What follows belongs to an exercise in optimizing a design on an open flow for small area; a production flow would make more cautious choices. Function was checked by simulation only, so behaviour that the tests miss may differ from the original. The series may have gaps, and a smaller design here may also do less where the tests do not look. Power and IR drop assume default switching activity.

<file path="flow/config.mk">
export PLATFORM = sky130hd
export DESIGN_NAME = SA
export DESIGN_NICKNAME = SA
export VERILOG_FILES = /design/flow/design.v
export SDC_FILE = /design/flow/constraint.sdc
export NUM_CORES = 4
export LEC_CHECK = 0
export CAP_MARGIN = 20
export CORE_MARGIN = 2
export CORE_UTILIZATION = 70
export PLACE_DENSITY = 0.8
export SLEW_MARGIN = 20
export SYNTH_HIERARCHICAL = 1
</file>
<file path="flow/constraint.sdc">
create_clock -name core_clock -period 10.0 [get_ports {clk}]
set_input_delay 2.0000 -clock core_clock [delete_from_list [all_inputs] [get_ports {clk}]]
set_output_delay 2.0000 -clock core_clock [all_outputs]
set_load 0.01 [all_outputs]
</file>
<file path="flow/design.v">
module Counter #(
    parameter COUNT_NUM = 4
    )
    (
    input   clk,
    input   rst_n,
    input   start_i,
    output  done_o,
    output  done_n_o         
    );
    localparam COUNT_LG2 = $clog2(COUNT_NUM);
    localparam IDLE = 2'b00;
    localparam RUN  = 2'b01;
    localparam DONE = 2'b10;
    reg [1:0] c_state, n_state;
    reg [COUNT_LG2-1:0] cnt_num;
    always @(posedge clk, negedge rst_n) begin
        if (!rst_n) begin
            c_state <= IDLE;
        end else begin
            c_state <= n_state;
        end
    end
    always @(*) begin 
        n_state = c_state;   
        case (c_state)
            IDLE    : begin
                if (start_i) begin
                    n_state = RUN;
                end
            end
            RUN     : begin
                if (cnt_num==COUNT_NUM-1) begin
                    n_state = DONE;
                end
            end
            DONE    : begin
                n_state = IDLE;
            end
            default : begin
                n_state = IDLE;
            end
        endcase
    end
    always @(posedge clk, negedge rst_n) begin
        if (!rst_n) begin
            cnt_num <= {(COUNT_LG2){1'b0}};
        end else begin
            case (c_state)
                IDLE    : cnt_num <= {(COUNT_LG2){1'b0}};
                RUN     : cnt_num <= cnt_num + 'd1;
                DONE    : cnt_num <= {(COUNT_LG2){1'b0}};
                default : cnt_num <= {(COUNT_LG2){1'b0}};
            endcase
        end
    end
    reg done_nr;
    always @(posedge clk, negedge rst_n) begin
        if (!rst_n) begin
            done_nr <= 1'b1;
        end else begin
            done_nr <= (n_state!=DONE);
        end
    end
    assign done_o = (c_state==DONE);
    assign done_n_o = done_nr;
endmodule
module PE #(
    parameter DATA_WIDTH = 8,
    parameter WEIGHT_RST = 0
    )
    (
    input                           clk,
    input                           rst_n,
    input   [DATA_WIDTH-1:0]        ifmap_i,         
    input                           ifmap_valid_i,   
    input   [DATA_WIDTH-1:0]        weight_i,
    input                           weight_en_i,
    input                           weight_hold_i,   
    input   [15:0]                  lo_n_i,          
    output  [DATA_WIDTH-1:0]        weight_o,
    output  [16:0]                  sum_n_o          
    );
    reg     [DATA_WIDTH-1:0]        weight_r;
    reg     [DATA_WIDTH-1:0]        icopy_r;
    wire    [DATA_WIDTH-1:0]        en_m   = {(DATA_WIDTH){weight_en_i}};
    wire    [DATA_WIDTH-1:0]        hold_m = {(DATA_WIDTH){weight_hold_i}};
    generate
        if (WEIGHT_RST) begin : G_WRST
            always @(posedge clk, negedge rst_n) begin
                if (!rst_n)
                    weight_r <= {(DATA_WIDTH){1'b0}};
                else
                    weight_r <= (weight_i & en_m) | (weight_r & hold_m);
            end
        end else begin : G_WNORST
            always @(posedge clk) begin
                weight_r <= (weight_i & en_m) | (weight_r & hold_m);
            end
        end
    endgenerate
    wire                            ld_v   = weight_en_i & ifmap_valid_i;
    always @(posedge clk, negedge rst_n) begin
        if (!rst_n)
            icopy_r <= {(DATA_WIDTH){1'b0}};
        else
            icopy_r <= (ifmap_i & {(DATA_WIDTH){ld_v}}) | (icopy_r & hold_m);
    end
    wire [7:0] ppn [0:7];
    genvar g;
    generate
        for (g = 0; g < 8; g = g + 1) begin : G_PP
            assign ppn[g] = ~(icopy_r & {8{weight_r[g]}});
        end
    endgenerate
    wire s1, c2;
    XNOR2 u_s1 (.a(ppn[0][5]), .b(ppn[1][4]), .y(s1));
    assign c2 = ppn[0][5] | ppn[1][4];
    wire s3, c4;
    FA u_s3 (.a(ppn[0][6]), .b(ppn[1][5]), .c(ppn[2][4]), .s(s3), .co(c4));
    wire s5, c6;
    XNOR2 u_s5 (.a(ppn[3][3]), .b(ppn[4][2]), .y(s5));
    assign c6 = ppn[3][3] | ppn[4][2];
    wire s7, c8;
    FA u_s7 (.a(ppn[0][7]), .b(ppn[1][6]), .c(ppn[2][5]), .s(s7), .co(c8));
    wire s9, c10;
    FA u_s9 (.a(ppn[3][4]), .b(ppn[4][3]), .c(ppn[5][2]), .s(s9), .co(c10));
    wire s11, c12;
    XNOR2 u_s11 (.a(ppn[6][1]), .b(ppn[7][0]), .y(s11));
    assign c12 = ppn[6][1] | ppn[7][0];
    wire s13, c14;
    FA u_s13 (.a(ppn[1][7]), .b(ppn[2][6]), .c(ppn[3][5]), .s(s13), .co(c14));
    wire s15, c16;
    FA u_s15 (.a(ppn[4][4]), .b(ppn[5][3]), .c(ppn[6][2]), .s(s15), .co(c16));
    wire s17, c18;
    XNOR2 u_s17 (.a(ppn[7][1]), .b(lo_n_i[8]), .y(s17));
    assign c18 = ppn[7][1] | lo_n_i[8];
    wire s19, c20;
    FA u_s19 (.a(ppn[2][7]), .b(ppn[3][6]), .c(ppn[4][5]), .s(s19), .co(c20));
    wire s21, c22;
    FA u_s21 (.a(ppn[5][4]), .b(ppn[6][3]), .c(ppn[7][2]), .s(s21), .co(c22));
    wire s23, c24;
    FA u_s23 (.a(ppn[3][7]), .b(ppn[4][6]), .c(ppn[5][5]), .s(s23), .co(c24));
    wire s25, c26;
    XNOR2 u_s25 (.a(ppn[0][3]), .b(ppn[1][2]), .y(s25));
    assign c26 = ppn[0][3] | ppn[1][2];
    wire s27, c28;
    FA u_s27 (.a(ppn[0][4]), .b(ppn[1][3]), .c(ppn[2][2]), .s(s27), .co(c28));
    wire s29, c30;
    XNOR2 u_s29 (.a(ppn[3][1]), .b(ppn[4][0]), .y(s29));
    assign c30 = ppn[3][1] | ppn[4][0];
    wire s31, c32;
    FA u_s31 (.a(s1), .b(ppn[2][3]), .c(ppn[3][2]), .s(s31), .co(c32));
    wire s33, c34;
    FA u_s33 (.a(ppn[4][1]), .b(ppn[5][0]), .c(lo_n_i[5]), .s(s33), .co(c34));
    wire s35, c36;
    FA u_s35 (.a(s3), .b(s5), .c(ppn[5][1]), .s(s35), .co(c36));
    wire s37, c38;
    FA u_s37 (.a(ppn[6][0]), .b(lo_n_i[6]), .c(c2), .s(s37), .co(c38));
    wire s39, c40;
    FA u_s39 (.a(s7), .b(s9), .c(s11), .s(s39), .co(c40));
    wire s41, c42;
    FA u_s41 (.a(lo_n_i[7]), .b(c4), .c(c6), .s(s41), .co(c42));
    wire s43, c44;
    FA u_s43 (.a(s13), .b(s15), .c(s17), .s(s43), .co(c44));
    wire s45, c46;
    FA u_s45 (.a(c8), .b(c10), .c(c12), .s(s45), .co(c46));
    wire s47, c48;
    FA u_s47 (.a(s19), .b(s21), .c(lo_n_i[9]), .s(s47), .co(c48));
    wire s49, c50;
    FA u_s49 (.a(c14), .b(c16), .c(c18), .s(s49), .co(c50));
    wire s51, c52;
    FA u_s51 (.a(s23), .b(ppn[6][4]), .c(ppn[7][3]), .s(s51), .co(c52));
    wire s53, c54;
    FA u_s53 (.a(lo_n_i[10]), .b(c20), .c(c22), .s(s53), .co(c54));
    wire s55, c56;
    FA u_s55 (.a(ppn[4][7]), .b(ppn[5][6]), .c(ppn[6][5]), .s(s55), .co(c56));
    wire s57, c58;
    FA u_s57 (.a(ppn[7][4]), .b(lo_n_i[11]), .c(c24), .s(s57), .co(c58));
    wire s59, c60;
    FA u_s59 (.a(ppn[5][7]), .b(ppn[6][6]), .c(ppn[7][5]), .s(s59), .co(c60));
    wire s61, c62;
    XNOR2 u_s61 (.a(ppn[0][2]), .b(ppn[1][1]), .y(s61));
    assign c62 = ppn[0][2] | ppn[1][1];
    wire s63, c64;
    FA u_s63 (.a(s25), .b(ppn[2][1]), .c(ppn[3][0]), .s(s63), .co(c64));
    wire s65, c66;
    FA u_s65 (.a(s27), .b(s29), .c(lo_n_i[4]), .s(s65), .co(c66));
    wire s67, c68;
    FA u_s67 (.a(s31), .b(s33), .c(c28), .s(s67), .co(c68));
    wire s69, c70;
    FA u_s69 (.a(s35), .b(s37), .c(c32), .s(s69), .co(c70));
    wire s71, c72;
    FA u_s71 (.a(s39), .b(s41), .c(c36), .s(s71), .co(c72));
    wire s73, c74;
    FA u_s73 (.a(s43), .b(s45), .c(c40), .s(s73), .co(c74));
    wire s75, c76;
    FA u_s75 (.a(s47), .b(s49), .c(c44), .s(s75), .co(c76));
    wire s77, c78;
    FA u_s77 (.a(s51), .b(s53), .c(c48), .s(s77), .co(c78));
    wire s79, c80;
    FA u_s79 (.a(s55), .b(s57), .c(c52), .s(s79), .co(c80));
    wire s81, c82;
    FA u_s81 (.a(s59), .b(lo_n_i[12]), .c(c56), .s(s81), .co(c82));
    wire s83, c84;
    FA u_s83 (.a(ppn[6][7]), .b(ppn[7][6]), .c(lo_n_i[13]), .s(s83), .co(c84));
    wire s85, c86;
    XNOR2 u_s85 (.a(ppn[0][1]), .b(ppn[1][0]), .y(s85));
    assign c86 = ppn[0][1] | ppn[1][0];
    wire s87, c88;
    FA u_s87 (.a(s61), .b(ppn[2][0]), .c(lo_n_i[2]), .s(s87), .co(c88));
    wire s89, c90;
    FA u_s89 (.a(s63), .b(lo_n_i[3]), .c(c62), .s(s89), .co(c90));
    wire s91, c92;
    FA u_s91 (.a(s65), .b(c26), .c(c64), .s(s91), .co(c92));
    wire s93, c94;
    FA u_s93 (.a(s67), .b(c30), .c(c66), .s(s93), .co(c94));
    wire s95, c96;
    FA u_s95 (.a(s69), .b(c34), .c(c68), .s(s95), .co(c96));
    wire s97, c98;
    FA u_s97 (.a(s71), .b(c38), .c(c70), .s(s97), .co(c98));
    wire s99, c100;
    FA u_s99 (.a(s73), .b(c42), .c(c72), .s(s99), .co(c100));
    wire s101, c102;
    FA u_s101 (.a(s75), .b(c46), .c(c74), .s(s101), .co(c102));
    wire s103, c104;
    FA u_s103 (.a(s77), .b(c50), .c(c76), .s(s103), .co(c104));
    wire s105, c106;
    FA u_s105 (.a(s79), .b(c54), .c(c78), .s(s105), .co(c106));
    wire s107, c108;
    FA u_s107 (.a(s81), .b(c58), .c(c80), .s(s107), .co(c108));
    wire s109, c110;
    FA u_s109 (.a(s83), .b(c60), .c(c82), .s(s109), .co(c110));
    wire s111, c112;
    FA u_s111 (.a(ppn[7][7]), .b(lo_n_i[14]), .c(c84), .s(s111), .co(c112));
    XNOR2 u_s113 (.a(ppn[0][0]), .b(lo_n_i[0]), .y(sum_n_o[0]));
    assign c114 = ppn[0][0] | lo_n_i[0];
    FA u_s115 (.a(s85), .b(lo_n_i[1]), .c(c114), .s(sum_n_o[1]), .co(c116));
    FA u_s117 (.a(s87), .b(c86), .c(c116), .s(sum_n_o[2]), .co(c118));
    FA u_s119 (.a(s89), .b(c88), .c(c118), .s(sum_n_o[3]), .co(c120));
    FA u_s121 (.a(s91), .b(c90), .c(c120), .s(sum_n_o[4]), .co(c122));
    FA u_s123 (.a(s93), .b(c92), .c(c122), .s(sum_n_o[5]), .co(c124));
    FA u_s125 (.a(s95), .b(c94), .c(c124), .s(sum_n_o[6]), .co(c126));
    FA u_s127 (.a(s97), .b(c96), .c(c126), .s(sum_n_o[7]), .co(c128));
    FA u_s129 (.a(s99), .b(c98), .c(c128), .s(sum_n_o[8]), .co(c130));
    FA u_s131 (.a(s101), .b(c100), .c(c130), .s(sum_n_o[9]), .co(c132));
    FA u_s133 (.a(s103), .b(c102), .c(c132), .s(sum_n_o[10]), .co(c134));
    FA u_s135 (.a(s105), .b(c104), .c(c134), .s(sum_n_o[11]), .co(c136));
    FA u_s137 (.a(s107), .b(c106), .c(c136), .s(sum_n_o[12]), .co(c138));
    FA u_s139 (.a(s109), .b(c108), .c(c138), .s(sum_n_o[13]), .co(c140));
    FA u_s141 (.a(s111), .b(c110), .c(c140), .s(sum_n_o[14]), .co(c142));
    FA u_s143 (.a(lo_n_i[15]), .b(c112), .c(c142), .s(sum_n_o[15]), .co(sum_n_o[16]));
    assign weight_o = weight_r;
endmodule
module PE_LAST #(
    parameter DATA_WIDTH = 8,
    parameter WEIGHT_RST = 0
    )
    (
    input                           clk,
    input                           rst_n,
    input   [DATA_WIDTH-1:0]        ifmap_i,         
    input                           ifmap_valid_i,   
    input   [DATA_WIDTH-1:0]        weight_i,
    input                           weight_en_i,
    input                           weight_hold_i,   
    input   [15:0]                  lo_n_i,          
    output  [DATA_WIDTH-1:0]        weight_o,
    output  [16:0]                  sum_o            
    );
    reg     [DATA_WIDTH-1:0]        weight_r;
    reg     [15:0]                  prod_n_r;        
    wire    [DATA_WIDTH-1:0]        en_m   = {(DATA_WIDTH){weight_en_i}};
    wire    [DATA_WIDTH-1:0]        hold_m = {(DATA_WIDTH){weight_hold_i}};
    generate
        if (WEIGHT_RST) begin : G_WRST
            always @(posedge clk, negedge rst_n) begin
                if (!rst_n)
                    weight_r <= {(DATA_WIDTH){1'b0}};
                else
                    weight_r <= (weight_i & en_m) | (weight_r & hold_m);
            end
        end else begin : G_WNORST
            always @(posedge clk) begin
                weight_r <= weight_i;
            end
        end
    endgenerate
    wire    [DATA_WIDTH-1:0]        ifm = ifmap_i & {(DATA_WIDTH){ifmap_valid_i}};
    wire [7:0] ppn [0:7];
    genvar g;
    generate
        for (g = 0; g < 8; g = g + 1) begin : G_PP
            assign ppn[g] = ~(ifm & {8{weight_i[g]}});
        end
    endgenerate
    wire [15:0] prod_n;
    wire s1, c2;
    XNOR2 u_s1 (.a(ppn[0][6]), .b(ppn[1][5]), .y(s1));
    assign c2 = ppn[0][6] | ppn[1][5];
    wire s3, c4;
    FA u_s3 (.a(ppn[0][7]), .b(ppn[1][6]), .c(ppn[2][5]), .s(s3), .co(c4));
    wire s5, c6;
    XNOR2 u_s5 (.a(ppn[3][4]), .b(ppn[4][3]), .y(s5));
    assign c6 = ppn[3][4] | ppn[4][3];
    wire s7, c8;
    FA u_s7 (.a(ppn[1][7]), .b(ppn[2][6]), .c(ppn[3][5]), .s(s7), .co(c8));
    wire s9, c10;
    XNOR2 u_s9 (.a(ppn[4][4]), .b(ppn[5][3]), .y(s9));
    assign c10 = ppn[4][4] | ppn[5][3];
    wire s11, c12;
    FA u_s11 (.a(ppn[2][7]), .b(ppn[3][6]), .c(ppn[4][5]), .s(s11), .co(c12));
    wire s13, c14;
    XNOR2 u_s13 (.a(ppn[0][4]), .b(ppn[1][3]), .y(s13));
    assign c14 = ppn[0][4] | ppn[1][3];
    wire s15, c16;
    FA u_s15 (.a(ppn[0][5]), .b(ppn[1][4]), .c(ppn[2][3]), .s(s15), .co(c16));
    wire s17, c18;
    XNOR2 u_s17 (.a(ppn[3][2]), .b(ppn[4][1]), .y(s17));
    assign c18 = ppn[3][2] | ppn[4][1];
    wire s19, c20;
    FA u_s19 (.a(s1), .b(ppn[2][4]), .c(ppn[3][3]), .s(s19), .co(c20));
    wire s21, c22;
    FA u_s21 (.a(ppn[4][2]), .b(ppn[5][1]), .c(ppn[6][0]), .s(s21), .co(c22));
    wire s23, c24;
    FA u_s23 (.a(s3), .b(s5), .c(ppn[5][2]), .s(s23), .co(c24));
    wire s25, c26;
    FA u_s25 (.a(ppn[6][1]), .b(ppn[7][0]), .c(c2), .s(s25), .co(c26));
    wire s27, c28;
    FA u_s27 (.a(s7), .b(s9), .c(ppn[6][2]), .s(s27), .co(c28));
    wire s29, c30;
    FA u_s29 (.a(ppn[7][1]), .b(c4), .c(c6), .s(s29), .co(c30));
    wire s31, c32;
    FA u_s31 (.a(s11), .b(ppn[5][4]), .c(ppn[6][3]), .s(s31), .co(c32));
    wire s33, c34;
    FA u_s33 (.a(ppn[7][2]), .b(c8), .c(c10), .s(s33), .co(c34));
    wire s35, c36;
    FA u_s35 (.a(ppn[3][7]), .b(ppn[4][6]), .c(ppn[5][5]), .s(s35), .co(c36));
    wire s37, c38;
    FA u_s37 (.a(ppn[6][4]), .b(ppn[7][3]), .c(c12), .s(s37), .co(c38));
    wire s39, c40;
    FA u_s39 (.a(ppn[4][7]), .b(ppn[5][6]), .c(ppn[6][5]), .s(s39), .co(c40));
    wire s41, c42;
    XNOR2 u_s41 (.a(ppn[0][3]), .b(ppn[1][2]), .y(s41));
    assign c42 = ppn[0][3] | ppn[1][2];
    wire s43, c44;
    FA u_s43 (.a(s13), .b(ppn[2][2]), .c(ppn[3][1]), .s(s43), .co(c44));
    wire s45, c46;
    FA u_s45 (.a(s15), .b(s17), .c(ppn[5][0]), .s(s45), .co(c46));
    wire s47, c48;
    FA u_s47 (.a(s19), .b(s21), .c(c16), .s(s47), .co(c48));
    wire s49, c50;
    FA u_s49 (.a(s23), .b(s25), .c(c20), .s(s49), .co(c50));
    wire s51, c52;
    FA u_s51 (.a(s27), .b(s29), .c(c24), .s(s51), .co(c52));
    wire s53, c54;
    FA u_s53 (.a(s31), .b(s33), .c(c28), .s(s53), .co(c54));
    wire s55, c56;
    FA u_s55 (.a(s35), .b(s37), .c(c32), .s(s55), .co(c56));
    wire s57, c58;
    FA u_s57 (.a(s39), .b(ppn[7][4]), .c(c36), .s(s57), .co(c58));
    wire s59, c60;
    FA u_s59 (.a(ppn[5][7]), .b(ppn[6][6]), .c(ppn[7][5]), .s(s59), .co(c60));
    wire s61, c62;
    XNOR2 u_s61 (.a(ppn[0][2]), .b(ppn[1][1]), .y(s61));
    assign c62 = ppn[0][2] | ppn[1][1];
    wire s63, c64;
    FA u_s63 (.a(s41), .b(ppn[2][1]), .c(ppn[3][0]), .s(s63), .co(c64));
    wire s65, c66;
    FA u_s65 (.a(s43), .b(ppn[4][0]), .c(c42), .s(s65), .co(c66));
    wire s67, c68;
    FA u_s67 (.a(s45), .b(c14), .c(c44), .s(s67), .co(c68));
    wire s69, c70;
    FA u_s69 (.a(s47), .b(c18), .c(c46), .s(s69), .co(c70));
    wire s71, c72;
    FA u_s71 (.a(s49), .b(c22), .c(c48), .s(s71), .co(c72));
    wire s73, c74;
    FA u_s73 (.a(s51), .b(c26), .c(c50), .s(s73), .co(c74));
    wire s75, c76;
    FA u_s75 (.a(s53), .b(c30), .c(c52), .s(s75), .co(c76));
    wire s77, c78;
    FA u_s77 (.a(s55), .b(c34), .c(c54), .s(s77), .co(c78));
    wire s79, c80;
    FA u_s79 (.a(s57), .b(c38), .c(c56), .s(s79), .co(c80));
    wire s81, c82;
    FA u_s81 (.a(s59), .b(c40), .c(c58), .s(s81), .co(c82));
    wire s83, c84;
    FA u_s83 (.a(ppn[6][7]), .b(ppn[7][6]), .c(c60), .s(s83), .co(c84));
    wire s85, c86;
    XNOR2 u_s85 (.a(ppn[0][1]), .b(ppn[1][0]), .y(s85));
    assign c86 = ppn[0][1] | ppn[1][0];
    wire s87, c88;
    FA u_s87 (.a(s61), .b(ppn[2][0]), .c(c86), .s(s87), .co(c88));
    wire s89, c90;
    FA u_s89 (.a(s63), .b(c62), .c(c88), .s(s89), .co(c90));
    wire s91, c92;
    FA u_s91 (.a(s65), .b(c64), .c(c90), .s(s91), .co(c92));
    wire s93, c94;
    FA u_s93 (.a(s67), .b(c66), .c(c92), .s(s93), .co(c94));
    wire s95, c96;
    FA u_s95 (.a(s69), .b(c68), .c(c94), .s(s95), .co(c96));
    wire s97, c98;
    FA u_s97 (.a(s71), .b(c70), .c(c96), .s(s97), .co(c98));
    wire s99, c100;
    FA u_s99 (.a(s73), .b(c72), .c(c98), .s(s99), .co(c100));
    wire s101, c102;
    FA u_s101 (.a(s75), .b(c74), .c(c100), .s(s101), .co(c102));
    wire s103, c104;
    FA u_s103 (.a(s77), .b(c76), .c(c102), .s(s103), .co(c104));
    wire s105, c106;
    FA u_s105 (.a(s79), .b(c78), .c(c104), .s(s105), .co(c106));
    wire s107, c108;
    FA u_s107 (.a(s81), .b(c80), .c(c106), .s(s107), .co(c108));
    wire s109, c110;
    FA u_s109 (.a(s83), .b(c82), .c(c108), .s(s109), .co(c110));
    wire s111, c112;
    FA u_s111 (.a(ppn[7][7]), .b(c84), .c(c110), .s(s111), .co(c112));
    assign prod_n[0] = ppn[0][0];
    assign prod_n[1] = s85;
    assign prod_n[2] = s87;
    assign prod_n[3] = s89;
    assign prod_n[4] = s91;
    assign prod_n[5] = s93;
    assign prod_n[6] = s95;
    assign prod_n[7] = s97;
    assign prod_n[8] = s99;
    assign prod_n[9] = s101;
    assign prod_n[10] = s103;
    assign prod_n[11] = s105;
    assign prod_n[12] = s107;
    assign prod_n[13] = s109;
    assign prod_n[14] = s111;
    assign prod_n[15] = c112;
    always @(posedge clk, negedge rst_n) begin
        if (!rst_n)
            prod_n_r <= 16'hffff;
        else
            prod_n_r <= (prod_n & {16{weight_en_i}}) | (prod_n_r & {16{weight_hold_i}});
    end
    wire s113, c114;
    XNOR2 u_s113 (.a(lo_n_i[0]), .b(prod_n_r[0]), .y(s113));
    assign c114 = lo_n_i[0] | prod_n_r[0];
    wire s115, c116;
    FA u_s115 (.a(lo_n_i[1]), .b(prod_n_r[1]), .c(c114), .s(s115), .co(c116));
    wire s117, c118;
    FA u_s117 (.a(lo_n_i[2]), .b(prod_n_r[2]), .c(c116), .s(s117), .co(c118));
    wire s119, c120;
    FA u_s119 (.a(lo_n_i[3]), .b(prod_n_r[3]), .c(c118), .s(s119), .co(c120));
    wire s121, c122;
    FA u_s121 (.a(lo_n_i[4]), .b(prod_n_r[4]), .c(c120), .s(s121), .co(c122));
    wire s123, c124;
    FA u_s123 (.a(lo_n_i[5]), .b(prod_n_r[5]), .c(c122), .s(s123), .co(c124));
    wire s125, c126;
    FA u_s125 (.a(lo_n_i[6]), .b(prod_n_r[6]), .c(c124), .s(s125), .co(c126));
    wire s127, c128;
    FA u_s127 (.a(lo_n_i[7]), .b(prod_n_r[7]), .c(c126), .s(s127), .co(c128));
    wire s129, c130;
    XNOR2 u_s129 (.a(lo_n_i[8]), .b(prod_n_r[8]), .y(s129));
    assign c130 = lo_n_i[8] | prod_n_r[8];
    wire s131, c132;
    FA u_s131 (.a(lo_n_i[9]), .b(prod_n_r[9]), .c(c130), .s(s131), .co(c132));
    wire s133, c134;
    FA u_s133 (.a(lo_n_i[10]), .b(prod_n_r[10]), .c(c132), .s(s133), .co(c134));
    wire s135, c136;
    FA u_s135 (.a(lo_n_i[11]), .b(prod_n_r[11]), .c(c134), .s(s135), .co(c136));
    wire s137, c138;
    FA u_s137 (.a(lo_n_i[12]), .b(prod_n_r[12]), .c(c136), .s(s137), .co(c138));
    wire s139, c140;
    FA u_s139 (.a(lo_n_i[13]), .b(prod_n_r[13]), .c(c138), .s(s139), .co(c140));
    wire s141, c142;
    FA u_s141 (.a(lo_n_i[14]), .b(prod_n_r[14]), .c(c140), .s(s141), .co(c142));
    wire s143, c144;
    FA u_s143 (.a(lo_n_i[15]), .b(prod_n_r[15]), .c(c142), .s(s143), .co(c144));
    wire s145, c146;
    assign s145 = lo_n_i[8] ^ prod_n_r[8];
    assign c146 = lo_n_i[8] & prod_n_r[8];
    wire s147, c148;
    FA u_s147 (.a(lo_n_i[9]), .b(prod_n_r[9]), .c(c146), .s(s147), .co(c148));
    wire s149, c150;
    FA u_s149 (.a(lo_n_i[10]), .b(prod_n_r[10]), .c(c148), .s(s149), .co(c150));
    wire s151, c152;
    FA u_s151 (.a(lo_n_i[11]), .b(prod_n_r[11]), .c(c150), .s(s151), .co(c152));
    wire s153, c154;
    FA u_s153 (.a(lo_n_i[12]), .b(prod_n_r[12]), .c(c152), .s(s153), .co(c154));
    wire s155, c156;
    FA u_s155 (.a(lo_n_i[13]), .b(prod_n_r[13]), .c(c154), .s(s155), .co(c156));
    wire s157, c158;
    FA u_s157 (.a(lo_n_i[14]), .b(prod_n_r[14]), .c(c156), .s(s157), .co(c158));
    wire s159, c160;
    FA u_s159 (.a(lo_n_i[15]), .b(prod_n_r[15]), .c(c158), .s(s159), .co(c160));
    assign sum_o[0] = ~s113;
    assign sum_o[1] = ~s115;
    assign sum_o[2] = ~s117;
    assign sum_o[3] = ~s119;
    assign sum_o[4] = ~s121;
    assign sum_o[5] = ~s123;
    assign sum_o[6] = ~s125;
    assign sum_o[7] = ~s127;
    assign sum_o[8] = ~(c128 ? s129 : s145);
    assign sum_o[9] = ~(c128 ? s131 : s147);
    assign sum_o[10] = ~(c128 ? s133 : s149);
    assign sum_o[11] = ~(c128 ? s135 : s151);
    assign sum_o[12] = ~(c128 ? s137 : s153);
    assign sum_o[13] = ~(c128 ? s139 : s155);
    assign sum_o[14] = ~(c128 ? s141 : s157);
    assign sum_o[15] = ~(c128 ? s143 : s159);
    assign sum_o[16] = ~(c128 ? c144 : c160);
    assign weight_o = weight_r;
endmodule
module FA (input a, input b, input c, output s, output co);
    assign s  = a ^ b ^ c;
    assign co = (a & b) | (a & c) | (b & c);
endmodule
module XNOR2 (input a, input b, output y);
    assign y = ~(a ^ b);
endmodule
module SA #(
    parameter PE_SIZE       = 8,
    parameter DATA_WIDTH    = 8,
    parameter PSUM_WIDTH    = 32
    )
    (
    input clk,
    input rst_n,
    input   [DATA_WIDTH*PE_SIZE-1:0]    ifmap_row_i,
    input   [DATA_WIDTH*PE_SIZE-1:0]    weight_col_i,
    input   [PSUM_WIDTH*PE_SIZE-1:0]    psum_row_i,
    input                               ifmap_preload_i,
    input   [PE_SIZE-1:0]               weight_en_col_i,
    input   [PE_SIZE-1:0]               psum_en_row_i,
    output  [DATA_WIDTH*PE_SIZE-1:0]    ifmap_row_o,
    output  [DATA_WIDTH*PE_SIZE-1:0]    weight_col_o,
    output  [PSUM_WIDTH*PE_SIZE-1:0]    psum_row_o,
    output  [PE_SIZE-1:0]               weight_en_col_o,
    output  [PE_SIZE-1:0]               psum_en_row_o
    );
    localparam N  = PE_SIZE;
    localparam DW = DATA_WIDTH;
    localparam HW = PSUM_WIDTH - 16;      
    localparam CW = $clog2(N);            
    wire preload_done_w;
    wire preload_ndone_w;     
    Counter #(
        .COUNT_NUM ( PE_SIZE-1 )
    ) u_Counter (
        .clk     ( clk              ),
        .rst_n   ( rst_n            ),
        .start_i ( ifmap_preload_i  ),
        .done_o  ( preload_done_w   ),
        .done_n_o( preload_ndone_w  )
    );
    reg preload_r;
    always @(posedge clk, negedge rst_n) begin
        if (!rst_n)
            preload_r <= 1'b0;
        else if (ifmap_preload_i)
            preload_r <= 1'b1;
        else if (preload_done_w)
            preload_r <= 1'b0;
    end
    reg preload_rb;
    always @(posedge clk, negedge rst_n) begin
        if (!rst_n)
            preload_rb <= 1'b1;
        else if (ifmap_preload_i)
            preload_rb <= 1'b0;
        else if (!preload_ndone_w)
            preload_rb <= 1'b1;
    end
    wire ifmap_en_w   = (!preload_done_w) & (ifmap_preload_i | preload_r);
    wire ifmap_hold_w = (!preload_ndone_w) | (!ifmap_preload_i & preload_rb);
    reg [PE_SIZE-1:0] ifmap_v_r;
    always @(posedge clk, negedge rst_n) begin
        if (!rst_n)
            ifmap_v_r <= {PE_SIZE{1'b0}};
        else
            ifmap_v_r <= ({ifmap_v_r[PE_SIZE-2:0], 1'b1} & {PE_SIZE{ifmap_en_w}})
                       | (ifmap_v_r & {PE_SIZE{ifmap_hold_w}});
    end
    genvar j, k;
    generate
        for (j = 0; j < N; j = j + 1) begin : G_LANE
            reg  [DW-1:0] ifmap_r [0:N-1];
            reg  [N-1:0]  pen_r;
            reg           pen_hold_r;
            wire [15:0]   lo_q  [0:N-1];
            wire [HW-1:0] hi_q  [0:N-1];
            wire [CW-1:0] cnt_q [0:N-1];
            wire [16:0]   sum_w [0:N-1];
            always @(posedge clk, negedge rst_n) begin
                if (!rst_n)
                    pen_r <= {N{1'b0}};
                else
                    pen_r <= {pen_r[N-2:0], psum_en_row_i[N-1-j]};
            end
            always @(posedge clk, negedge rst_n) begin
                if (!rst_n)
                    pen_hold_r <= 1'b1;
                else
                    pen_hold_r <= !pen_r[N-3];
            end
            for (k = 0; k < N; k = k + 1) begin : G_STAGE
                always @(posedge clk) begin
                    ifmap_r[k] <= (((k == 0) ? ifmap_row_i[DW*(N-j)-1 -: DW] : ifmap_r[k-1 < 0 ? 0 : k-1]) & {DW{ifmap_en_w}})
                                | (ifmap_r[k] & {DW{ifmap_hold_w}});
                end
                if (k < N-1) begin : G_MID
                    localparam KW = (k == 0) ? 1 : $clog2(k+1);
                    reg [15:0]   lo_r;
                    reg [HW-1:0] hi_r;
                    reg [KW-1:0] c_r;
                    always @(posedge clk) begin
                        if (k == 0) begin
                            lo_r <= ~psum_row_i[PSUM_WIDTH*(N-j)-1-HW -: 16];
                            hi_r <= psum_row_i[PSUM_WIDTH*(N-j)-1 -: HW];
                            c_r  <= {KW{1'b0}};
                        end else begin
                            lo_r <= G_STAGE[k-1 < 0 ? 0 : k-1].G_MID.lo_n;
                            hi_r <= hi_q[k-1 < 0 ? 0 : k-1];
                            c_r  <= G_STAGE[k-1 < 0 ? 0 : k-1].G_MID.c_n[KW-1:0];
                        end
                    end
                    wire [15:0]  lo_n = sum_w[k][15:0];
                    wire [KW:0]  c_n  = c_r + !sum_w[k][16];
                    assign lo_q[k]  = lo_r;
                    assign hi_q[k]  = hi_r;
                    assign cnt_q[k] = c_r;
                end else begin : G_LAST
                    reg [15:0]   lo_r;
                    reg [HW-1:0] hi_r;
                    reg [CW-1:0] c_r;
                    always @(posedge clk, negedge rst_n) begin
                        if (!rst_n) begin
                            lo_r <= 16'hffff;
                            hi_r <= {HW{1'b0}};
                            c_r  <= {CW{1'b0}};
                        end else begin
                            lo_r <= (G_STAGE[N-2].G_MID.lo_n & {16{pen_r[N-2]}}) | (lo_r & {16{pen_hold_r}});
                            hi_r <= (hi_q[N-2] & {HW{pen_r[N-2]}}) | (hi_r & {HW{pen_hold_r}});
                            c_r  <= (G_STAGE[N-2].G_MID.c_n[CW-1:0] & {CW{pen_r[N-2]}}) | (c_r & {CW{pen_hold_r}});
                        end
                    end
                    assign lo_q[k]  = lo_r;
                    assign hi_q[k]  = hi_r;
                    assign cnt_q[k] = c_r;
                    wire [HW-1:0] hi_c;
                    wire [HW:0]   hc;
                    assign hc[0] = 1'b0;
                    genvar b;
                    for (b = 0; b < HW; b = b + 1) begin : G_HI
                        if (b < CW) begin : G_F
                            assign hi_c[b]  = hi_r[b] ^ c_r[b] ^ hc[b];
                            assign hc[b+1]  = (hi_r[b] & c_r[b]) | (hc[b] & (hi_r[b] ^ c_r[b]));
                        end else begin : G_H
                            assign hi_c[b]  = hi_r[b] ^ hc[b];
                            assign hc[b+1]  = hi_r[b] & hc[b];
                        end
                    end
                    wire [HW-1:0] ones;
                    assign ones[0] = 1'b1;
                    for (b = 1; b < HW; b = b + 1) begin : G_ONES
                        assign ones[b] = &hi_c[b-1:0];
                    end
                    assign psum_row_o[PSUM_WIDTH*(N-j)-1 -: PSUM_WIDTH] =
                        {hi_c ^ (ones & {HW{sum_w[k][16]}}), sum_w[k][15:0]};
                end
            end
            assign ifmap_row_o[DW*(N-j)-1 -: DW] = ifmap_r[N-1] & {DW{ifmap_v_r[N-1]}};
            assign psum_en_row_o[N-1-j] = pen_r[N-1];
        end
        for (k = 0; k < N; k = k + 1) begin : G_COL
            reg  [N-1:0]  wen_r;
            reg  [N-1:0]  wen_hold_r;    
            wire [DW-1:0] w_q [0:N-1];
            always @(posedge clk, negedge rst_n) begin
                if (!rst_n)
                    wen_r <= {N{1'b0}};
                else
                    wen_r <= {wen_r[N-2:0], weight_en_col_i[N-1-k]};
            end
            always @(posedge clk, negedge rst_n) begin
                if (!rst_n)
                    wen_hold_r <= {N{1'b1}};
                else
                    wen_hold_r <= ~{wen_r[N-2:0], weight_en_col_i[N-1-k]};
            end
            for (j = 0; j < N; j = j + 1) begin : G_PE
                if (k < N-1) begin : G_MIDPE
                    PE #(
                        .DATA_WIDTH ( DW ),
                        .WEIGHT_RST ( j == N-1 )
                    ) PE_INST (
                        .clk         ( clk ),
                        .rst_n       ( rst_n ),
                        .ifmap_i     ( G_LANE[j].ifmap_r[k] ),
                        .ifmap_valid_i ( ifmap_v_r[k] ),
                        .weight_i    ( (j == 0) ? weight_col_i[DW*(N-k)-1 -: DW] : w_q[j == 0 ? 0 : j-1] ),
                        .weight_en_i ( (j == 0) ? weight_en_col_i[N-1-k] : wen_r[j == 0 ? 0 : j-1] ),
                        .weight_hold_i ( (j == 0) ? !weight_en_col_i[N-1-k] : wen_hold_r[j == 0 ? 0 : j-1] ),
                        .lo_n_i      ( G_LANE[j].lo_q[k] ),
                        .weight_o    ( w_q[j] ),
                        .sum_n_o     ( G_LANE[j].sum_w[k] )
                    );
                end else begin : G_LASTPE
                    PE_LAST #(
                        .DATA_WIDTH ( DW ),
                        .WEIGHT_RST ( j == N-1 )
                    ) PE_INST (
                        .clk         ( clk ),
                        .rst_n       ( rst_n ),
                        .ifmap_i     ( G_LANE[j].ifmap_r[k] ),
                        .ifmap_valid_i ( ifmap_v_r[k] ),
                        .weight_i    ( (j == 0) ? weight_col_i[DW*(N-k)-1 -: DW] : w_q[j == 0 ? 0 : j-1] ),
                        .weight_en_i ( (j == 0) ? weight_en_col_i[N-1-k] : wen_r[j == 0 ? 0 : j-1] ),
                        .weight_hold_i ( (j == 0) ? !weight_en_col_i[N-1-k] : wen_hold_r[j == 0 ? 0 : j-1] ),
                        .lo_n_i      ( G_LANE[j].lo_q[k] ),
                        .weight_o    ( w_q[j] ),
                        .sum_o       ( G_LANE[j].sum_w[k] )
                    );
                end
            end
            assign weight_col_o[DW*(N-k)-1 -: DW] = w_q[N-1];
            assign weight_en_col_o[N-1-k] = wen_r[N-1];
        end
    endgenerate
endmodule
</file>
<file path="flow/flow/run.sh">
#!/bin/bash
# Own layout flow: the standard layout (standard.sh runs the ORFS flow,
# synthesis through finish, with its scripts unchanged) with two settings
# changed:
#  - the input and output ports are buffered with sky130_fd_sc_hd__buf_1
#    rather than the buffer cell buffer_ports picks by default (every port
#    still gets its own buffer);
#  - clock tree synthesis builds the tree from clkbuf_8 with clusters of up
#    to 14 sinks and no dummy loads.
# ORFS writes each step's full log under orfs/logs/; make's own output
# goes to standard_make.log in the work folder.
set -euo pipefail
cd "$(dirname "$0")/.."
export BUFFER_PORTS_ARGS="-buffer_cell sky130_fd_sc_hd__buf_1"
export CTS_ARGS="-sink_clustering_enable -repair_clock_nets -sink_clustering_size 14 -sink_clustering_max_diameter 60 -buf_list sky130_fd_sc_hd__clkbuf_8 -dont_use_dummy_load"
bash standard.sh finish > standard_make.log 2>&1
</file>
<file path="flow/standard.sh">
#!/bin/bash
# synth_recipe.tcl (not shown) runs the flow's synth.tcl, then flattens the netlist and writes it again
# the make line also repeats each setting of config.mk as NAME=value (left out here)
make -C /OpenROAD-flow-scripts/flow DESIGN_CONFIG=/design/flow/config.mk WORK_HOME=/design/flow/orfs CLKGATE_MAP_FILE= SYNTH_SCRIPT=/design/flow/synth_recipe.tcl "${@:-finish}"
</file>
Figure 1. Port wiring (run 1).
Bar = 200 microns.
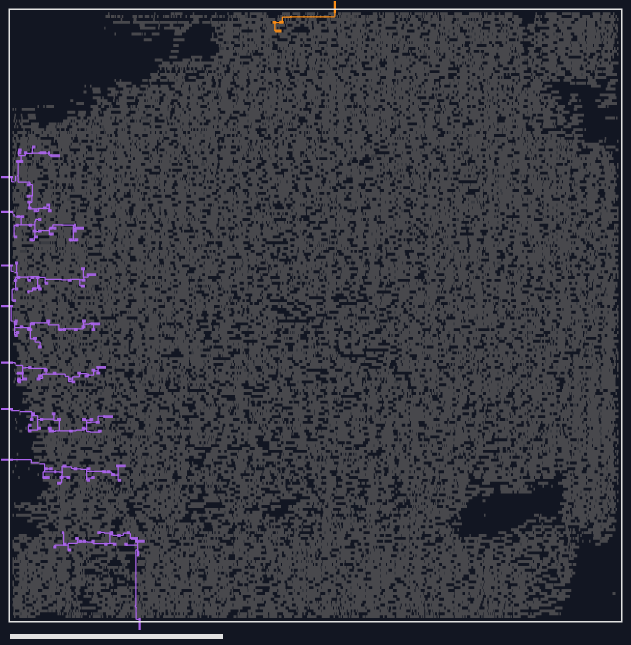
colour	port	bits	direction	edge	end cells	buffers	wire
purple	weight_en_col_i	8	input	7 west, 1 south	144	11	1,500 microns
orange	ifmap_preload_i	1	input	north	5	1	80.1 microns
# IOs: 803
PortBufs: 802

Figure 2. Routing view (run 1).
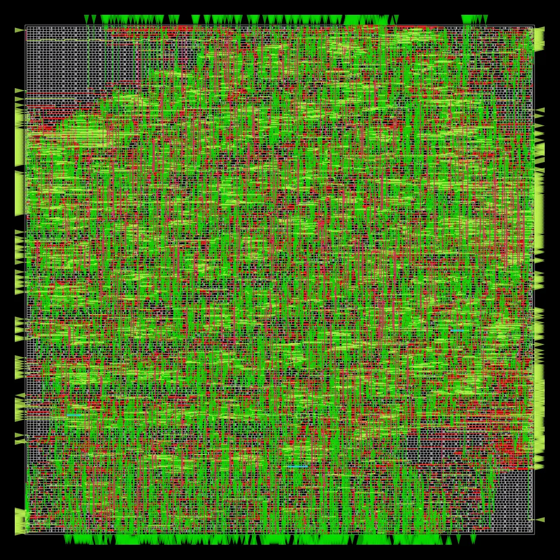
M1 WL: 180,000 microns
routed length per instance: 22.8 microns
WL final: 500,000 microns
vias after detailed routing: 137,000

==> results.toml, run 1 <==
[detailed_routing]
ant_nets = 0

[setup_path]
r2r_cells = 21
worstPathCellList = "or2_2, fa_1, fa_1, fa_1, fa_1, fa_1, fa_1, fa_1, mux2i_1, nand4b_4, nor4_1, xor2_1, buf_1"
regToRegSetupSlack_ns = 1.97
crit_path_frequent_cell = "fa_1"
cp-end-kind = "output port"
r2r-end = "G_LANE[7].G_STAGE[7].G_LAST.c_r[1]$_DFF_PN0_"
cp_slowest_cell = "mux2i_1"
crit_fanout = 10
worstReg2RegStart = "G_COL[6].G_PE[7].G_MIDPE.PE_INST.weight_r[1]$_DFF_PN0_"

[finish]
layoutNonFillerInstCount = 21900
inverters = 382
multi_input_area_sq_um = 130000
drive_gt1_share_pct = 4.81
final_area_sq_um = 232000
antennaDiodeCount = 11
numSequentialCells = 3992
signal_buffers = 853
fin_nets = 22300
sh_seq_area_pct = 37.1

[pwr]
p_comb_share_pct = 58.8
powerDensity_nw_per_um2 = 400
finalPower_mw = 92.6
leakage_nw = 81.0
pwr-share-seq_pct = 32.0

[clock_tree]
cts_hold_buf = 0
htree_num_levels = 5
cts_resized = 0
clk_pin_slew_ns = 0.07
cts_buffer_depth = 4
cts_setup_buffers = 0

[die]
dieArea_sq_um = 329000
die_y_microns = 573

[timing]
fin_crit_ns = 8.62
tns_ns = 0
fmax_mhz = 116
finalSetupViolCount = 0
rsz0062_at_grt = "false"
timing.final.crit_share_pct = 86.2
finalMaxSlewViolations = 0
worst_clock_skew_ns = 0.0998
worst_pin_slew_ns = 1.08

[min_path]
min_to = "G_LANE[6].G_STAGE[2].G_MID.hi_r[7]$_DFF_P_"
min_path_cells = 0
hold_path.class = "reg -> reg"

[yosys]
yosysWarnings = 88
ys_seq_area_share_pct = 37.9
synth_top_area_share_pct = 36.1
yosys.area.top_type = "fa_1"
synthMuxAreaShare_pct = 0.318
synth_compound_area_share_pct = 7.33

[placed_design]
place_inst = 21500

[run_status]
status = "timing/DRC/antenna clean"

[global_route]
grt-ovfl-total = 0
Figure 3. Pin map (run 1).
Bar = 200 microns. Pins as bars across the die edge, other pins in grey.
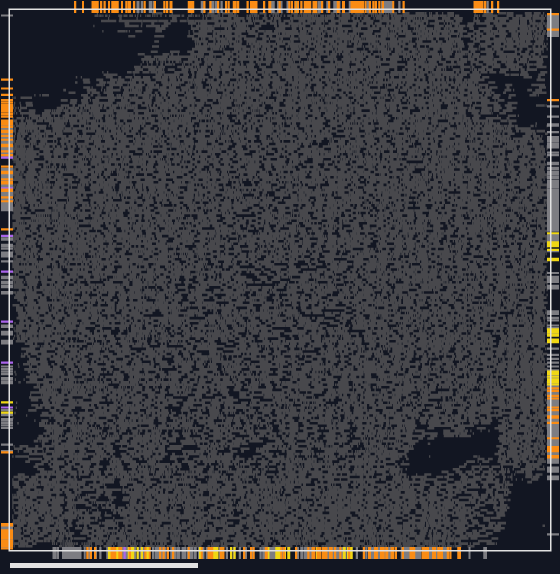
colour	port	pins	direction	edge
yellow	ifmap_row_o	64	output	38 south, 24 east, 2 west
purple	weight_en_col_i	8	input	7 west, 1 south
orange	psum_row_i	256	input	104 north, 80 south, 53 west, 19 east
cyan	ifmap_preload_i	1	input	north
all pins by edge	290 south, 208 east, 154 north, 151 west

-- run 1: Yosys cell counts (all sizes together) --
cell	number
a21o	2
a21oi	1
a22o	1383
a311oi	1
a32o	448
and2	136
and4	2
and4b	8
buf	1277
clkbuf	270
dfrtp	806
dfstp	322
dfxtp	2864
fa	4096
ha	210
inv	382
mux2i	72
nand2	4111
nand2b	1
nand3	74
nand3b	120
nand4	455
nand4b	8
nor2	15
nor2b	1
nor3	25
nor4	35
o21ai	1
or2	9
xnor2	664
xor2	81
-- run 1: power by group through the flow --
stage,Sequential [mW],Combinational [mW],Clock [mW]
global route,30.2,62.6,9.26
detailed placement,29.9,56.1,0
finish,29.7,54.5,8.49
global placement,29.8,53.7,0
floorplan,24.8,43.3,0
CTS,29.5,56.2,8.68
-- run 1: Yosys stat by module, one instance, submodules excluded, a selection --
module  area [sq um]  flops+latches
FA              20.0              0
XNOR2           8.76              0
SA             75600           2898
-- run 1: layer usage --
layer | global-route usage, % | share of wire [%]
met1 | 40.0 | 36
met3 | 4.76 | 7.4
met5 | 0 | 0.0092
met2 | 52.8 | 51
met4 | 13.7 | 5.2
-- run 1: worst register-to-register path: cells and delay by family, from the launching register on --
family	cells	cell delay (ns)
AOI/OAI and AO/OA	1	0.18
xor gates and xnor gates	1	0.24
adders and majority gates	17	6.57
buffers and inverters	1	0.08
DFF	1	0.70
and+or+nand+nor	1	0.17
-- run 1: registers in the layout (all words and copies together), names as in the netlist, 56 cells and up --
| register | cells |
|---|---|
| G_LANE.G_STAGE.G_LAST.hi_r | 128 |
| G_LANE.G_STAGE.G_MID.lo_r | 896 |
| G_COL.G_PE.G_LASTPE.PE_INST.weight_r | 64 |
| G_COL.G_PE.G_MIDPE.PE_INST.weight_r | 448 |
| G_COL.wen_r | 64 |
| G_COL.wen_hold_r | 56 |
| G_COL.G_PE.G_MIDPE.PE_INST.icopy_r | 448 |
| G_LANE.G_STAGE.G_LAST.lo_r | 128 |
| G_LANE.ifmap_r | 512 |
| G_LANE.G_STAGE.G_MID.hi_r | 896 |
| G_LANE.G_STAGE.G_MID.c_r | 112 |
| G_LANE.pen_r | 64 |
| G_COL.G_PE.G_LASTPE.PE_INST.prod_n_r | 128 |
Figure 4. Routed clock nets over the placement (run 1).
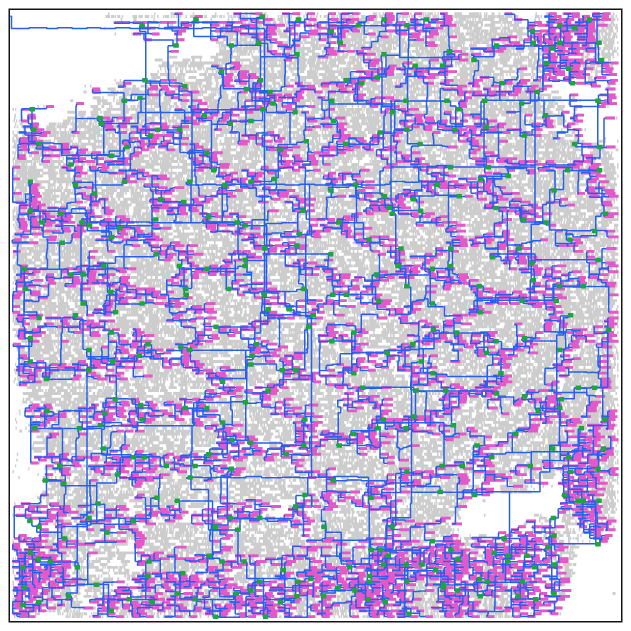

==> run 1 -> run 2 <==
--- a/flow/design.v
+++ b/flow/design.v
@@ -629,39 +629,37 @@
                     reg [15:0]   lo_r;
                     reg [HW-1:0] hi_r;
-                    reg [CW-1:0] c_r;
+                    wire [CW-1:0] c_in = G_STAGE[N-2].G_MID.c_n[CW-1:0];    
+                    wire [HW-1:0] hi_in;
+                    wire [HW:0]   hc;
+                    assign hc[0] = 1'b0;
+                    genvar b;
+                    for (b = 0; b < HW; b = b + 1) begin : G_HI
+                        if (b < CW) begin : G_F
+                            assign hi_in[b] = hi_q[N-2][b] ^ c_in[b] ^ hc[b];
+                            assign hc[b+1]  = (hi_q[N-2][b] & c_in[b]) | (hc[b] & (hi_q[N-2][b] ^ c_in[b]));
+                        end else begin : G_H
+                            assign hi_in[b] = hi_q[N-2][b] ^ hc[b];
+                            assign hc[b+1]  = hi_q[N-2][b] & hc[b];
+                        end
+                    end
                     always @(posedge clk, negedge rst_n) begin
                         if (!rst_n) begin
                             lo_r <= 16'hffff;
                             hi_r <= {HW{1'b0}};
-                            c_r  <= {CW{1'b0}};
                         end else begin
                             lo_r <= (G_STAGE[N-2].G_MID.lo_n & {16{pen_r[N-2]}}) | (lo_r & {16{pen_hold_r}});
-                            hi_r <= (hi_q[N-2] & {HW{pen_r[N-2]}}) | (hi_r & {HW{pen_hold_r}});
-                            c_r  <= (G_STAGE[N-2].G_MID.c_n[CW-1:0] & {CW{pen_r[N-2]}}) | (c_r & {CW{pen_hold_r}});
+                            hi_r <= (hi_in & {HW{pen_r[N-2]}}) | (hi_r & {HW{pen_hold_r}});
                         end
                     end
                     assign lo_q[k]  = lo_r;
                     assign hi_q[k]  = hi_r;
-                    assign cnt_q[k] = c_r;
-                    wire [HW-1:0] hi_c;
-                    wire [HW:0]   hc;
-                    assign hc[0] = 1'b0;
-                    genvar b;
-                    for (b = 0; b < HW; b = b + 1) begin : G_HI
-                        if (b < CW) begin : G_F
-                            assign hi_c[b]  = hi_r[b] ^ c_r[b] ^ hc[b];
-                            assign hc[b+1]  = (hi_r[b] & c_r[b]) | (hc[b] & (hi_r[b] ^ c_r[b]));
-                        end else begin : G_H
-                            assign hi_c[b]  = hi_r[b] ^ hc[b];
-                            assign hc[b+1]  = hi_r[b] & hc[b];
-                        end
-                    end
+                    assign cnt_q[k] = {CW{1'b0}};
                     wire [HW-1:0] ones;
                     assign ones[0] = 1'b1;
                     for (b = 1; b < HW; b = b + 1) begin : G_ONES
-                        assign ones[b] = &hi_c[b-1:0];
+                        assign ones[b] = &hi_r[b-1:0];
                     end
                     assign psum_row_o[PSUM_WIDTH*(N-j)-1 -: PSUM_WIDTH] =
-                        {hi_c ^ (ones & {HW{sum_w[k][16]}}), sum_w[k][15:0]};
+                        {hi_r ^ (ones & {HW{sum_w[k][16]}}), sum_w[k][15:0]};
                 end
             end
--- a/flow/config.mk
+++ b/flow/config.mk
@@ -8,6 +8,6 @@
 export CAP_MARGIN = 20
 export CORE_MARGIN = 2
-export CORE_UTILIZATION = 70
-export PLACE_DENSITY = 0.8
+export CORE_UTILIZATION = 55
+export PLACE_DENSITY = 0.7
 export SLEW_MARGIN = 20
 export SYNTH_HIERARCHICAL = 1
Figure 5. Routed clock nets over the placement (run 2).
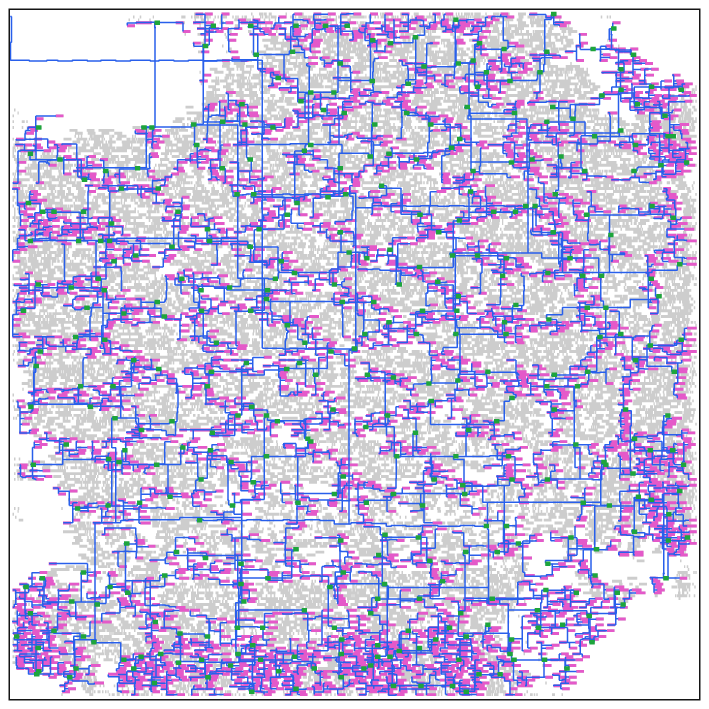
[green] clock drivers | count: 397
[magenta] flip-flops | count: 3,968
[blue] clock wires | length: 47.1 mm
flops lie	all over the die
routed clock nets	398
clock latency (worst-skew pair): 1.18 ns
power in the clock group: 8.74 mW
Clock power frac: 9.2%

==> run 2 against run 1 <==
Compared with the run above: still clean on timing, DRC and antenna; area after synthesis is 0.59% lower; critical path depth grew 24; power increased by 2.5%; sequential share of layout area fell by 0.93 points; flip-flop and latch count fell by 24; die area up 26%; setup slack worse by 1.3 ns; critical endpoint is now G_LANE[3].G_STAGE[7].G_LAST.hi_r[14]$_DFF_PN0_.
==> results.toml, run 2 <==
[run_status]
status = "timing/DRC/antenna clean"

[yosys]
synth_top_area_share_pct = 36.4
synth_edf_count = 0
synth_fp_nets = 22500
synthArstFlopShare_pct = 27.8
synthTopCellsByArea = "fa_1, dfxtp_1, dfrtp_1"
synth.most_common_cell = "nand2_1"
yosys.area.top_type = "fa_1"
synth_top_flop_cell = "dfxtp_1"
ys_seq_area_share_pct = 37.9
synth_seq_cells = 3968
yosysWarnings = 88
synthTopCellsByCount = "nand2_1, fa_1, dfxtp_1"
syn_area_sq_um = 226000
avgSynthCellArea_sq_um = 12.7
yosysUniqueCellTypes = 44
syn_inst = 17800

[global_route]
grt_usage_pct = 25.6
grt_start_max_net_pins = 152
grt-ovfl-total = 0
antenna_found_initial = 12
grt_pass1_vias = 144000
grt_pass1_wl_microns = 832000

[setup_path]
r2r-end = "G_LANE[3].G_STAGE[7].G_LAST.hi_r[14]$_DFF_PN0_"
cp-endpoint = "G_LANE[3].G_STAGE[7].G_LAST.hi_r[14]$_DFF_PN0_"
path_class = "reg -> reg"
r2r_cells = 37
crit_arrival_ns = 10.95
crit_fanout = 4
cp_slowest_cell = "fa_1"
crit_path_start = "G_COL[6].G_PE[3].G_MIDPE.PE_INST.weight_r[1]$_DFF_P_"
regToRegSetupSlack_ns = 0.1
cp.required_ns = 11.05
critPathLaunchType = "flop"
critPathMaxStageDelay_ns = 0.56
worstReg2RegStart = "G_COL[6].G_PE[3].G_MIDPE.PE_INST.weight_r[1]$_DFF_P_"
cp-end-kind = "flop"

[finish]
fin_nets = 22500
final_area_sq_um = 236000
layout.cells.most_common = "nand2_1"
drive_gt1_share_pct = 8.28
area_delta_synth_final_pct = 4.66
reg.largest.list = "G_LANE.G_STAGE.G_MID.hi_r (896), G_LANE.G_STAGE.G_MID.lo_r (896), G_LANE.ifmap_r (512)"
final_cell_mix = "nand2_1, fa_1, dfxtp_1"

[min_path]
hold_path.class = "reg -> reg"
min_path_cells = 0
min_to = "G_LANE[2].G_STAGE[3].G_MID.hi_r[15]$_DFF_P_"
hold_path.startpoint = "G_LANE[2].G_STAGE[2].G_MID.hi_r[15]$_DFF_P_"

[detailed_routing]
drc = 0
drt-wirelength-per-cell_microns = 22.5
via_per_inst = 5.76
ant_nets = 0
num_vias = 134000
drt_pass1_iterations = 7
drtIter0Drc = 10200

[die]
dieArea_sq_um = 415000
fp.coreArea_sq_um = 409000
die_w_microns = 644
die_y_microns = 644
initial_core_util_pct = 55.1
rows = 235
ios = 803

[timing]
finalMaxSlewViolations = 0
fmax_mhz = 101
rsz0062_at_grt = "true"
hold_viol = 0
tns_ns = 0
maxSlewHeadroom_pct = 24.9
fin_crit_ns = 9.90
worst_pin_slew_ns = 1.13
worst_clock_skew_ns = 0.127
timing.final.crit_share_pct = 99.0
finalSetupViolCount = 0

[pwr]
pwr-share-seq_pct = 30.9
p_sw_mw = 41.9
swShare_pct = 44.1
seq_power_mw = 29.3
leakage_nw = 81.9
powerDensity_nw_per_um2 = 402
power_leader = "combinational cells"
p_comb_mw = 56.9
p_comb_share_pct = 59.9
peakVddDrop_mv = 0.343
internal_power_mw = 53.1

[placed_design]
hpwl_microns = 398000
gp_congestion = 0.898
numPortBuffers = 802
postPlaceCellArea_sq_um = 228000

[clock_tree]
cts_buffer_depth = 4
htree_num_levels = 5
cts_sinks = 3968
cts_tree = "built"
cts_buffers = 397
clockRootBuffer = "clkbuf_8"
clk_pin_slew_ns = 0.08

[job]
maxCapViolations = 0
Figure 6. Routing view (run 2).
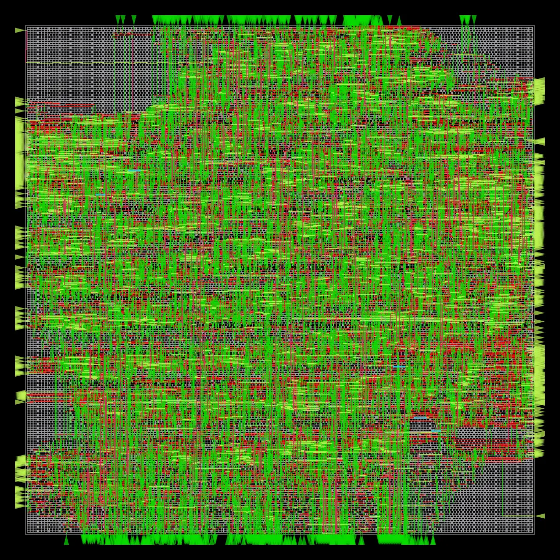
met3 routed wirelength: 29,900 microns
routed wl met2: 272,000 microns
DR top layer: met5
WL final: 524,000 microns

run 2: changes by cell type after synthesis, moves of 12 or more:
cell / change
a22o_1: -40
nor4_1: -31
nand2_1: +28
dfrtp_1: -24
xnor2_1: +20
xor2_1: -20
nor3_1: -16
o21ai_0: +16
nor2_1: +14
nand3_1: +12
run 2: area by class of cell:
cell class	instances	area, sq um
fillers	33200	173000
multi-input cells	11900	131000
flip-flops and latches	3968	85500
well taps	5451	6820
repair buffers	1118	5570
clock buffers	397	5460
inverters	383	1440
diodes	21	52.6
run 2: worst max-delay path, delay by kind of cell, from the launching register on:
kind / cells / cell delay (ns)
AO/OA/AOI/OAI: 1 / 0.18
adder cells (fa/ha/maj): 31 / 8.81
buffers and inverters: 4 / 0.33
flip-flops: 1 / 0.40
AND/OR/NAND/NOR: 1 / 0.04
run 2: modules after synthesis (local to each module, per instance), a selection:
module  flip-flops and latches  area (sq um)  cells inside  copies in the design
FA                           0          20.0             1                  4080
SA                        2874         74300          4742                     1
XNOR2                        0          8.76             1                   584
run 2: kinds of logic (layout without fill, tap and decap cells):
| logic type | count (synthesis) | in the layout | synth area share [%] |
|---|---|---|---|
| mux | 72 | 72 | 0.320 |
| xor+xnor | 745 | 745 | 2.89 |
| other cells | 0 | 21 | 0 |
| compound gates | 1812 | 1812 | 7.25 |
| fa+ha+maj | 4306 | 4306 | 37.5 |
| simple gates | 4992 | 4992 | 9.35 |
| flops | 3968 | 3968 | 37.9 |
| buf+inv | 1915 | 1898 | 4.81 |
run 2: metrics by stage:
stage | power [mW] | std cells | utilization [%] | worst slack [ns] | hold WS, ns
after global routing | 105 | 23300 | 57.7 | -0.172 | 0.253
after global placement | 86.4 | 22800 | 55.8 | -0.403 | 0.310
after CTS | 97.4 | 23200 | 57.4 | -0.0575 | 0.259
final | 95.0 | 23300 | 57.7 | 0.0987 | 0.252
after floorplan | 68.1 | 17800 | - | -0.0296 | 0.310
after detailed placement | 88.1 | 22800 | 55.8 | -0.517 | 0.312
run 2: timing repair:
action	in CTS	in global routing
setup buffers	23	13
hold buffers	0	0
setup endpoints to repair	32	25
pin swaps	125	176
resized for setup	228	176
run 2: routing by layer:
metal / global-route usage, % / part of all wire [%] / up-vias
met3: 3.26 / 5.7 / 1115
li1: - / - / 57400
met1: 33.2 / 38 / 70700
met2: 44.5 / 52 / 4685
met4: 8.78 / 4.0 / 10
met5: 0 / 0.012 / -
--- run 3 (changed files replaced; the others as in run 2) ---
==> flow/design.v <==
module Counter #(
    parameter COUNT_NUM = 4
    )
    (
    input   clk,
    input   rst_n,
    input   start_i,
    output  done_o,
    output  done_n_o         
    );
    localparam COUNT_LG2 = $clog2(COUNT_NUM);
    localparam IDLE = 2'b00;
    localparam RUN  = 2'b01;
    localparam DONE = 2'b10;
    reg [1:0] c_state, n_state;
    reg [COUNT_LG2-1:0] cnt_num;
    always @(posedge clk, negedge rst_n) begin
        if (!rst_n) begin
            c_state <= IDLE;
        end else begin
            c_state <= n_state;
        end
    end
    always @(*) begin 
        n_state = c_state;   
        case (c_state)
            IDLE    : begin
                if (start_i) begin
                    n_state = RUN;
                end
            end
            RUN     : begin
                if (cnt_num==COUNT_NUM-1) begin
                    n_state = DONE;
                end
            end
            DONE    : begin
                n_state = IDLE;
            end
            default : begin
                n_state = IDLE;
            end
        endcase
    end
    always @(posedge clk, negedge rst_n) begin
        if (!rst_n) begin
            cnt_num <= {(COUNT_LG2){1'b0}};
        end else begin
            case (c_state)
                IDLE    : cnt_num <= {(COUNT_LG2){1'b0}};
                RUN     : cnt_num <= cnt_num + 'd1;
                DONE    : cnt_num <= {(COUNT_LG2){1'b0}};
                default : cnt_num <= {(COUNT_LG2){1'b0}};
            endcase
        end
    end
    reg done_nr;
    always @(posedge clk, negedge rst_n) begin
        if (!rst_n) begin
            done_nr <= 1'b1;
        end else begin
            done_nr <= (n_state!=DONE);
        end
    end
    assign done_o = (c_state==DONE);
    assign done_n_o = done_nr;
endmodule
module PE #(
    parameter DATA_WIDTH = 8,
    parameter WEIGHT_RST = 0
    )
    (
    input                           clk,
    input                           rst_n,
    input   [DATA_WIDTH-1:0]        ifmap_i,         
    input                           ifmap_valid_i,   
    input   [DATA_WIDTH-1:0]        weight_i,
    input                           weight_en_i,
    input                           weight_hold_i,   
    input   [15:0]                  lo_n_i,          
    output  [DATA_WIDTH-1:0]        weight_o,
    output  [16:0]                  sum_n_o          
    );
    reg     [DATA_WIDTH-1:0]        weight_r;
    reg     [DATA_WIDTH-1:0]        icopy_r;
    wire    [DATA_WIDTH-1:0]        en_m   = {(DATA_WIDTH){weight_en_i}};
    wire    [DATA_WIDTH-1:0]        hold_m = {(DATA_WIDTH){weight_hold_i}};
    generate
        if (WEIGHT_RST) begin : G_WRST
            always @(posedge clk, negedge rst_n) begin
                if (!rst_n)
                    weight_r <= {(DATA_WIDTH){1'b0}};
                else
                    weight_r <= (weight_i & en_m) | (weight_r & hold_m);
            end
        end else begin : G_WNORST
            always @(posedge clk) begin
                weight_r <= (weight_i & en_m) | (weight_r & hold_m);
            end
        end
    endgenerate
    wire                            ld_v   = weight_en_i & ifmap_valid_i;
    always @(posedge clk, negedge rst_n) begin
        if (!rst_n)
            icopy_r <= {(DATA_WIDTH){1'b0}};
        else
            icopy_r <= (ifmap_i & {(DATA_WIDTH){ld_v}}) | (icopy_r & hold_m);
    end
    wire [7:0] ppn [0:7];
    genvar g;
    generate
        for (g = 0; g < 8; g = g + 1) begin : G_PP
            assign ppn[g] = ~(icopy_r & {8{weight_r[g]}});
        end
    endgenerate
    wire s1, c2;
    XNOR2 u_s1 (.a(ppn[0][5]), .b(ppn[1][4]), .y(s1));
    assign c2 = ppn[0][5] | ppn[1][4];
    wire s3, c4;
    FA u_s3 (.a(ppn[0][6]), .b(ppn[1][5]), .c(ppn[2][4]), .s(s3), .co(c4));
    wire s5, c6;
    XNOR2 u_s5 (.a(ppn[3][3]), .b(ppn[4][2]), .y(s5));
    assign c6 = ppn[3][3] | ppn[4][2];
    wire s7, c8;
    FA u_s7 (.a(ppn[0][7]), .b(ppn[1][6]), .c(ppn[2][5]), .s(s7), .co(c8));
    wire s9, c10;
    FA u_s9 (.a(ppn[3][4]), .b(ppn[4][3]), .c(ppn[5][2]), .s(s9), .co(c10));
    wire s11, c12;
    XNOR2 u_s11 (.a(ppn[6][1]), .b(ppn[7][0]), .y(s11));
    assign c12 = ppn[6][1] | ppn[7][0];
    wire s13, c14;
    FA u_s13 (.a(ppn[1][7]), .b(ppn[2][6]), .c(ppn[3][5]), .s(s13), .co(c14));
    wire s15, c16;
    FA u_s15 (.a(ppn[4][4]), .b(ppn[5][3]), .c(ppn[6][2]), .s(s15), .co(c16));
    wire s17, c18;
    XNOR2 u_s17 (.a(ppn[7][1]), .b(lo_n_i[8]), .y(s17));
    assign c18 = ppn[7][1] | lo_n_i[8];
    wire s19, c20;
    FA u_s19 (.a(ppn[2][7]), .b(ppn[3][6]), .c(ppn[4][5]), .s(s19), .co(c20));
    wire s21, c22;
    FA u_s21 (.a(ppn[5][4]), .b(ppn[6][3]), .c(ppn[7][2]), .s(s21), .co(c22));
    wire s23, c24;
    FA u_s23 (.a(ppn[3][7]), .b(ppn[4][6]), .c(ppn[5][5]), .s(s23), .co(c24));
    wire s25, c26;
    XNOR2 u_s25 (.a(ppn[0][3]), .b(ppn[1][2]), .y(s25));
    assign c26 = ppn[0][3] | ppn[1][2];
    wire s27, c28;
    FA u_s27 (.a(ppn[0][4]), .b(ppn[1][3]), .c(ppn[2][2]), .s(s27), .co(c28));
    wire s29, c30;
    XNOR2 u_s29 (.a(ppn[3][1]), .b(ppn[4][0]), .y(s29));
    assign c30 = ppn[3][1] | ppn[4][0];
    wire s31, c32;
    FA u_s31 (.a(s1), .b(ppn[2][3]), .c(ppn[3][2]), .s(s31), .co(c32));
    wire s33, c34;
    FA u_s33 (.a(ppn[4][1]), .b(ppn[5][0]), .c(lo_n_i[5]), .s(s33), .co(c34));
    wire s35, c36;
    FA u_s35 (.a(s3), .b(s5), .c(ppn[5][1]), .s(s35), .co(c36));
    wire s37, c38;
    FA u_s37 (.a(ppn[6][0]), .b(lo_n_i[6]), .c(c2), .s(s37), .co(c38));
    wire s39, c40;
    FA u_s39 (.a(s7), .b(s9), .c(s11), .s(s39), .co(c40));
    wire s41, c42;
    FA u_s41 (.a(lo_n_i[7]), .b(c4), .c(c6), .s(s41), .co(c42));
    wire s43, c44;
    FA u_s43 (.a(s13), .b(s15), .c(s17), .s(s43), .co(c44));
    wire s45, c46;
    FA u_s45 (.a(c8), .b(c10), .c(c12), .s(s45), .co(c46));
    wire s47, c48;
    FA u_s47 (.a(s19), .b(s21), .c(lo_n_i[9]), .s(s47), .co(c48));
    wire s49, c50;
    FA u_s49 (.a(c14), .b(c16), .c(c18), .s(s49), .co(c50));
    wire s51, c52;
    FA u_s51 (.a(s23), .b(ppn[6][4]), .c(ppn[7][3]), .s(s51), .co(c52));
    wire s53, c54;
    FA u_s53 (.a(lo_n_i[10]), .b(c20), .c(c22), .s(s53), .co(c54));
    wire s55, c56;
    FA u_s55 (.a(ppn[4][7]), .b(ppn[5][6]), .c(ppn[6][5]), .s(s55), .co(c56));
    wire s57, c58;
    FA u_s57 (.a(ppn[7][4]), .b(lo_n_i[11]), .c(c24), .s(s57), .co(c58));
    wire s59, c60;
    FA u_s59 (.a(ppn[5][7]), .b(ppn[6][6]), .c(ppn[7][5]), .s(s59), .co(c60));
    wire s61, c62;
    XNOR2 u_s61 (.a(ppn[0][2]), .b(ppn[1][1]), .y(s61));
    assign c62 = ppn[0][2] | ppn[1][1];
    wire s63, c64;
    FA u_s63 (.a(s25), .b(ppn[2][1]), .c(ppn[3][0]), .s(s63), .co(c64));
    wire s65, c66;
    FA u_s65 (.a(s27), .b(s29), .c(lo_n_i[4]), .s(s65), .co(c66));
    wire s67, c68;
    FA u_s67 (.a(s31), .b(s33), .c(c28), .s(s67), .co(c68));
    wire s69, c70;
    FA u_s69 (.a(s35), .b(s37), .c(c32), .s(s69), .co(c70));
    wire s71, c72;
    FA u_s71 (.a(s39), .b(s41), .c(c36), .s(s71), .co(c72));
    wire s73, c74;
    FA u_s73 (.a(s43), .b(s45), .c(c40), .s(s73), .co(c74));
    wire s75, c76;
    FA u_s75 (.a(s47), .b(s49), .c(c44), .s(s75), .co(c76));
    wire s77, c78;
    FA u_s77 (.a(s51), .b(s53), .c(c48), .s(s77), .co(c78));
    wire s79, c80;
    FA u_s79 (.a(s55), .b(s57), .c(c52), .s(s79), .co(c80));
    wire s81, c82;
    FA u_s81 (.a(s59), .b(lo_n_i[12]), .c(c56), .s(s81), .co(c82));
    wire s83, c84;
    FA u_s83 (.a(ppn[6][7]), .b(ppn[7][6]), .c(lo_n_i[13]), .s(s83), .co(c84));
    wire s85, c86;
    XNOR2 u_s85 (.a(ppn[0][1]), .b(ppn[1][0]), .y(s85));
    assign c86 = ppn[0][1] | ppn[1][0];
    wire s87, c88;
    FA u_s87 (.a(s61), .b(ppn[2][0]), .c(lo_n_i[2]), .s(s87), .co(c88));
    wire s89, c90;
    FA u_s89 (.a(s63), .b(lo_n_i[3]), .c(c62), .s(s89), .co(c90));
    wire s91, c92;
    FA u_s91 (.a(s65), .b(c26), .c(c64), .s(s91), .co(c92));
    wire s93, c94;
    FA u_s93 (.a(s67), .b(c30), .c(c66), .s(s93), .co(c94));
    wire s95, c96;
    FA u_s95 (.a(s69), .b(c34), .c(c68), .s(s95), .co(c96));
    wire s97, c98;
    FA u_s97 (.a(s71), .b(c38), .c(c70), .s(s97), .co(c98));
    wire s99, c100;
    FA u_s99 (.a(s73), .b(c42), .c(c72), .s(s99), .co(c100));
    wire s101, c102;
    FA u_s101 (.a(s75), .b(c46), .c(c74), .s(s101), .co(c102));
    wire s103, c104;
    FA u_s103 (.a(s77), .b(c50), .c(c76), .s(s103), .co(c104));
    wire s105, c106;
    FA u_s105 (.a(s79), .b(c54), .c(c78), .s(s105), .co(c106));
    wire s107, c108;
    FA u_s107 (.a(s81), .b(c58), .c(c80), .s(s107), .co(c108));
    wire s109, c110;
    FA u_s109 (.a(s83), .b(c60), .c(c82), .s(s109), .co(c110));
    wire s111, c112;
    FA u_s111 (.a(ppn[7][7]), .b(lo_n_i[14]), .c(c84), .s(s111), .co(c112));
    XNOR2 u_s113 (.a(ppn[0][0]), .b(lo_n_i[0]), .y(sum_n_o[0]));
    assign c114 = ppn[0][0] | lo_n_i[0];
    FA u_s115 (.a(s85), .b(lo_n_i[1]), .c(c114), .s(sum_n_o[1]), .co(c116));
    FA u_s117 (.a(s87), .b(c86), .c(c116), .s(sum_n_o[2]), .co(c118));
    FA u_s119 (.a(s89), .b(c88), .c(c118), .s(sum_n_o[3]), .co(c120));
    FA u_s121 (.a(s91), .b(c90), .c(c120), .s(sum_n_o[4]), .co(c122));
    FA u_s123 (.a(s93), .b(c92), .c(c122), .s(sum_n_o[5]), .co(c124));
    FA u_s125 (.a(s95), .b(c94), .c(c124), .s(sum_n_o[6]), .co(c126));
    FA u_s127 (.a(s97), .b(c96), .c(c126), .s(sum_n_o[7]), .co(c128));
    FA u_s129 (.a(s99), .b(c98), .c(c128), .s(sum_n_o[8]), .co(c130));
    FA u_s131 (.a(s101), .b(c100), .c(c130), .s(sum_n_o[9]), .co(c132));
    FA u_s133 (.a(s103), .b(c102), .c(c132), .s(sum_n_o[10]), .co(c134));
    FA u_s135 (.a(s105), .b(c104), .c(c134), .s(sum_n_o[11]), .co(c136));
    FA u_s137 (.a(s107), .b(c106), .c(c136), .s(sum_n_o[12]), .co(c138));
    FA u_s139 (.a(s109), .b(c108), .c(c138), .s(sum_n_o[13]), .co(c140));
    FA u_s141 (.a(s111), .b(c110), .c(c140), .s(sum_n_o[14]), .co(c142));
    FA u_s143 (.a(lo_n_i[15]), .b(c112), .c(c142), .s(sum_n_o[15]), .co(sum_n_o[16]));
    assign weight_o = weight_r;
endmodule
module PE_LAST #(
    parameter DATA_WIDTH = 8,
    parameter WEIGHT_RST = 0
    )
    (
    input                           clk,
    input                           rst_n,
    input   [DATA_WIDTH-1:0]        ifmap_i,         
    input                           ifmap_valid_i,   
    input   [DATA_WIDTH-1:0]        weight_i,
    input                           weight_en_i,
    input                           weight_hold_i,   
    input   [15:0]                  lo_n_i,          
    output  [DATA_WIDTH-1:0]        weight_o,
    output  [16:0]                  sum_o            
    );
    reg     [DATA_WIDTH-1:0]        weight_r;
    reg     [DATA_WIDTH-1:0]        icopy_r;
    wire    [DATA_WIDTH-1:0]        en_m   = {(DATA_WIDTH){weight_en_i}};
    wire    [DATA_WIDTH-1:0]        hold_m = {(DATA_WIDTH){weight_hold_i}};
    generate
        if (WEIGHT_RST) begin : G_WRST
            always @(posedge clk, negedge rst_n) begin
                if (!rst_n)
                    weight_r <= {(DATA_WIDTH){1'b0}};
                else
                    weight_r <= (weight_i & en_m) | (weight_r & hold_m);
            end
        end else begin : G_WNORST
            always @(posedge clk) begin
                weight_r <= (weight_i & en_m) | (weight_r & hold_m);
            end
        end
    endgenerate
    wire                            ld_v   = weight_en_i & ifmap_valid_i;
    always @(posedge clk, negedge rst_n) begin
        if (!rst_n)
            icopy_r <= {(DATA_WIDTH){1'b0}};
        else
            icopy_r <= (ifmap_i & {(DATA_WIDTH){ld_v}}) | (icopy_r & hold_m);
    end
    wire [7:0] ppn [0:7];
    genvar g;
    generate
        for (g = 0; g < 8; g = g + 1) begin : G_PP
            assign ppn[g] = ~(icopy_r & {8{weight_r[g]}});
        end
    endgenerate
    wire s1, c2;
    XNOR2 u_s1 (.a(ppn[0][5]), .b(ppn[1][4]), .y(s1));
    assign c2 = ppn[0][5] | ppn[1][4];
    wire s3, c4;
    FA u_s3 (.a(ppn[0][6]), .b(ppn[1][5]), .c(ppn[2][4]), .s(s3), .co(c4));
    wire s5, c6;
    XNOR2 u_s5 (.a(ppn[3][3]), .b(ppn[4][2]), .y(s5));
    assign c6 = ppn[3][3] | ppn[4][2];
    wire s7, c8;
    FA u_s7 (.a(ppn[0][7]), .b(ppn[1][6]), .c(ppn[2][5]), .s(s7), .co(c8));
    wire s9, c10;
    FA u_s9 (.a(ppn[3][4]), .b(ppn[4][3]), .c(ppn[5][2]), .s(s9), .co(c10));
    wire s11, c12;
    XNOR2 u_s11 (.a(ppn[6][1]), .b(ppn[7][0]), .y(s11));
    assign c12 = ppn[6][1] | ppn[7][0];
    wire s13, c14;
    FA u_s13 (.a(ppn[1][7]), .b(ppn[2][6]), .c(ppn[3][5]), .s(s13), .co(c14));
    wire s15, c16;
    FA u_s15 (.a(ppn[4][4]), .b(ppn[5][3]), .c(ppn[6][2]), .s(s15), .co(c16));
    wire s17, c18;
    XNOR2 u_s17 (.a(ppn[7][1]), .b(lo_n_i[8]), .y(s17));
    assign c18 = ppn[7][1] | lo_n_i[8];
    wire s19, c20;
    FA u_s19 (.a(ppn[2][7]), .b(ppn[3][6]), .c(ppn[4][5]), .s(s19), .co(c20));
    wire s21, c22;
    FA u_s21 (.a(ppn[5][4]), .b(ppn[6][3]), .c(ppn[7][2]), .s(s21), .co(c22));
    wire s23, c24;
    FA u_s23 (.a(ppn[3][7]), .b(ppn[4][6]), .c(ppn[5][5]), .s(s23), .co(c24));
    wire s25, c26;
    XNOR2 u_s25 (.a(ppn[0][3]), .b(ppn[1][2]), .y(s25));
    assign c26 = ppn[0][3] | ppn[1][2];
    wire s27, c28;
    FA u_s27 (.a(ppn[0][4]), .b(ppn[1][3]), .c(ppn[2][2]), .s(s27), .co(c28));
    wire s29, c30;
    XNOR2 u_s29 (.a(ppn[3][1]), .b(ppn[4][0]), .y(s29));
    assign c30 = ppn[3][1] | ppn[4][0];
    wire s31, c32;
    FA u_s31 (.a(s1), .b(ppn[2][3]), .c(ppn[3][2]), .s(s31), .co(c32));
    wire s33, c34;
    FA u_s33 (.a(ppn[4][1]), .b(ppn[5][0]), .c(lo_n_i[5]), .s(s33), .co(c34));
    wire s35, c36;
    FA u_s35 (.a(s3), .b(s5), .c(ppn[5][1]), .s(s35), .co(c36));
    wire s37, c38;
    FA u_s37 (.a(ppn[6][0]), .b(lo_n_i[6]), .c(c2), .s(s37), .co(c38));
    wire s39, c40;
    FA u_s39 (.a(s7), .b(s9), .c(s11), .s(s39), .co(c40));
    wire s41, c42;
    FA u_s41 (.a(lo_n_i[7]), .b(c4), .c(c6), .s(s41), .co(c42));
    wire s43, c44;
    FA u_s43 (.a(s13), .b(s15), .c(s17), .s(s43), .co(c44));
    wire s45, c46;
    FA u_s45 (.a(c8), .b(c10), .c(c12), .s(s45), .co(c46));
    wire s47, c48;
    FA u_s47 (.a(s19), .b(s21), .c(lo_n_i[9]), .s(s47), .co(c48));
    wire s49, c50;
    FA u_s49 (.a(c14), .b(c16), .c(c18), .s(s49), .co(c50));
    wire s51, c52;
    FA u_s51 (.a(s23), .b(ppn[6][4]), .c(ppn[7][3]), .s(s51), .co(c52));
    wire s53, c54;
    FA u_s53 (.a(lo_n_i[10]), .b(c20), .c(c22), .s(s53), .co(c54));
    wire s55, c56;
    FA u_s55 (.a(ppn[4][7]), .b(ppn[5][6]), .c(ppn[6][5]), .s(s55), .co(c56));
    wire s57, c58;
    FA u_s57 (.a(ppn[7][4]), .b(lo_n_i[11]), .c(c24), .s(s57), .co(c58));
    wire s59, c60;
    FA u_s59 (.a(ppn[5][7]), .b(ppn[6][6]), .c(ppn[7][5]), .s(s59), .co(c60));
    wire s61, c62;
    XNOR2 u_s61 (.a(ppn[0][2]), .b(ppn[1][1]), .y(s61));
    assign c62 = ppn[0][2] | ppn[1][1];
    wire s63, c64;
    FA u_s63 (.a(s25), .b(ppn[2][1]), .c(ppn[3][0]), .s(s63), .co(c64));
    wire s65, c66;
    FA u_s65 (.a(s27), .b(s29), .c(lo_n_i[4]), .s(s65), .co(c66));
    wire s67, c68;
    FA u_s67 (.a(s31), .b(s33), .c(c28), .s(s67), .co(c68));
    wire s69, c70;
    FA u_s69 (.a(s35), .b(s37), .c(c32), .s(s69), .co(c70));
    wire s71, c72;
    FA u_s71 (.a(s39), .b(s41), .c(c36), .s(s71), .co(c72));
    wire s73, c74;
    FA u_s73 (.a(s43), .b(s45), .c(c40), .s(s73), .co(c74));
    wire s75, c76;
    FA u_s75 (.a(s47), .b(s49), .c(c44), .s(s75), .co(c76));
    wire s77, c78;
    FA u_s77 (.a(s51), .b(s53), .c(c48), .s(s77), .co(c78));
    wire s79, c80;
    FA u_s79 (.a(s55), .b(s57), .c(c52), .s(s79), .co(c80));
    wire s81, c82;
    FA u_s81 (.a(s59), .b(lo_n_i[12]), .c(c56), .s(s81), .co(c82));
    wire s83, c84;
    FA u_s83 (.a(ppn[6][7]), .b(ppn[7][6]), .c(lo_n_i[13]), .s(s83), .co(c84));
    wire s85, c86;
    XNOR2 u_s85 (.a(ppn[0][1]), .b(ppn[1][0]), .y(s85));
    assign c86 = ppn[0][1] | ppn[1][0];
    wire s87, c88;
    FA u_s87 (.a(s61), .b(ppn[2][0]), .c(lo_n_i[2]), .s(s87), .co(c88));
    wire s89, c90;
    FA u_s89 (.a(s63), .b(lo_n_i[3]), .c(c62), .s(s89), .co(c90));
    wire s91, c92;
    FA u_s91 (.a(s65), .b(c26), .c(c64), .s(s91), .co(c92));
    wire s93, c94;
    FA u_s93 (.a(s67), .b(c30), .c(c66), .s(s93), .co(c94));
    wire s95, c96;
    FA u_s95 (.a(s69), .b(c34), .c(c68), .s(s95), .co(c96));
    wire s97, c98;
    FA u_s97 (.a(s71), .b(c38), .c(c70), .s(s97), .co(c98));
    wire s99, c100;
    FA u_s99 (.a(s73), .b(c42), .c(c72), .s(s99), .co(c100));
    wire s101, c102;
    FA u_s101 (.a(s75), .b(c46), .c(c74), .s(s101), .co(c102));
    wire s103, c104;
    FA u_s103 (.a(s77), .b(c50), .c(c76), .s(s103), .co(c104));
    wire s105, c106;
    FA u_s105 (.a(s79), .b(c54), .c(c78), .s(s105), .co(c106));
    wire s107, c108;
    FA u_s107 (.a(s81), .b(c58), .c(c80), .s(s107), .co(c108));
    wire s109, c110;
    FA u_s109 (.a(s83), .b(c60), .c(c82), .s(s109), .co(c110));
    wire s111, c112;
    FA u_s111 (.a(ppn[7][7]), .b(lo_n_i[14]), .c(c84), .s(s111), .co(c112));
    wire s113, c114;
    XNOR2 u_s113 (.a(ppn[0][0]), .b(lo_n_i[0]), .y(s113));
    assign c114 = ppn[0][0] | lo_n_i[0];
    wire s115, c116;
    FA u_s115 (.a(s85), .b(lo_n_i[1]), .c(c114), .s(s115), .co(c116));
    wire s117, c118;
    FA u_s117 (.a(s87), .b(c86), .c(c116), .s(s117), .co(c118));
    wire s119, c120;
    FA u_s119 (.a(s89), .b(c88), .c(c118), .s(s119), .co(c120));
    wire s121, c122;
    FA u_s121 (.a(s91), .b(c90), .c(c120), .s(s121), .co(c122));
    wire s123, c124;
    FA u_s123 (.a(s93), .b(c92), .c(c122), .s(s123), .co(c124));
    wire s125, c126;
    XNOR2 u_s125 (.a(s95), .b(c94), .y(s125));
    assign c126 = s95 | c94;
    wire s127, c128;
    FA u_s127 (.a(s97), .b(c96), .c(c126), .s(s127), .co(c128));
    wire s129, c130;
    FA u_s129 (.a(s99), .b(c98), .c(c128), .s(s129), .co(c130));
    wire s131, c132;
    FA u_s131 (.a(s101), .b(c100), .c(c130), .s(s131), .co(c132));
    wire s133, c134;
    FA u_s133 (.a(s103), .b(c102), .c(c132), .s(s133), .co(c134));
    wire s135, c136;
    assign s135 = s95 ^ c94;
    assign c136 = s95 & c94;
    wire s137, c138;
    FA u_s137 (.a(s97), .b(c96), .c(c136), .s(s137), .co(c138));
    wire s139, c140;
    FA u_s139 (.a(s99), .b(c98), .c(c138), .s(s139), .co(c140));
    wire s141, c142;
    FA u_s141 (.a(s101), .b(c100), .c(c140), .s(s141), .co(c142));
    wire s143, c144;
    FA u_s143 (.a(s103), .b(c102), .c(c142), .s(s143), .co(c144));
    wire s145, c146;
    XNOR2 u_s145 (.a(s105), .b(c104), .y(s145));
    assign c146 = s105 | c104;
    wire s147, c148;
    FA u_s147 (.a(s107), .b(c106), .c(c146), .s(s147), .co(c148));
    wire s149, c150;
    FA u_s149 (.a(s109), .b(c108), .c(c148), .s(s149), .co(c150));
    wire s151, c152;
    FA u_s151 (.a(s111), .b(c110), .c(c150), .s(s151), .co(c152));
    wire s153, c154;
    FA u_s153 (.a(lo_n_i[15]), .b(c112), .c(c152), .s(s153), .co(c154));
    wire s155, c156;
    assign s155 = s105 ^ c104;
    assign c156 = s105 & c104;
    wire s157, c158;
    FA u_s157 (.a(s107), .b(c106), .c(c156), .s(s157), .co(c158));
    wire s159, c160;
    FA u_s159 (.a(s109), .b(c108), .c(c158), .s(s159), .co(c160));
    wire s161, c162;
    FA u_s161 (.a(s111), .b(c110), .c(c160), .s(s161), .co(c162));
    wire s163, c164;
    FA u_s163 (.a(lo_n_i[15]), .b(c112), .c(c162), .s(s163), .co(c164));
    assign sum_o[0] = ~s113;
    assign sum_o[1] = ~s115;
    assign sum_o[2] = ~s117;
    assign sum_o[3] = ~s119;
    assign sum_o[4] = ~s121;
    assign sum_o[5] = ~s123;
    assign sum_o[6] = ~(c124 ? s125 : s135);
    assign sum_o[7] = ~(c124 ? s127 : s137);
    assign sum_o[8] = ~(c124 ? s129 : s139);
    assign sum_o[9] = ~(c124 ? s131 : s141);
    assign sum_o[10] = ~(c124 ? s133 : s143);
    wire c2n = c124 ? c134 : c144;
    assign sum_o[11] = ~(c2n ? s145 : s155);
    assign sum_o[12] = ~(c2n ? s147 : s157);
    assign sum_o[13] = ~(c2n ? s149 : s159);
    assign sum_o[14] = ~(c2n ? s151 : s161);
    assign sum_o[15] = ~(c2n ? s153 : s163);
    assign sum_o[16] = ~(c2n ? c154 : c164);
    assign weight_o = weight_r;
endmodule
module FA (input a, input b, input c, output s, output co);
    assign s  = a ^ b ^ c;
    assign co = (a & b) | (a & c) | (b & c);
endmodule
module XNOR2 (input a, input b, output y);
    assign y = ~(a ^ b);
endmodule
module SA #(
    parameter PE_SIZE       = 8,
    parameter DATA_WIDTH    = 8,
    parameter PSUM_WIDTH    = 32
    )
    (
    input clk,
    input rst_n,
    input   [DATA_WIDTH*PE_SIZE-1:0]    ifmap_row_i,
    input   [DATA_WIDTH*PE_SIZE-1:0]    weight_col_i,
    input   [PSUM_WIDTH*PE_SIZE-1:0]    psum_row_i,
    input                               ifmap_preload_i,
    input   [PE_SIZE-1:0]               weight_en_col_i,
    input   [PE_SIZE-1:0]               psum_en_row_i,
    output  [DATA_WIDTH*PE_SIZE-1:0]    ifmap_row_o,
    output  [DATA_WIDTH*PE_SIZE-1:0]    weight_col_o,
    output  [PSUM_WIDTH*PE_SIZE-1:0]    psum_row_o,
    output  [PE_SIZE-1:0]               weight_en_col_o,
    output  [PE_SIZE-1:0]               psum_en_row_o
    );
    localparam N  = PE_SIZE;
    localparam DW = DATA_WIDTH;
    localparam HW = PSUM_WIDTH - 16;      
    localparam CW = $clog2(N);            
    wire preload_done_w;
    wire preload_ndone_w;     
    Counter #(
        .COUNT_NUM ( PE_SIZE-1 )
    ) u_Counter (
        .clk     ( clk              ),
        .rst_n   ( rst_n            ),
        .start_i ( ifmap_preload_i  ),
        .done_o  ( preload_done_w   ),
        .done_n_o( preload_ndone_w  )
    );
    reg preload_r;
    always @(posedge clk, negedge rst_n) begin
        if (!rst_n)
            preload_r <= 1'b0;
        else if (ifmap_preload_i)
            preload_r <= 1'b1;
        else if (preload_done_w)
            preload_r <= 1'b0;
    end
    reg preload_rb;
    always @(posedge clk, negedge rst_n) begin
        if (!rst_n)
            preload_rb <= 1'b1;
        else if (ifmap_preload_i)
            preload_rb <= 1'b0;
        else if (!preload_ndone_w)
            preload_rb <= 1'b1;
    end
    wire ifmap_en_w   = (!preload_done_w) & (ifmap_preload_i | preload_r);
    wire ifmap_hold_w = (!preload_ndone_w) | (!ifmap_preload_i & preload_rb);
    reg [PE_SIZE-1:0] ifmap_v_r;
    always @(posedge clk, negedge rst_n) begin
        if (!rst_n)
            ifmap_v_r <= {PE_SIZE{1'b0}};
        else
            ifmap_v_r <= ({ifmap_v_r[PE_SIZE-2:0], 1'b1} & {PE_SIZE{ifmap_en_w}})
                       | (ifmap_v_r & {PE_SIZE{ifmap_hold_w}});
    end
    genvar j, k;
    generate
        for (j = 0; j < N; j = j + 1) begin : G_LANE
            reg  [DW-1:0] ifmap_r [0:N-1];
            reg  [N-1:0]  pen_r;
            reg           pen_hold_r;
            wire [15:0]   lo_q  [0:N-1];
            wire [HW-1:0] hi_q  [0:N-1];
            wire [CW-1:0] cnt_q [0:N-1];
            wire [16:0]   sum_w [0:N-1];
            always @(posedge clk, negedge rst_n) begin
                if (!rst_n)
                    pen_r <= {N{1'b0}};
                else
                    pen_r <= {pen_r[N-2:0], psum_en_row_i[N-1-j]};
            end
            always @(posedge clk, negedge rst_n) begin
                if (!rst_n)
                    pen_hold_r <= 1'b1;
                else
                    pen_hold_r <= !pen_r[N-3];
            end
            for (k = 0; k < N; k = k + 1) begin : G_STAGE
                always @(posedge clk) begin
                    ifmap_r[k] <= (((k == 0) ? ifmap_row_i[DW*(N-j)-1 -: DW] : ifmap_r[k-1 < 0 ? 0 : k-1]) & {DW{ifmap_en_w}})
                                | (ifmap_r[k] & {DW{ifmap_hold_w}});
                end
                if (k < N-1) begin : G_MID
                    localparam KW = (k == 0) ? 1 : $clog2(k+1);
                    reg [15:0]   lo_r;
                    reg [HW-1:0] hi_r;
                    reg [KW-1:0] c_r;
                    always @(posedge clk) begin
                        if (k == 0) begin
                            lo_r <= ~psum_row_i[PSUM_WIDTH*(N-j)-1-HW -: 16];
                            hi_r <= psum_row_i[PSUM_WIDTH*(N-j)-1 -: HW];
                            c_r  <= {KW{1'b0}};
                        end else begin
                            lo_r <= G_STAGE[k-1 < 0 ? 0 : k-1].G_MID.lo_n;
                            hi_r <= hi_q[k-1 < 0 ? 0 : k-1];
                            c_r  <= G_STAGE[k-1 < 0 ? 0 : k-1].G_MID.c_n[KW-1:0];
                        end
                    end
                    wire [15:0]  lo_n = sum_w[k][15:0];
                    wire [KW:0]  c_n  = c_r + !sum_w[k][16];
                    assign lo_q[k]  = lo_r;
                    assign hi_q[k]  = hi_r;
                    assign cnt_q[k] = c_r;
                end else begin : G_LAST
                    reg [15:0]   lo_r;
                    reg [HW-1:0] hi_r;
                    reg [CW-1:0] c_r;
                    always @(posedge clk, negedge rst_n) begin
                        if (!rst_n) begin
                            lo_r <= 16'hffff;
                            hi_r <= {HW{1'b0}};
                            c_r  <= {CW{1'b0}};
                        end else begin
                            lo_r <= (G_STAGE[N-2].G_MID.lo_n & {16{pen_r[N-2]}}) | (lo_r & {16{pen_hold_r}});
                            hi_r <= (hi_q[N-2] & {HW{pen_r[N-2]}}) | (hi_r & {HW{pen_hold_r}});
                            c_r  <= (G_STAGE[N-2].G_MID.c_n[CW-1:0] & {CW{pen_r[N-2]}}) | (c_r & {CW{pen_hold_r}});
                        end
                    end
                    assign lo_q[k]  = lo_r;
                    assign hi_q[k]  = hi_r;
                    assign cnt_q[k] = c_r;
                    wire [HW-1:0] hi_c;
                    wire [HW:0]   hc;
                    assign hc[0] = 1'b0;
                    genvar b;
                    for (b = 0; b < HW; b = b + 1) begin : G_HI
                        if (b < CW) begin : G_F
                            assign hi_c[b]  = hi_r[b] ^ c_r[b] ^ hc[b];
                            assign hc[b+1]  = (hi_r[b] & c_r[b]) | (hc[b] & (hi_r[b] ^ c_r[b]));
                        end else begin : G_H
                            assign hi_c[b]  = hi_r[b] ^ hc[b];
                            assign hc[b+1]  = hi_r[b] & hc[b];
                        end
                    end
                    wire [HW-1:0] ones;
                    assign ones[0] = 1'b1;
                    for (b = 1; b < HW; b = b + 1) begin : G_ONES
                        assign ones[b] = &hi_c[b-1:0];
                    end
                    wire [HW-1:0] hi_p1 = hi_c ^ ones;      
                    assign psum_row_o[PSUM_WIDTH*(N-j)-1 -: PSUM_WIDTH] =
                        {sum_w[k][16] ? hi_p1 : hi_c, sum_w[k][15:0]};
                end
            end
            assign ifmap_row_o[DW*(N-j)-1 -: DW] = ifmap_r[N-1] & {DW{ifmap_v_r[N-1]}};
            assign psum_en_row_o[N-1-j] = pen_r[N-1];
        end
        for (k = 0; k < N; k = k + 1) begin : G_COL
            reg  [N-1:0]  wen_r;
            reg  [N-1:0]  wen_hold_r;    
            wire [DW-1:0] w_q [0:N-1];
            always @(posedge clk, negedge rst_n) begin
                if (!rst_n)
                    wen_r <= {N{1'b0}};
                else
                    wen_r <= {wen_r[N-2:0], weight_en_col_i[N-1-k]};
            end
            always @(posedge clk, negedge rst_n) begin
                if (!rst_n)
                    wen_hold_r <= {N{1'b1}};
                else
                    wen_hold_r <= ~{wen_r[N-2:0], weight_en_col_i[N-1-k]};
            end
            for (j = 0; j < N; j = j + 1) begin : G_PE
                if (k < N-1) begin : G_MIDPE
                    PE #(
                        .DATA_WIDTH ( DW ),
                        .WEIGHT_RST ( j == N-1 )
                    ) PE_INST (
                        .clk         ( clk ),
                        .rst_n       ( rst_n ),
                        .ifmap_i     ( G_LANE[j].ifmap_r[k] ),
                        .ifmap_valid_i ( ifmap_v_r[k] ),
                        .weight_i    ( (j == 0) ? weight_col_i[DW*(N-k)-1 -: DW] : w_q[j == 0 ? 0 : j-1] ),
                        .weight_en_i ( (j == 0) ? weight_en_col_i[N-1-k] : wen_r[j == 0 ? 0 : j-1] ),
                        .weight_hold_i ( (j == 0) ? !weight_en_col_i[N-1-k] : wen_hold_r[j == 0 ? 0 : j-1] ),
                        .lo_n_i      ( G_LANE[j].lo_q[k] ),
                        .weight_o    ( w_q[j] ),
                        .sum_n_o     ( G_LANE[j].sum_w[k] )
                    );
                end else begin : G_LASTPE
                    PE_LAST #(
                        .DATA_WIDTH ( DW ),
                        .WEIGHT_RST ( j == N-1 )
                    ) PE_INST (
                        .clk         ( clk ),
                        .rst_n       ( rst_n ),
                        .ifmap_i     ( G_LANE[j].ifmap_r[k] ),
                        .ifmap_valid_i ( ifmap_v_r[k] ),
                        .weight_i    ( (j == 0) ? weight_col_i[DW*(N-k)-1 -: DW] : w_q[j == 0 ? 0 : j-1] ),
                        .weight_en_i ( (j == 0) ? weight_en_col_i[N-1-k] : wen_r[j == 0 ? 0 : j-1] ),
                        .weight_hold_i ( (j == 0) ? !weight_en_col_i[N-1-k] : wen_hold_r[j == 0 ? 0 : j-1] ),
                        .lo_n_i      ( G_LANE[j].lo_q[k] ),
                        .weight_o    ( w_q[j] ),
                        .sum_o       ( G_LANE[j].sum_w[k] )
                    );
                end
            end
            assign weight_col_o[DW*(N-k)-1 -: DW] = w_q[N-1];
            assign weight_en_col_o[N-1-k] = wen_r[N-1];
        end
    endgenerate
endmodule
Figure 7. Port wiring (run 3).
Bar = 200 microns.
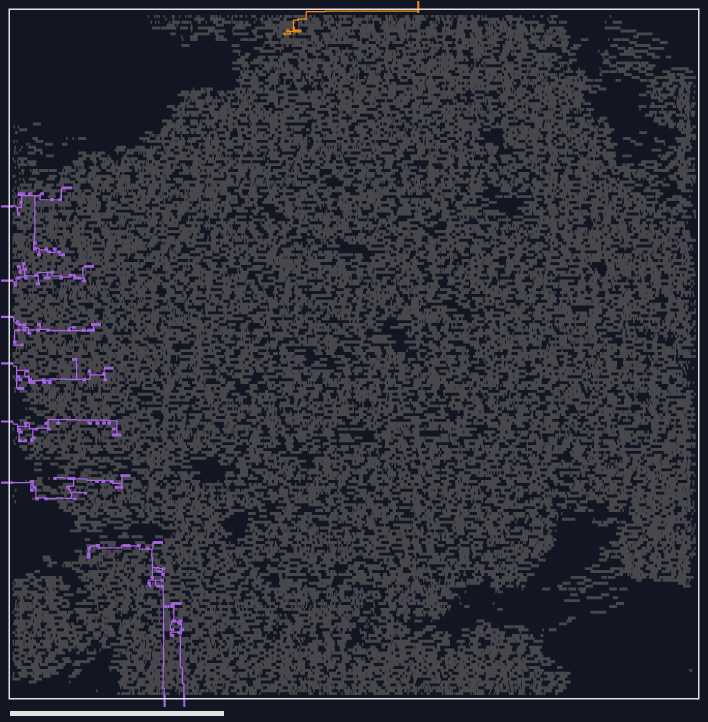
colour	port	bits	direction	edge	end cells	buffers	wire
orange	ifmap_preload_i	1	input	north	5	1	153 microns
purple	weight_en_col_i	8	input	6 west, 2 south	137	10	1,500 microns

Figure 8. Pin map (run 3).
Bar = 200 microns. Pins as bars across the die edge, other pins in grey.
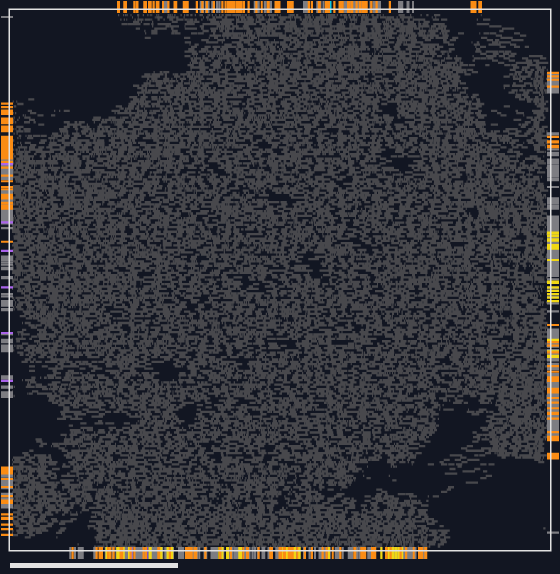
colour	port	pins	direction	edge
yellow	ifmap_row_o	64	output	44 south, 20 east
cyan	ifmap_preload_i	1	input	north
purple	weight_en_col_i	8	input	6 west, 2 south
orange	psum_row_i	256	input	92 north, 70 south, 58 west, 36 east
all pins by edge	276 south, 216 east, 156 north, 155 west
die height: 644 microns
Die W: 644 microns

==> run 3 against run 2 <==
Compared with the run above: sequential power hardly changed; hold slack better by 0.022 ns; combinational power is 2% lower; area after synthesis is 0.16% lower; still clean; flip-flop and latch count is 40 lower; clock-buffer cell count is 8 lower; largest power group unchanged; fmax is 3.1% higher; critical endpoint is now psum_row_o[95]; cell count is 1.3% lower; clock power is 2% lower; sequential share of layout area is 0.17 points higher; power is 1.9% lower; final area is 1.9% lower.
==> results.toml, run 3 <==
[run_status]
status = "timing/DRC/antenna clean"

[global_route]
grt-ovfl-total = 0
grt_pass1_vias = 142000
grt_usage_pct = 24.9
grt_start_max_net_pins = 166
grt_pass1_wl_microns = 814000

[detailed_routing]
drtIter0Drc = 10600
num_vias = 133000
drt-wirelength-per-cell_microns = 22.2
via_per_inst = 5.81
ant_nets = 0
drt_pass1_iterations = 8
wl_microns = 510000
drc = 0

[placed_design]
postPlaceCellArea_sq_um = 226000
place_ws_ns = 1.19
numPortBuffers = 802
place_inst = 22600
hpwl_microns = 383000

[timing]
tns_ns = 0
setup_ws_ns = 0.394
fmax_mhz = 104
timing.final.crit_share_pct = 96.1
fin_hold_ws_ns = 0.274
hold_viol = 0
finalMaxSlewViolations = 0
fin_crit_ns = 9.61
worst_pin_slew_ns = 1.10
worst_clock_skew_ns = 0.178
rsz0062_at_grt = "false"
maxSlewHeadroom_pct = 26.9
finalSetupViolCount = 0

[setup_path]
cp-end-kind = "output port"
cp.required_ns = 8.00
crit_path_start = "G_COL[7].G_PE[5].G_LASTPE.PE_INST.weight_r[1]$_DFF_P_"
crit_fanout = 14
crit_arrival_ns = 7.61
path_delay_family = "adder cells"
path_class = "reg -> out"
cp_slowest_cell = "dfxtp_1"
critPathMaxStageDelay_ns = 0.71
critPathLaunchType = "flop"
worstReg2RegStart = "G_COL[6].G_PE[7].G_MIDPE.PE_INST.weight_r[1]$_DFF_PN0_"
crit_buf_inv = 4

[finish]
layout.cells.most_common = "nand2_1"
area_delta_synth_final_pct = 2.84
final_area_sq_um = 232000
fin_util_pct = 56.9
final_cell_mix = "nand2_1, fa_1, dfxtp_1"
layoutNonFillerInstCount = 23000
drive_gt1_share_pct = 4.12
reg.largest.list = "G_LANE.G_STAGE.G_MID.hi_r (896), G_LANE.G_STAGE.G_MID.lo_r (896), G_LANE.ifmap_r (512)"
fin_nets = 22300

[clock_tree]
cts_tree = "built"
cts_hold_buf = 0
clk_latency_ns = 1.18
cts_sinks = 3928
clockRootBuffer = "clkbuf_8"
cts_buffers = 389
clk_pin_slew_ns = 0.07
cts_buffer_depth = 4
cts_setup_buffers = 0

[yosys]
synth_fp_nets = 22600
synthTopCellsByArea = "fa_1, dfxtp_1, dfrtp_1"
synth_seq_cells = 3928
syn_inst = 17800
synth.most_common_cell = "nand2_1"
synthTopCellsByCount = "nand2_1, fa_1, dfxtp_1"
synth_edf_count = 0
synthArstFlopShare_pct = 27.1
synth_top_flop_cell = "dfxtp_1"
yosysWarnings = 88
avgSynthCellArea_sq_um = 12.6
yosysUniqueCellTypes = 42
ys_seq_area_share_pct = 37.4
syn_area_sq_um = 225000

[pwr]
finalPower_mw = 93.1
p_comb_share_pct = 59.7
leakage_nw = 79.8
p_clk_share_pct = 9.2
powerDensity_nw_per_um2 = 402
peakVddDrop_mv = 0.325
swShare_pct = 45.3
p_sw_mw = 42.2

[die]
initial_core_util_pct = 55.3
dieArea_sq_um = 415000
ios = 803
rows = 234

[min_path]
hold_path.class = "reg -> reg"
hold_path.startpoint = "G_LANE[1].G_STAGE[5].G_MID.hi_r[14]$_DFF_P_"

[job]
maxCapViolations = 0
==> run 3: cell count changes in the layout (fill, tap and decap cells not counted), sizes merged, moves of 28 or more <==
cell and change:
mux2 +28, dfstp -128, and2 -59, dfrtp +88, nand3 -63, buf -262, ha +40, a22o +32
==> run 3: area by class of cell <==
| type | count | area [sq um] |
|---|---|---|
| fillers | 33300 | 175000 |
| multi-input cells | 11900 | 130000 |
| flip-flops and latches | 3928 | 84200 |
| well taps | 5428 | 6790 |
| clock buffers | 389 | 5350 |
| repair buffers | 856 | 3580 |
| inverters | 405 | 1520 |
| diodes | 16 | 40.0 |
==> run 3: kinds of logic after synthesis <==
family,synth area share (%)
flops,37.4
buf+inv,4.86
mux,0.611
simple gates,9.09
xor+xnor,2.87
compound gates,7.37
fa+ha+maj,37.8
==> run 3: power by group through the flow <==
stage / clock (mW) / combinational [mW] / sequential (mW)
after global routing: 9.45 / 63.9 / 29.6
after CTS: 8.88 / 57.9 / 28.9
after detailed placement: 0 / 57.8 / 29.3
after global placement: 0 / 55.9 / 29.2
final: 8.58 / 55.6 / 29.0
after floorplan: 0 / 43.8 / 23.8
==> run 3: repair_timing <==
action                     CTS  global route
setup endpoints to repair    3            17
gates cloned                 0             0
hold endpoints to repair     0             0
gates resized for setup      1            10
==> run 3: final timing paths <==
kind / to / slack, ns / cells after the start
max in group asynchronous: G_COL[0].wen_r[1]$_DFF_PN0_ / 6.96 / 3
min in group asynchronous: G_LANE[6].G_STAGE[7].G_LAST.hi_r[13]$_DFF_PN0_ / 0.95 / 1
worst max-delay path: psum_row_o[95] / 0.39 / 20
worst min-delay path: G_LANE[1].G_STAGE[6].G_MID.hi_r[14]$_DFF_P_ / 0.27 / 0
worst max register to register: G_LANE[7].G_STAGE[7].G_LAST.c_r[1]$_DFF_PN0_ / 1.95 / 21
worst min register to register: G_LANE[1].G_STAGE[6].G_MID.hi_r[14]$_DFF_P_ / 0.27 / 0
==> run 3: layer usage <==
layer	up-vias	GRT usage, %	routed length, microns
met3	1058	2.94	29600
met1	70400	32.9	198000
met5	-	0	78
met2	4955	42.7	262000
met4	12	8.82	20800
li1	57000	-	-
==> run 3: Yosys stat by module (local to each module, per instance), excerpt <==
module | cells | times used | flops+latches
SA | 4838 | 1 | 2898
FA | 1 | 4080 | 0
XNOR2 | 1 | 592 | 0
Figure 9. Routing view (run 3).
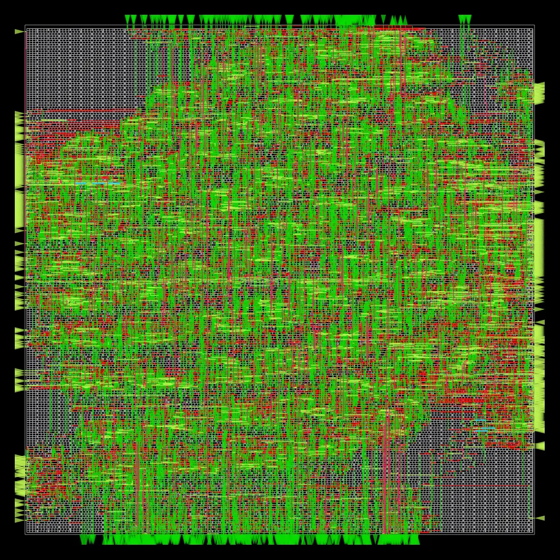

==> run 3 -> run 4 <==
--- a/flow/flow/run.sh
+++ b/flow/flow/run.sh
@@ -7,5 +7,5 @@
 #    still gets its own buffer);
 #  - clock tree synthesis builds the tree from clkbuf_8 with clusters of up
-#    to 14 sinks and no dummy loads.
+#    to 18 sinks and no dummy loads.
 # ORFS writes each step's full log under orfs/logs/; make's own output
 # goes to standard_make.log in the work folder.
@@ -13,4 +13,4 @@
 cd "$(dirname "$0")/.."
 export BUFFER_PORTS_ARGS="-buffer_cell sky130_fd_sc_hd__buf_1"
-export CTS_ARGS="-sink_clustering_enable -repair_clock_nets -sink_clustering_size 14 -sink_clustering_max_diameter 60 -buf_list sky130_fd_sc_hd__clkbuf_8 -dont_use_dummy_load"
+export CTS_ARGS="-sink_clustering_enable -repair_clock_nets -sink_clustering_size 18 -sink_clustering_max_diameter 60 -buf_list sky130_fd_sc_hd__clkbuf_8 -dont_use_dummy_load"
 bash standard.sh finish > standard_make.log 2>&1
--- a/flow/config.mk
+++ b/flow/config.mk
@@ -8,6 +8,6 @@
 export CAP_MARGIN = 20
 export CORE_MARGIN = 2
-export CORE_UTILIZATION = 55
-export PLACE_DENSITY = 0.7
+export CORE_UTILIZATION = 70
+export PLACE_DENSITY = 0.8
 export SLEW_MARGIN = 20
 export SYNTH_HIERARCHICAL = 1
Figure 10. Routing view (run 4).
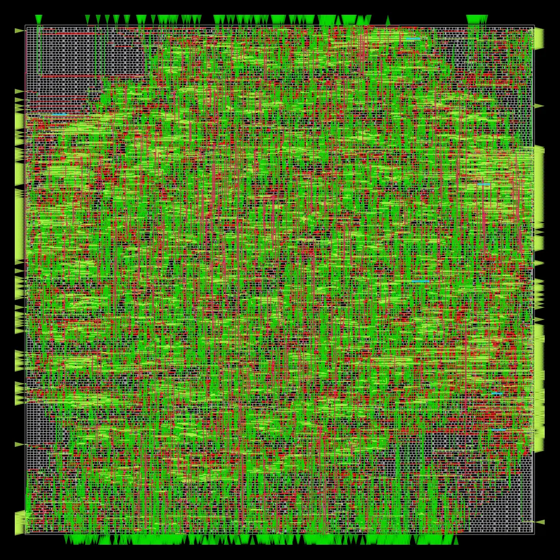
M1 WL: 186,000 microns
routed wl met2: 248,000 microns
vias after detailed routing: 135,000
Tot GR Track Use: 31.1%

==> run 4 against run 3 <==
Compared with the run above: still clean; clock-buffer cell count decreased by 66; power fell by 0.40%; clock skew fell by 0.046 ns; combinational power rose by 0.7%; flip-flop and latch count unchanged; setup slack got worse by 0.012 ns; area after synthesis is the same; non-clock buffer count fell by 4; critical path type unchanged.
==> results.toml, run 4 <==
[clock_tree]
clockRootBuffer = "clkbuf_8"
cts_sinks = 3928
clk_pin_slew_ns = 0.10
htree_num_levels = 5
cts_buffers = 323
cts_buffer_depth = 4
cts_tree = "built"

[setup_path]
crit_fanout = 14
crit_path_frequent_cell = "fa_1"
crit_arrival_ns = 7.62
cp-end-kind = "output port"
path_class = "reg -> out"
regToRegSetupSlack_ns = 1.86
r2r_cells = 21
cp.required_ns = 8.00
crit_path_start = "G_COL[7].G_PE[6].G_LASTPE.PE_INST.weight_r[1]$_DFF_P_"
worstPathCellList = "nand2_1, fa_1, fa_1, fa_1, fa_1, inv_1, ha_1, inv_1, fa_1, fa_1, fa_1, fa_1, mux2i_4, mux2i_1, nand4_1, nor4_4, nand4_1, xnor2_1, buf_1"
cp-endpoint = "psum_row_o[63]"
critPathMaxStageDelay_ns = 0.64
r2r-end = "G_LANE[7].G_STAGE[7].G_LAST.c_r[1]$_DFF_PN0_"
worstReg2RegStart = "G_COL[6].G_PE[7].G_MIDPE.PE_INST.weight_r[1]$_DFF_PN0_"
cp_slowest_cell = "dfxtp_1"
critPathLaunchType = "flop"

[placed_design]
place_inst = 21400
hpwl_microns = 371000
gp_congestion = 0.928
numPortBuffers = 802

[finish]
area_delta_synth_final_pct = 1.76
drive_gt1_share_pct = 3.73
register_area_sq_um = 84200
fin_nets = 22200
n_fill_cell = 21700
final_cell_mix = "nand2_1, fa_1, dfxtp_1"
multi_input_area_sq_um = 130000
layout.cells.most_common = "nand2_1"
reg.largest.list = "G_LANE.G_STAGE.G_MID.hi_r (896), G_LANE.G_STAGE.G_MID.lo_r (896), G_LANE.ifmap_r (512)"
layoutNonFillerInstCount = 21800
fin_util_pct = 71.5

[global_route]
grt_pass1_vias = 143000
grt_start_max_net_pins = 155
grt-ovfl-total = 0
grt_pass1_wl_microns = 795000
antenna_found_initial = 10

[die]
dieArea_sq_um = 326000
ios = 803
fp.coreArea_sq_um = 321000
initial_core_util_pct = 70.2
rows = 208
die_y_microns = 571
die_w_microns = 571

[detailed_routing]
drc = 0
wl_microns = 494000
drt-wirelength-per-cell_microns = 22.7
drtIter0Drc = 11600
via_per_inst = 6.22
drt_pass1_iterations = 6
ant_nets = 0

[timing]
timing.final.crit_share_pct = 96.2
maxSlewHeadroom_pct = 27.8
finalMaxSlewViolations = 0
fmax_mhz = 104
worst_pin_slew_ns = 1.08
fin_crit_ns = 9.62
finalSetupViolCount = 0
hold_viol = 0

[yosys]
synthArstFlopShare_pct = 27.1
syn_area_sq_um = 225000
synth_seq_cells = 3928
synth.most_common_cell = "nand2_1"
synthTopCellsByCount = "nand2_1, fa_1, dfxtp_1"
avgSynthCellArea_sq_um = 12.6
synth_top_flop_cell = "dfxtp_1"
yosysUniqueCellTypes = 42
yosysWarnings = 88
yosys.area.top_type = "fa_1"
synthTopCellsByArea = "fa_1, dfxtp_1, dfrtp_1"
synth_top_area_share_pct = 36.4
synth_fp_nets = 22600
ys_seq_area_share_pct = 37.4
syn_inst = 17800
synth_edf_count = 0

[pwr]
powerDensity_nw_per_um2 = 405
finalPower_mw = 92.7
peakVddDrop_mv = 0.602
leakage_nw = 79.3

[run_status]
status = "timing/DRC/antenna clean"

[min_path]
min_to = "G_LANE[1].G_STAGE[4].G_MID.hi_r[2]$_DFF_P_"
hold_path.class = "reg -> reg"
min_path_cells = 0
hold_path.startpoint = "G_LANE[1].G_STAGE[3].G_MID.hi_r[2]$_DFF_P_"

[job]
maxCapViolations = 0
Figure 11. Routed clock nets over the placement (run 4).
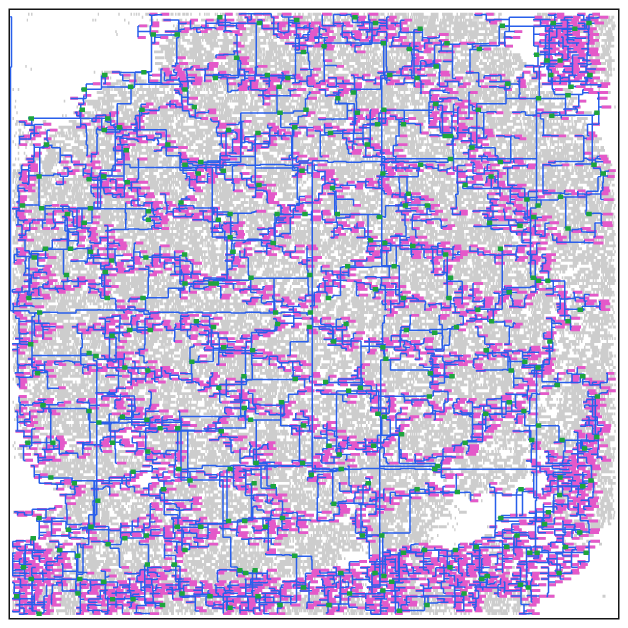
[blue] clock wires | length: 42.2 mm
[magenta] flip-flops | count: 3,928
[green] clock drivers | count: 323
flops lie	all over the die
routed clock nets	324
Clock power frac: 8.4%
skew final: 0.132 ns
power in the clock group: 7.82 mW
clock latency (worst-skew pair): 1.12 ns

run 4: kinds of logic (layout without fill, tap and decap cells):
group                    after synthesis  after routing  synth area share, %
adder cells (fa/ha/maj)             4346           4346                 37.8
AND/OR/NAND/NOR                     4901           4901                 9.09
AO/OA/AOI/OAI                       1832           1832                 7.37
multiplexers                         124            124                0.611
flip-flops                          3928           3928                 37.4
other                                  0              8                    0
buffers and inverters               1958           1580                 4.86
XOR/XNOR                             737            737                 2.87
run 4: layout make-up:
type	count	share of cell area, %
sequential	3928	36.8
clock buffer	323	1.94
inverter	405	0.663
antenna	8	0.00874
multi-input combinational	11900	56.7
tap	4305	2.35
timing repair buffer	852	1.53
run 4: metal layers:
metal,track usage (%),wire length [microns],vias to the layer above
met5,0,80,-
met4,11.5,20900,12
met3,5.37,39800,1276
met2,51.3,248000,6374
met1,41.8,186000,70900
li1,-,-,56800
run 4: through the flow:
stage | setup TNS [ns] | worst slack [ns] | cell area, sq um | hold WS [ns]
after global placement | 0 | 1.42 | 225000 | 0.309
after CTS | 0 | 0.152 | 229000 | 0.233
after floorplan | 0 | 1.91 | 225000 | 0.310
after global routing | -0.0140 | -0.00709 | 229000 | 0.238
final | 0 | 0.382 | 229000 | 0.247
after detailed placement | 0 | 1.35 | 225000 | 0.312
run 4: repair_timing:
action,CTS,global route
setup endpoints to repair,0,14
buffers inserted,0,0
hold buffers,0,0
resized for setup,0,9
run 4: where the power goes:
part           internal (mW)  switching, mW
Combinational           26.4           29.6
Sequential              21.4           7.59
Clock                   2.89           4.93
run 4: worst max-delay path, delay by kind of cell, from the launching register on:
| family | cells | cell delay, ns |
|---|---|---|
| flops | 1 | 0.64 |
| simple gates | 4 | 0.85 |
| buf+inv | 3 | 0.29 |
| fa+ha+maj | 9 | 3.83 |
| mux | 2 | 0.80 |
| xor+xnor | 1 | 0.17 |
run 4: modules after synthesis, one instance, submodules excluded, a selection:
module / area (sq um) / copies in the design / flops+latches
XNOR2: 8.76 / 592 / 0
FA: 20.0 / 4080 / 0
SA: 76100 / 1 / 2898

## separate check: timing with driven ports
Ports are ideal in the flow. The routed layouts listed here were re-timed in OpenROAD.
Step 1 sets driving cells, clkbuf_16 on the clock port and buf_2 on the other inputs (assumed; they add their load-dependent delay and slew).
Step 2, shift: input delay + t, output delay - t, t = (earliest + latest rising clock arrival at the registers) / 2. This alone moves slack from input paths to output paths.
Slacks: ideal ports / drivers / drivers and shift; pairs: ideal ports / drivers.
run	t, ns	setup WS [ns]	worst setup path after step 2	latest minus earliest clock arrival (ns)
run 1	1.200	1.385 / 1.272 / 1.608	input to register	0.132 / 0.132
run 2	1.242	0.099 / 0.099 / 0.099	register to register	0.137 / 0.137
run 3	1.202	0.394 / 0.281 / 1.482	register to output	0.179 / 0.179
run 4	1.176	0.382 / 0.277 / 1.454	register to output	0.162 / 0.161
After both steps setup and hold are still met in every run listed.
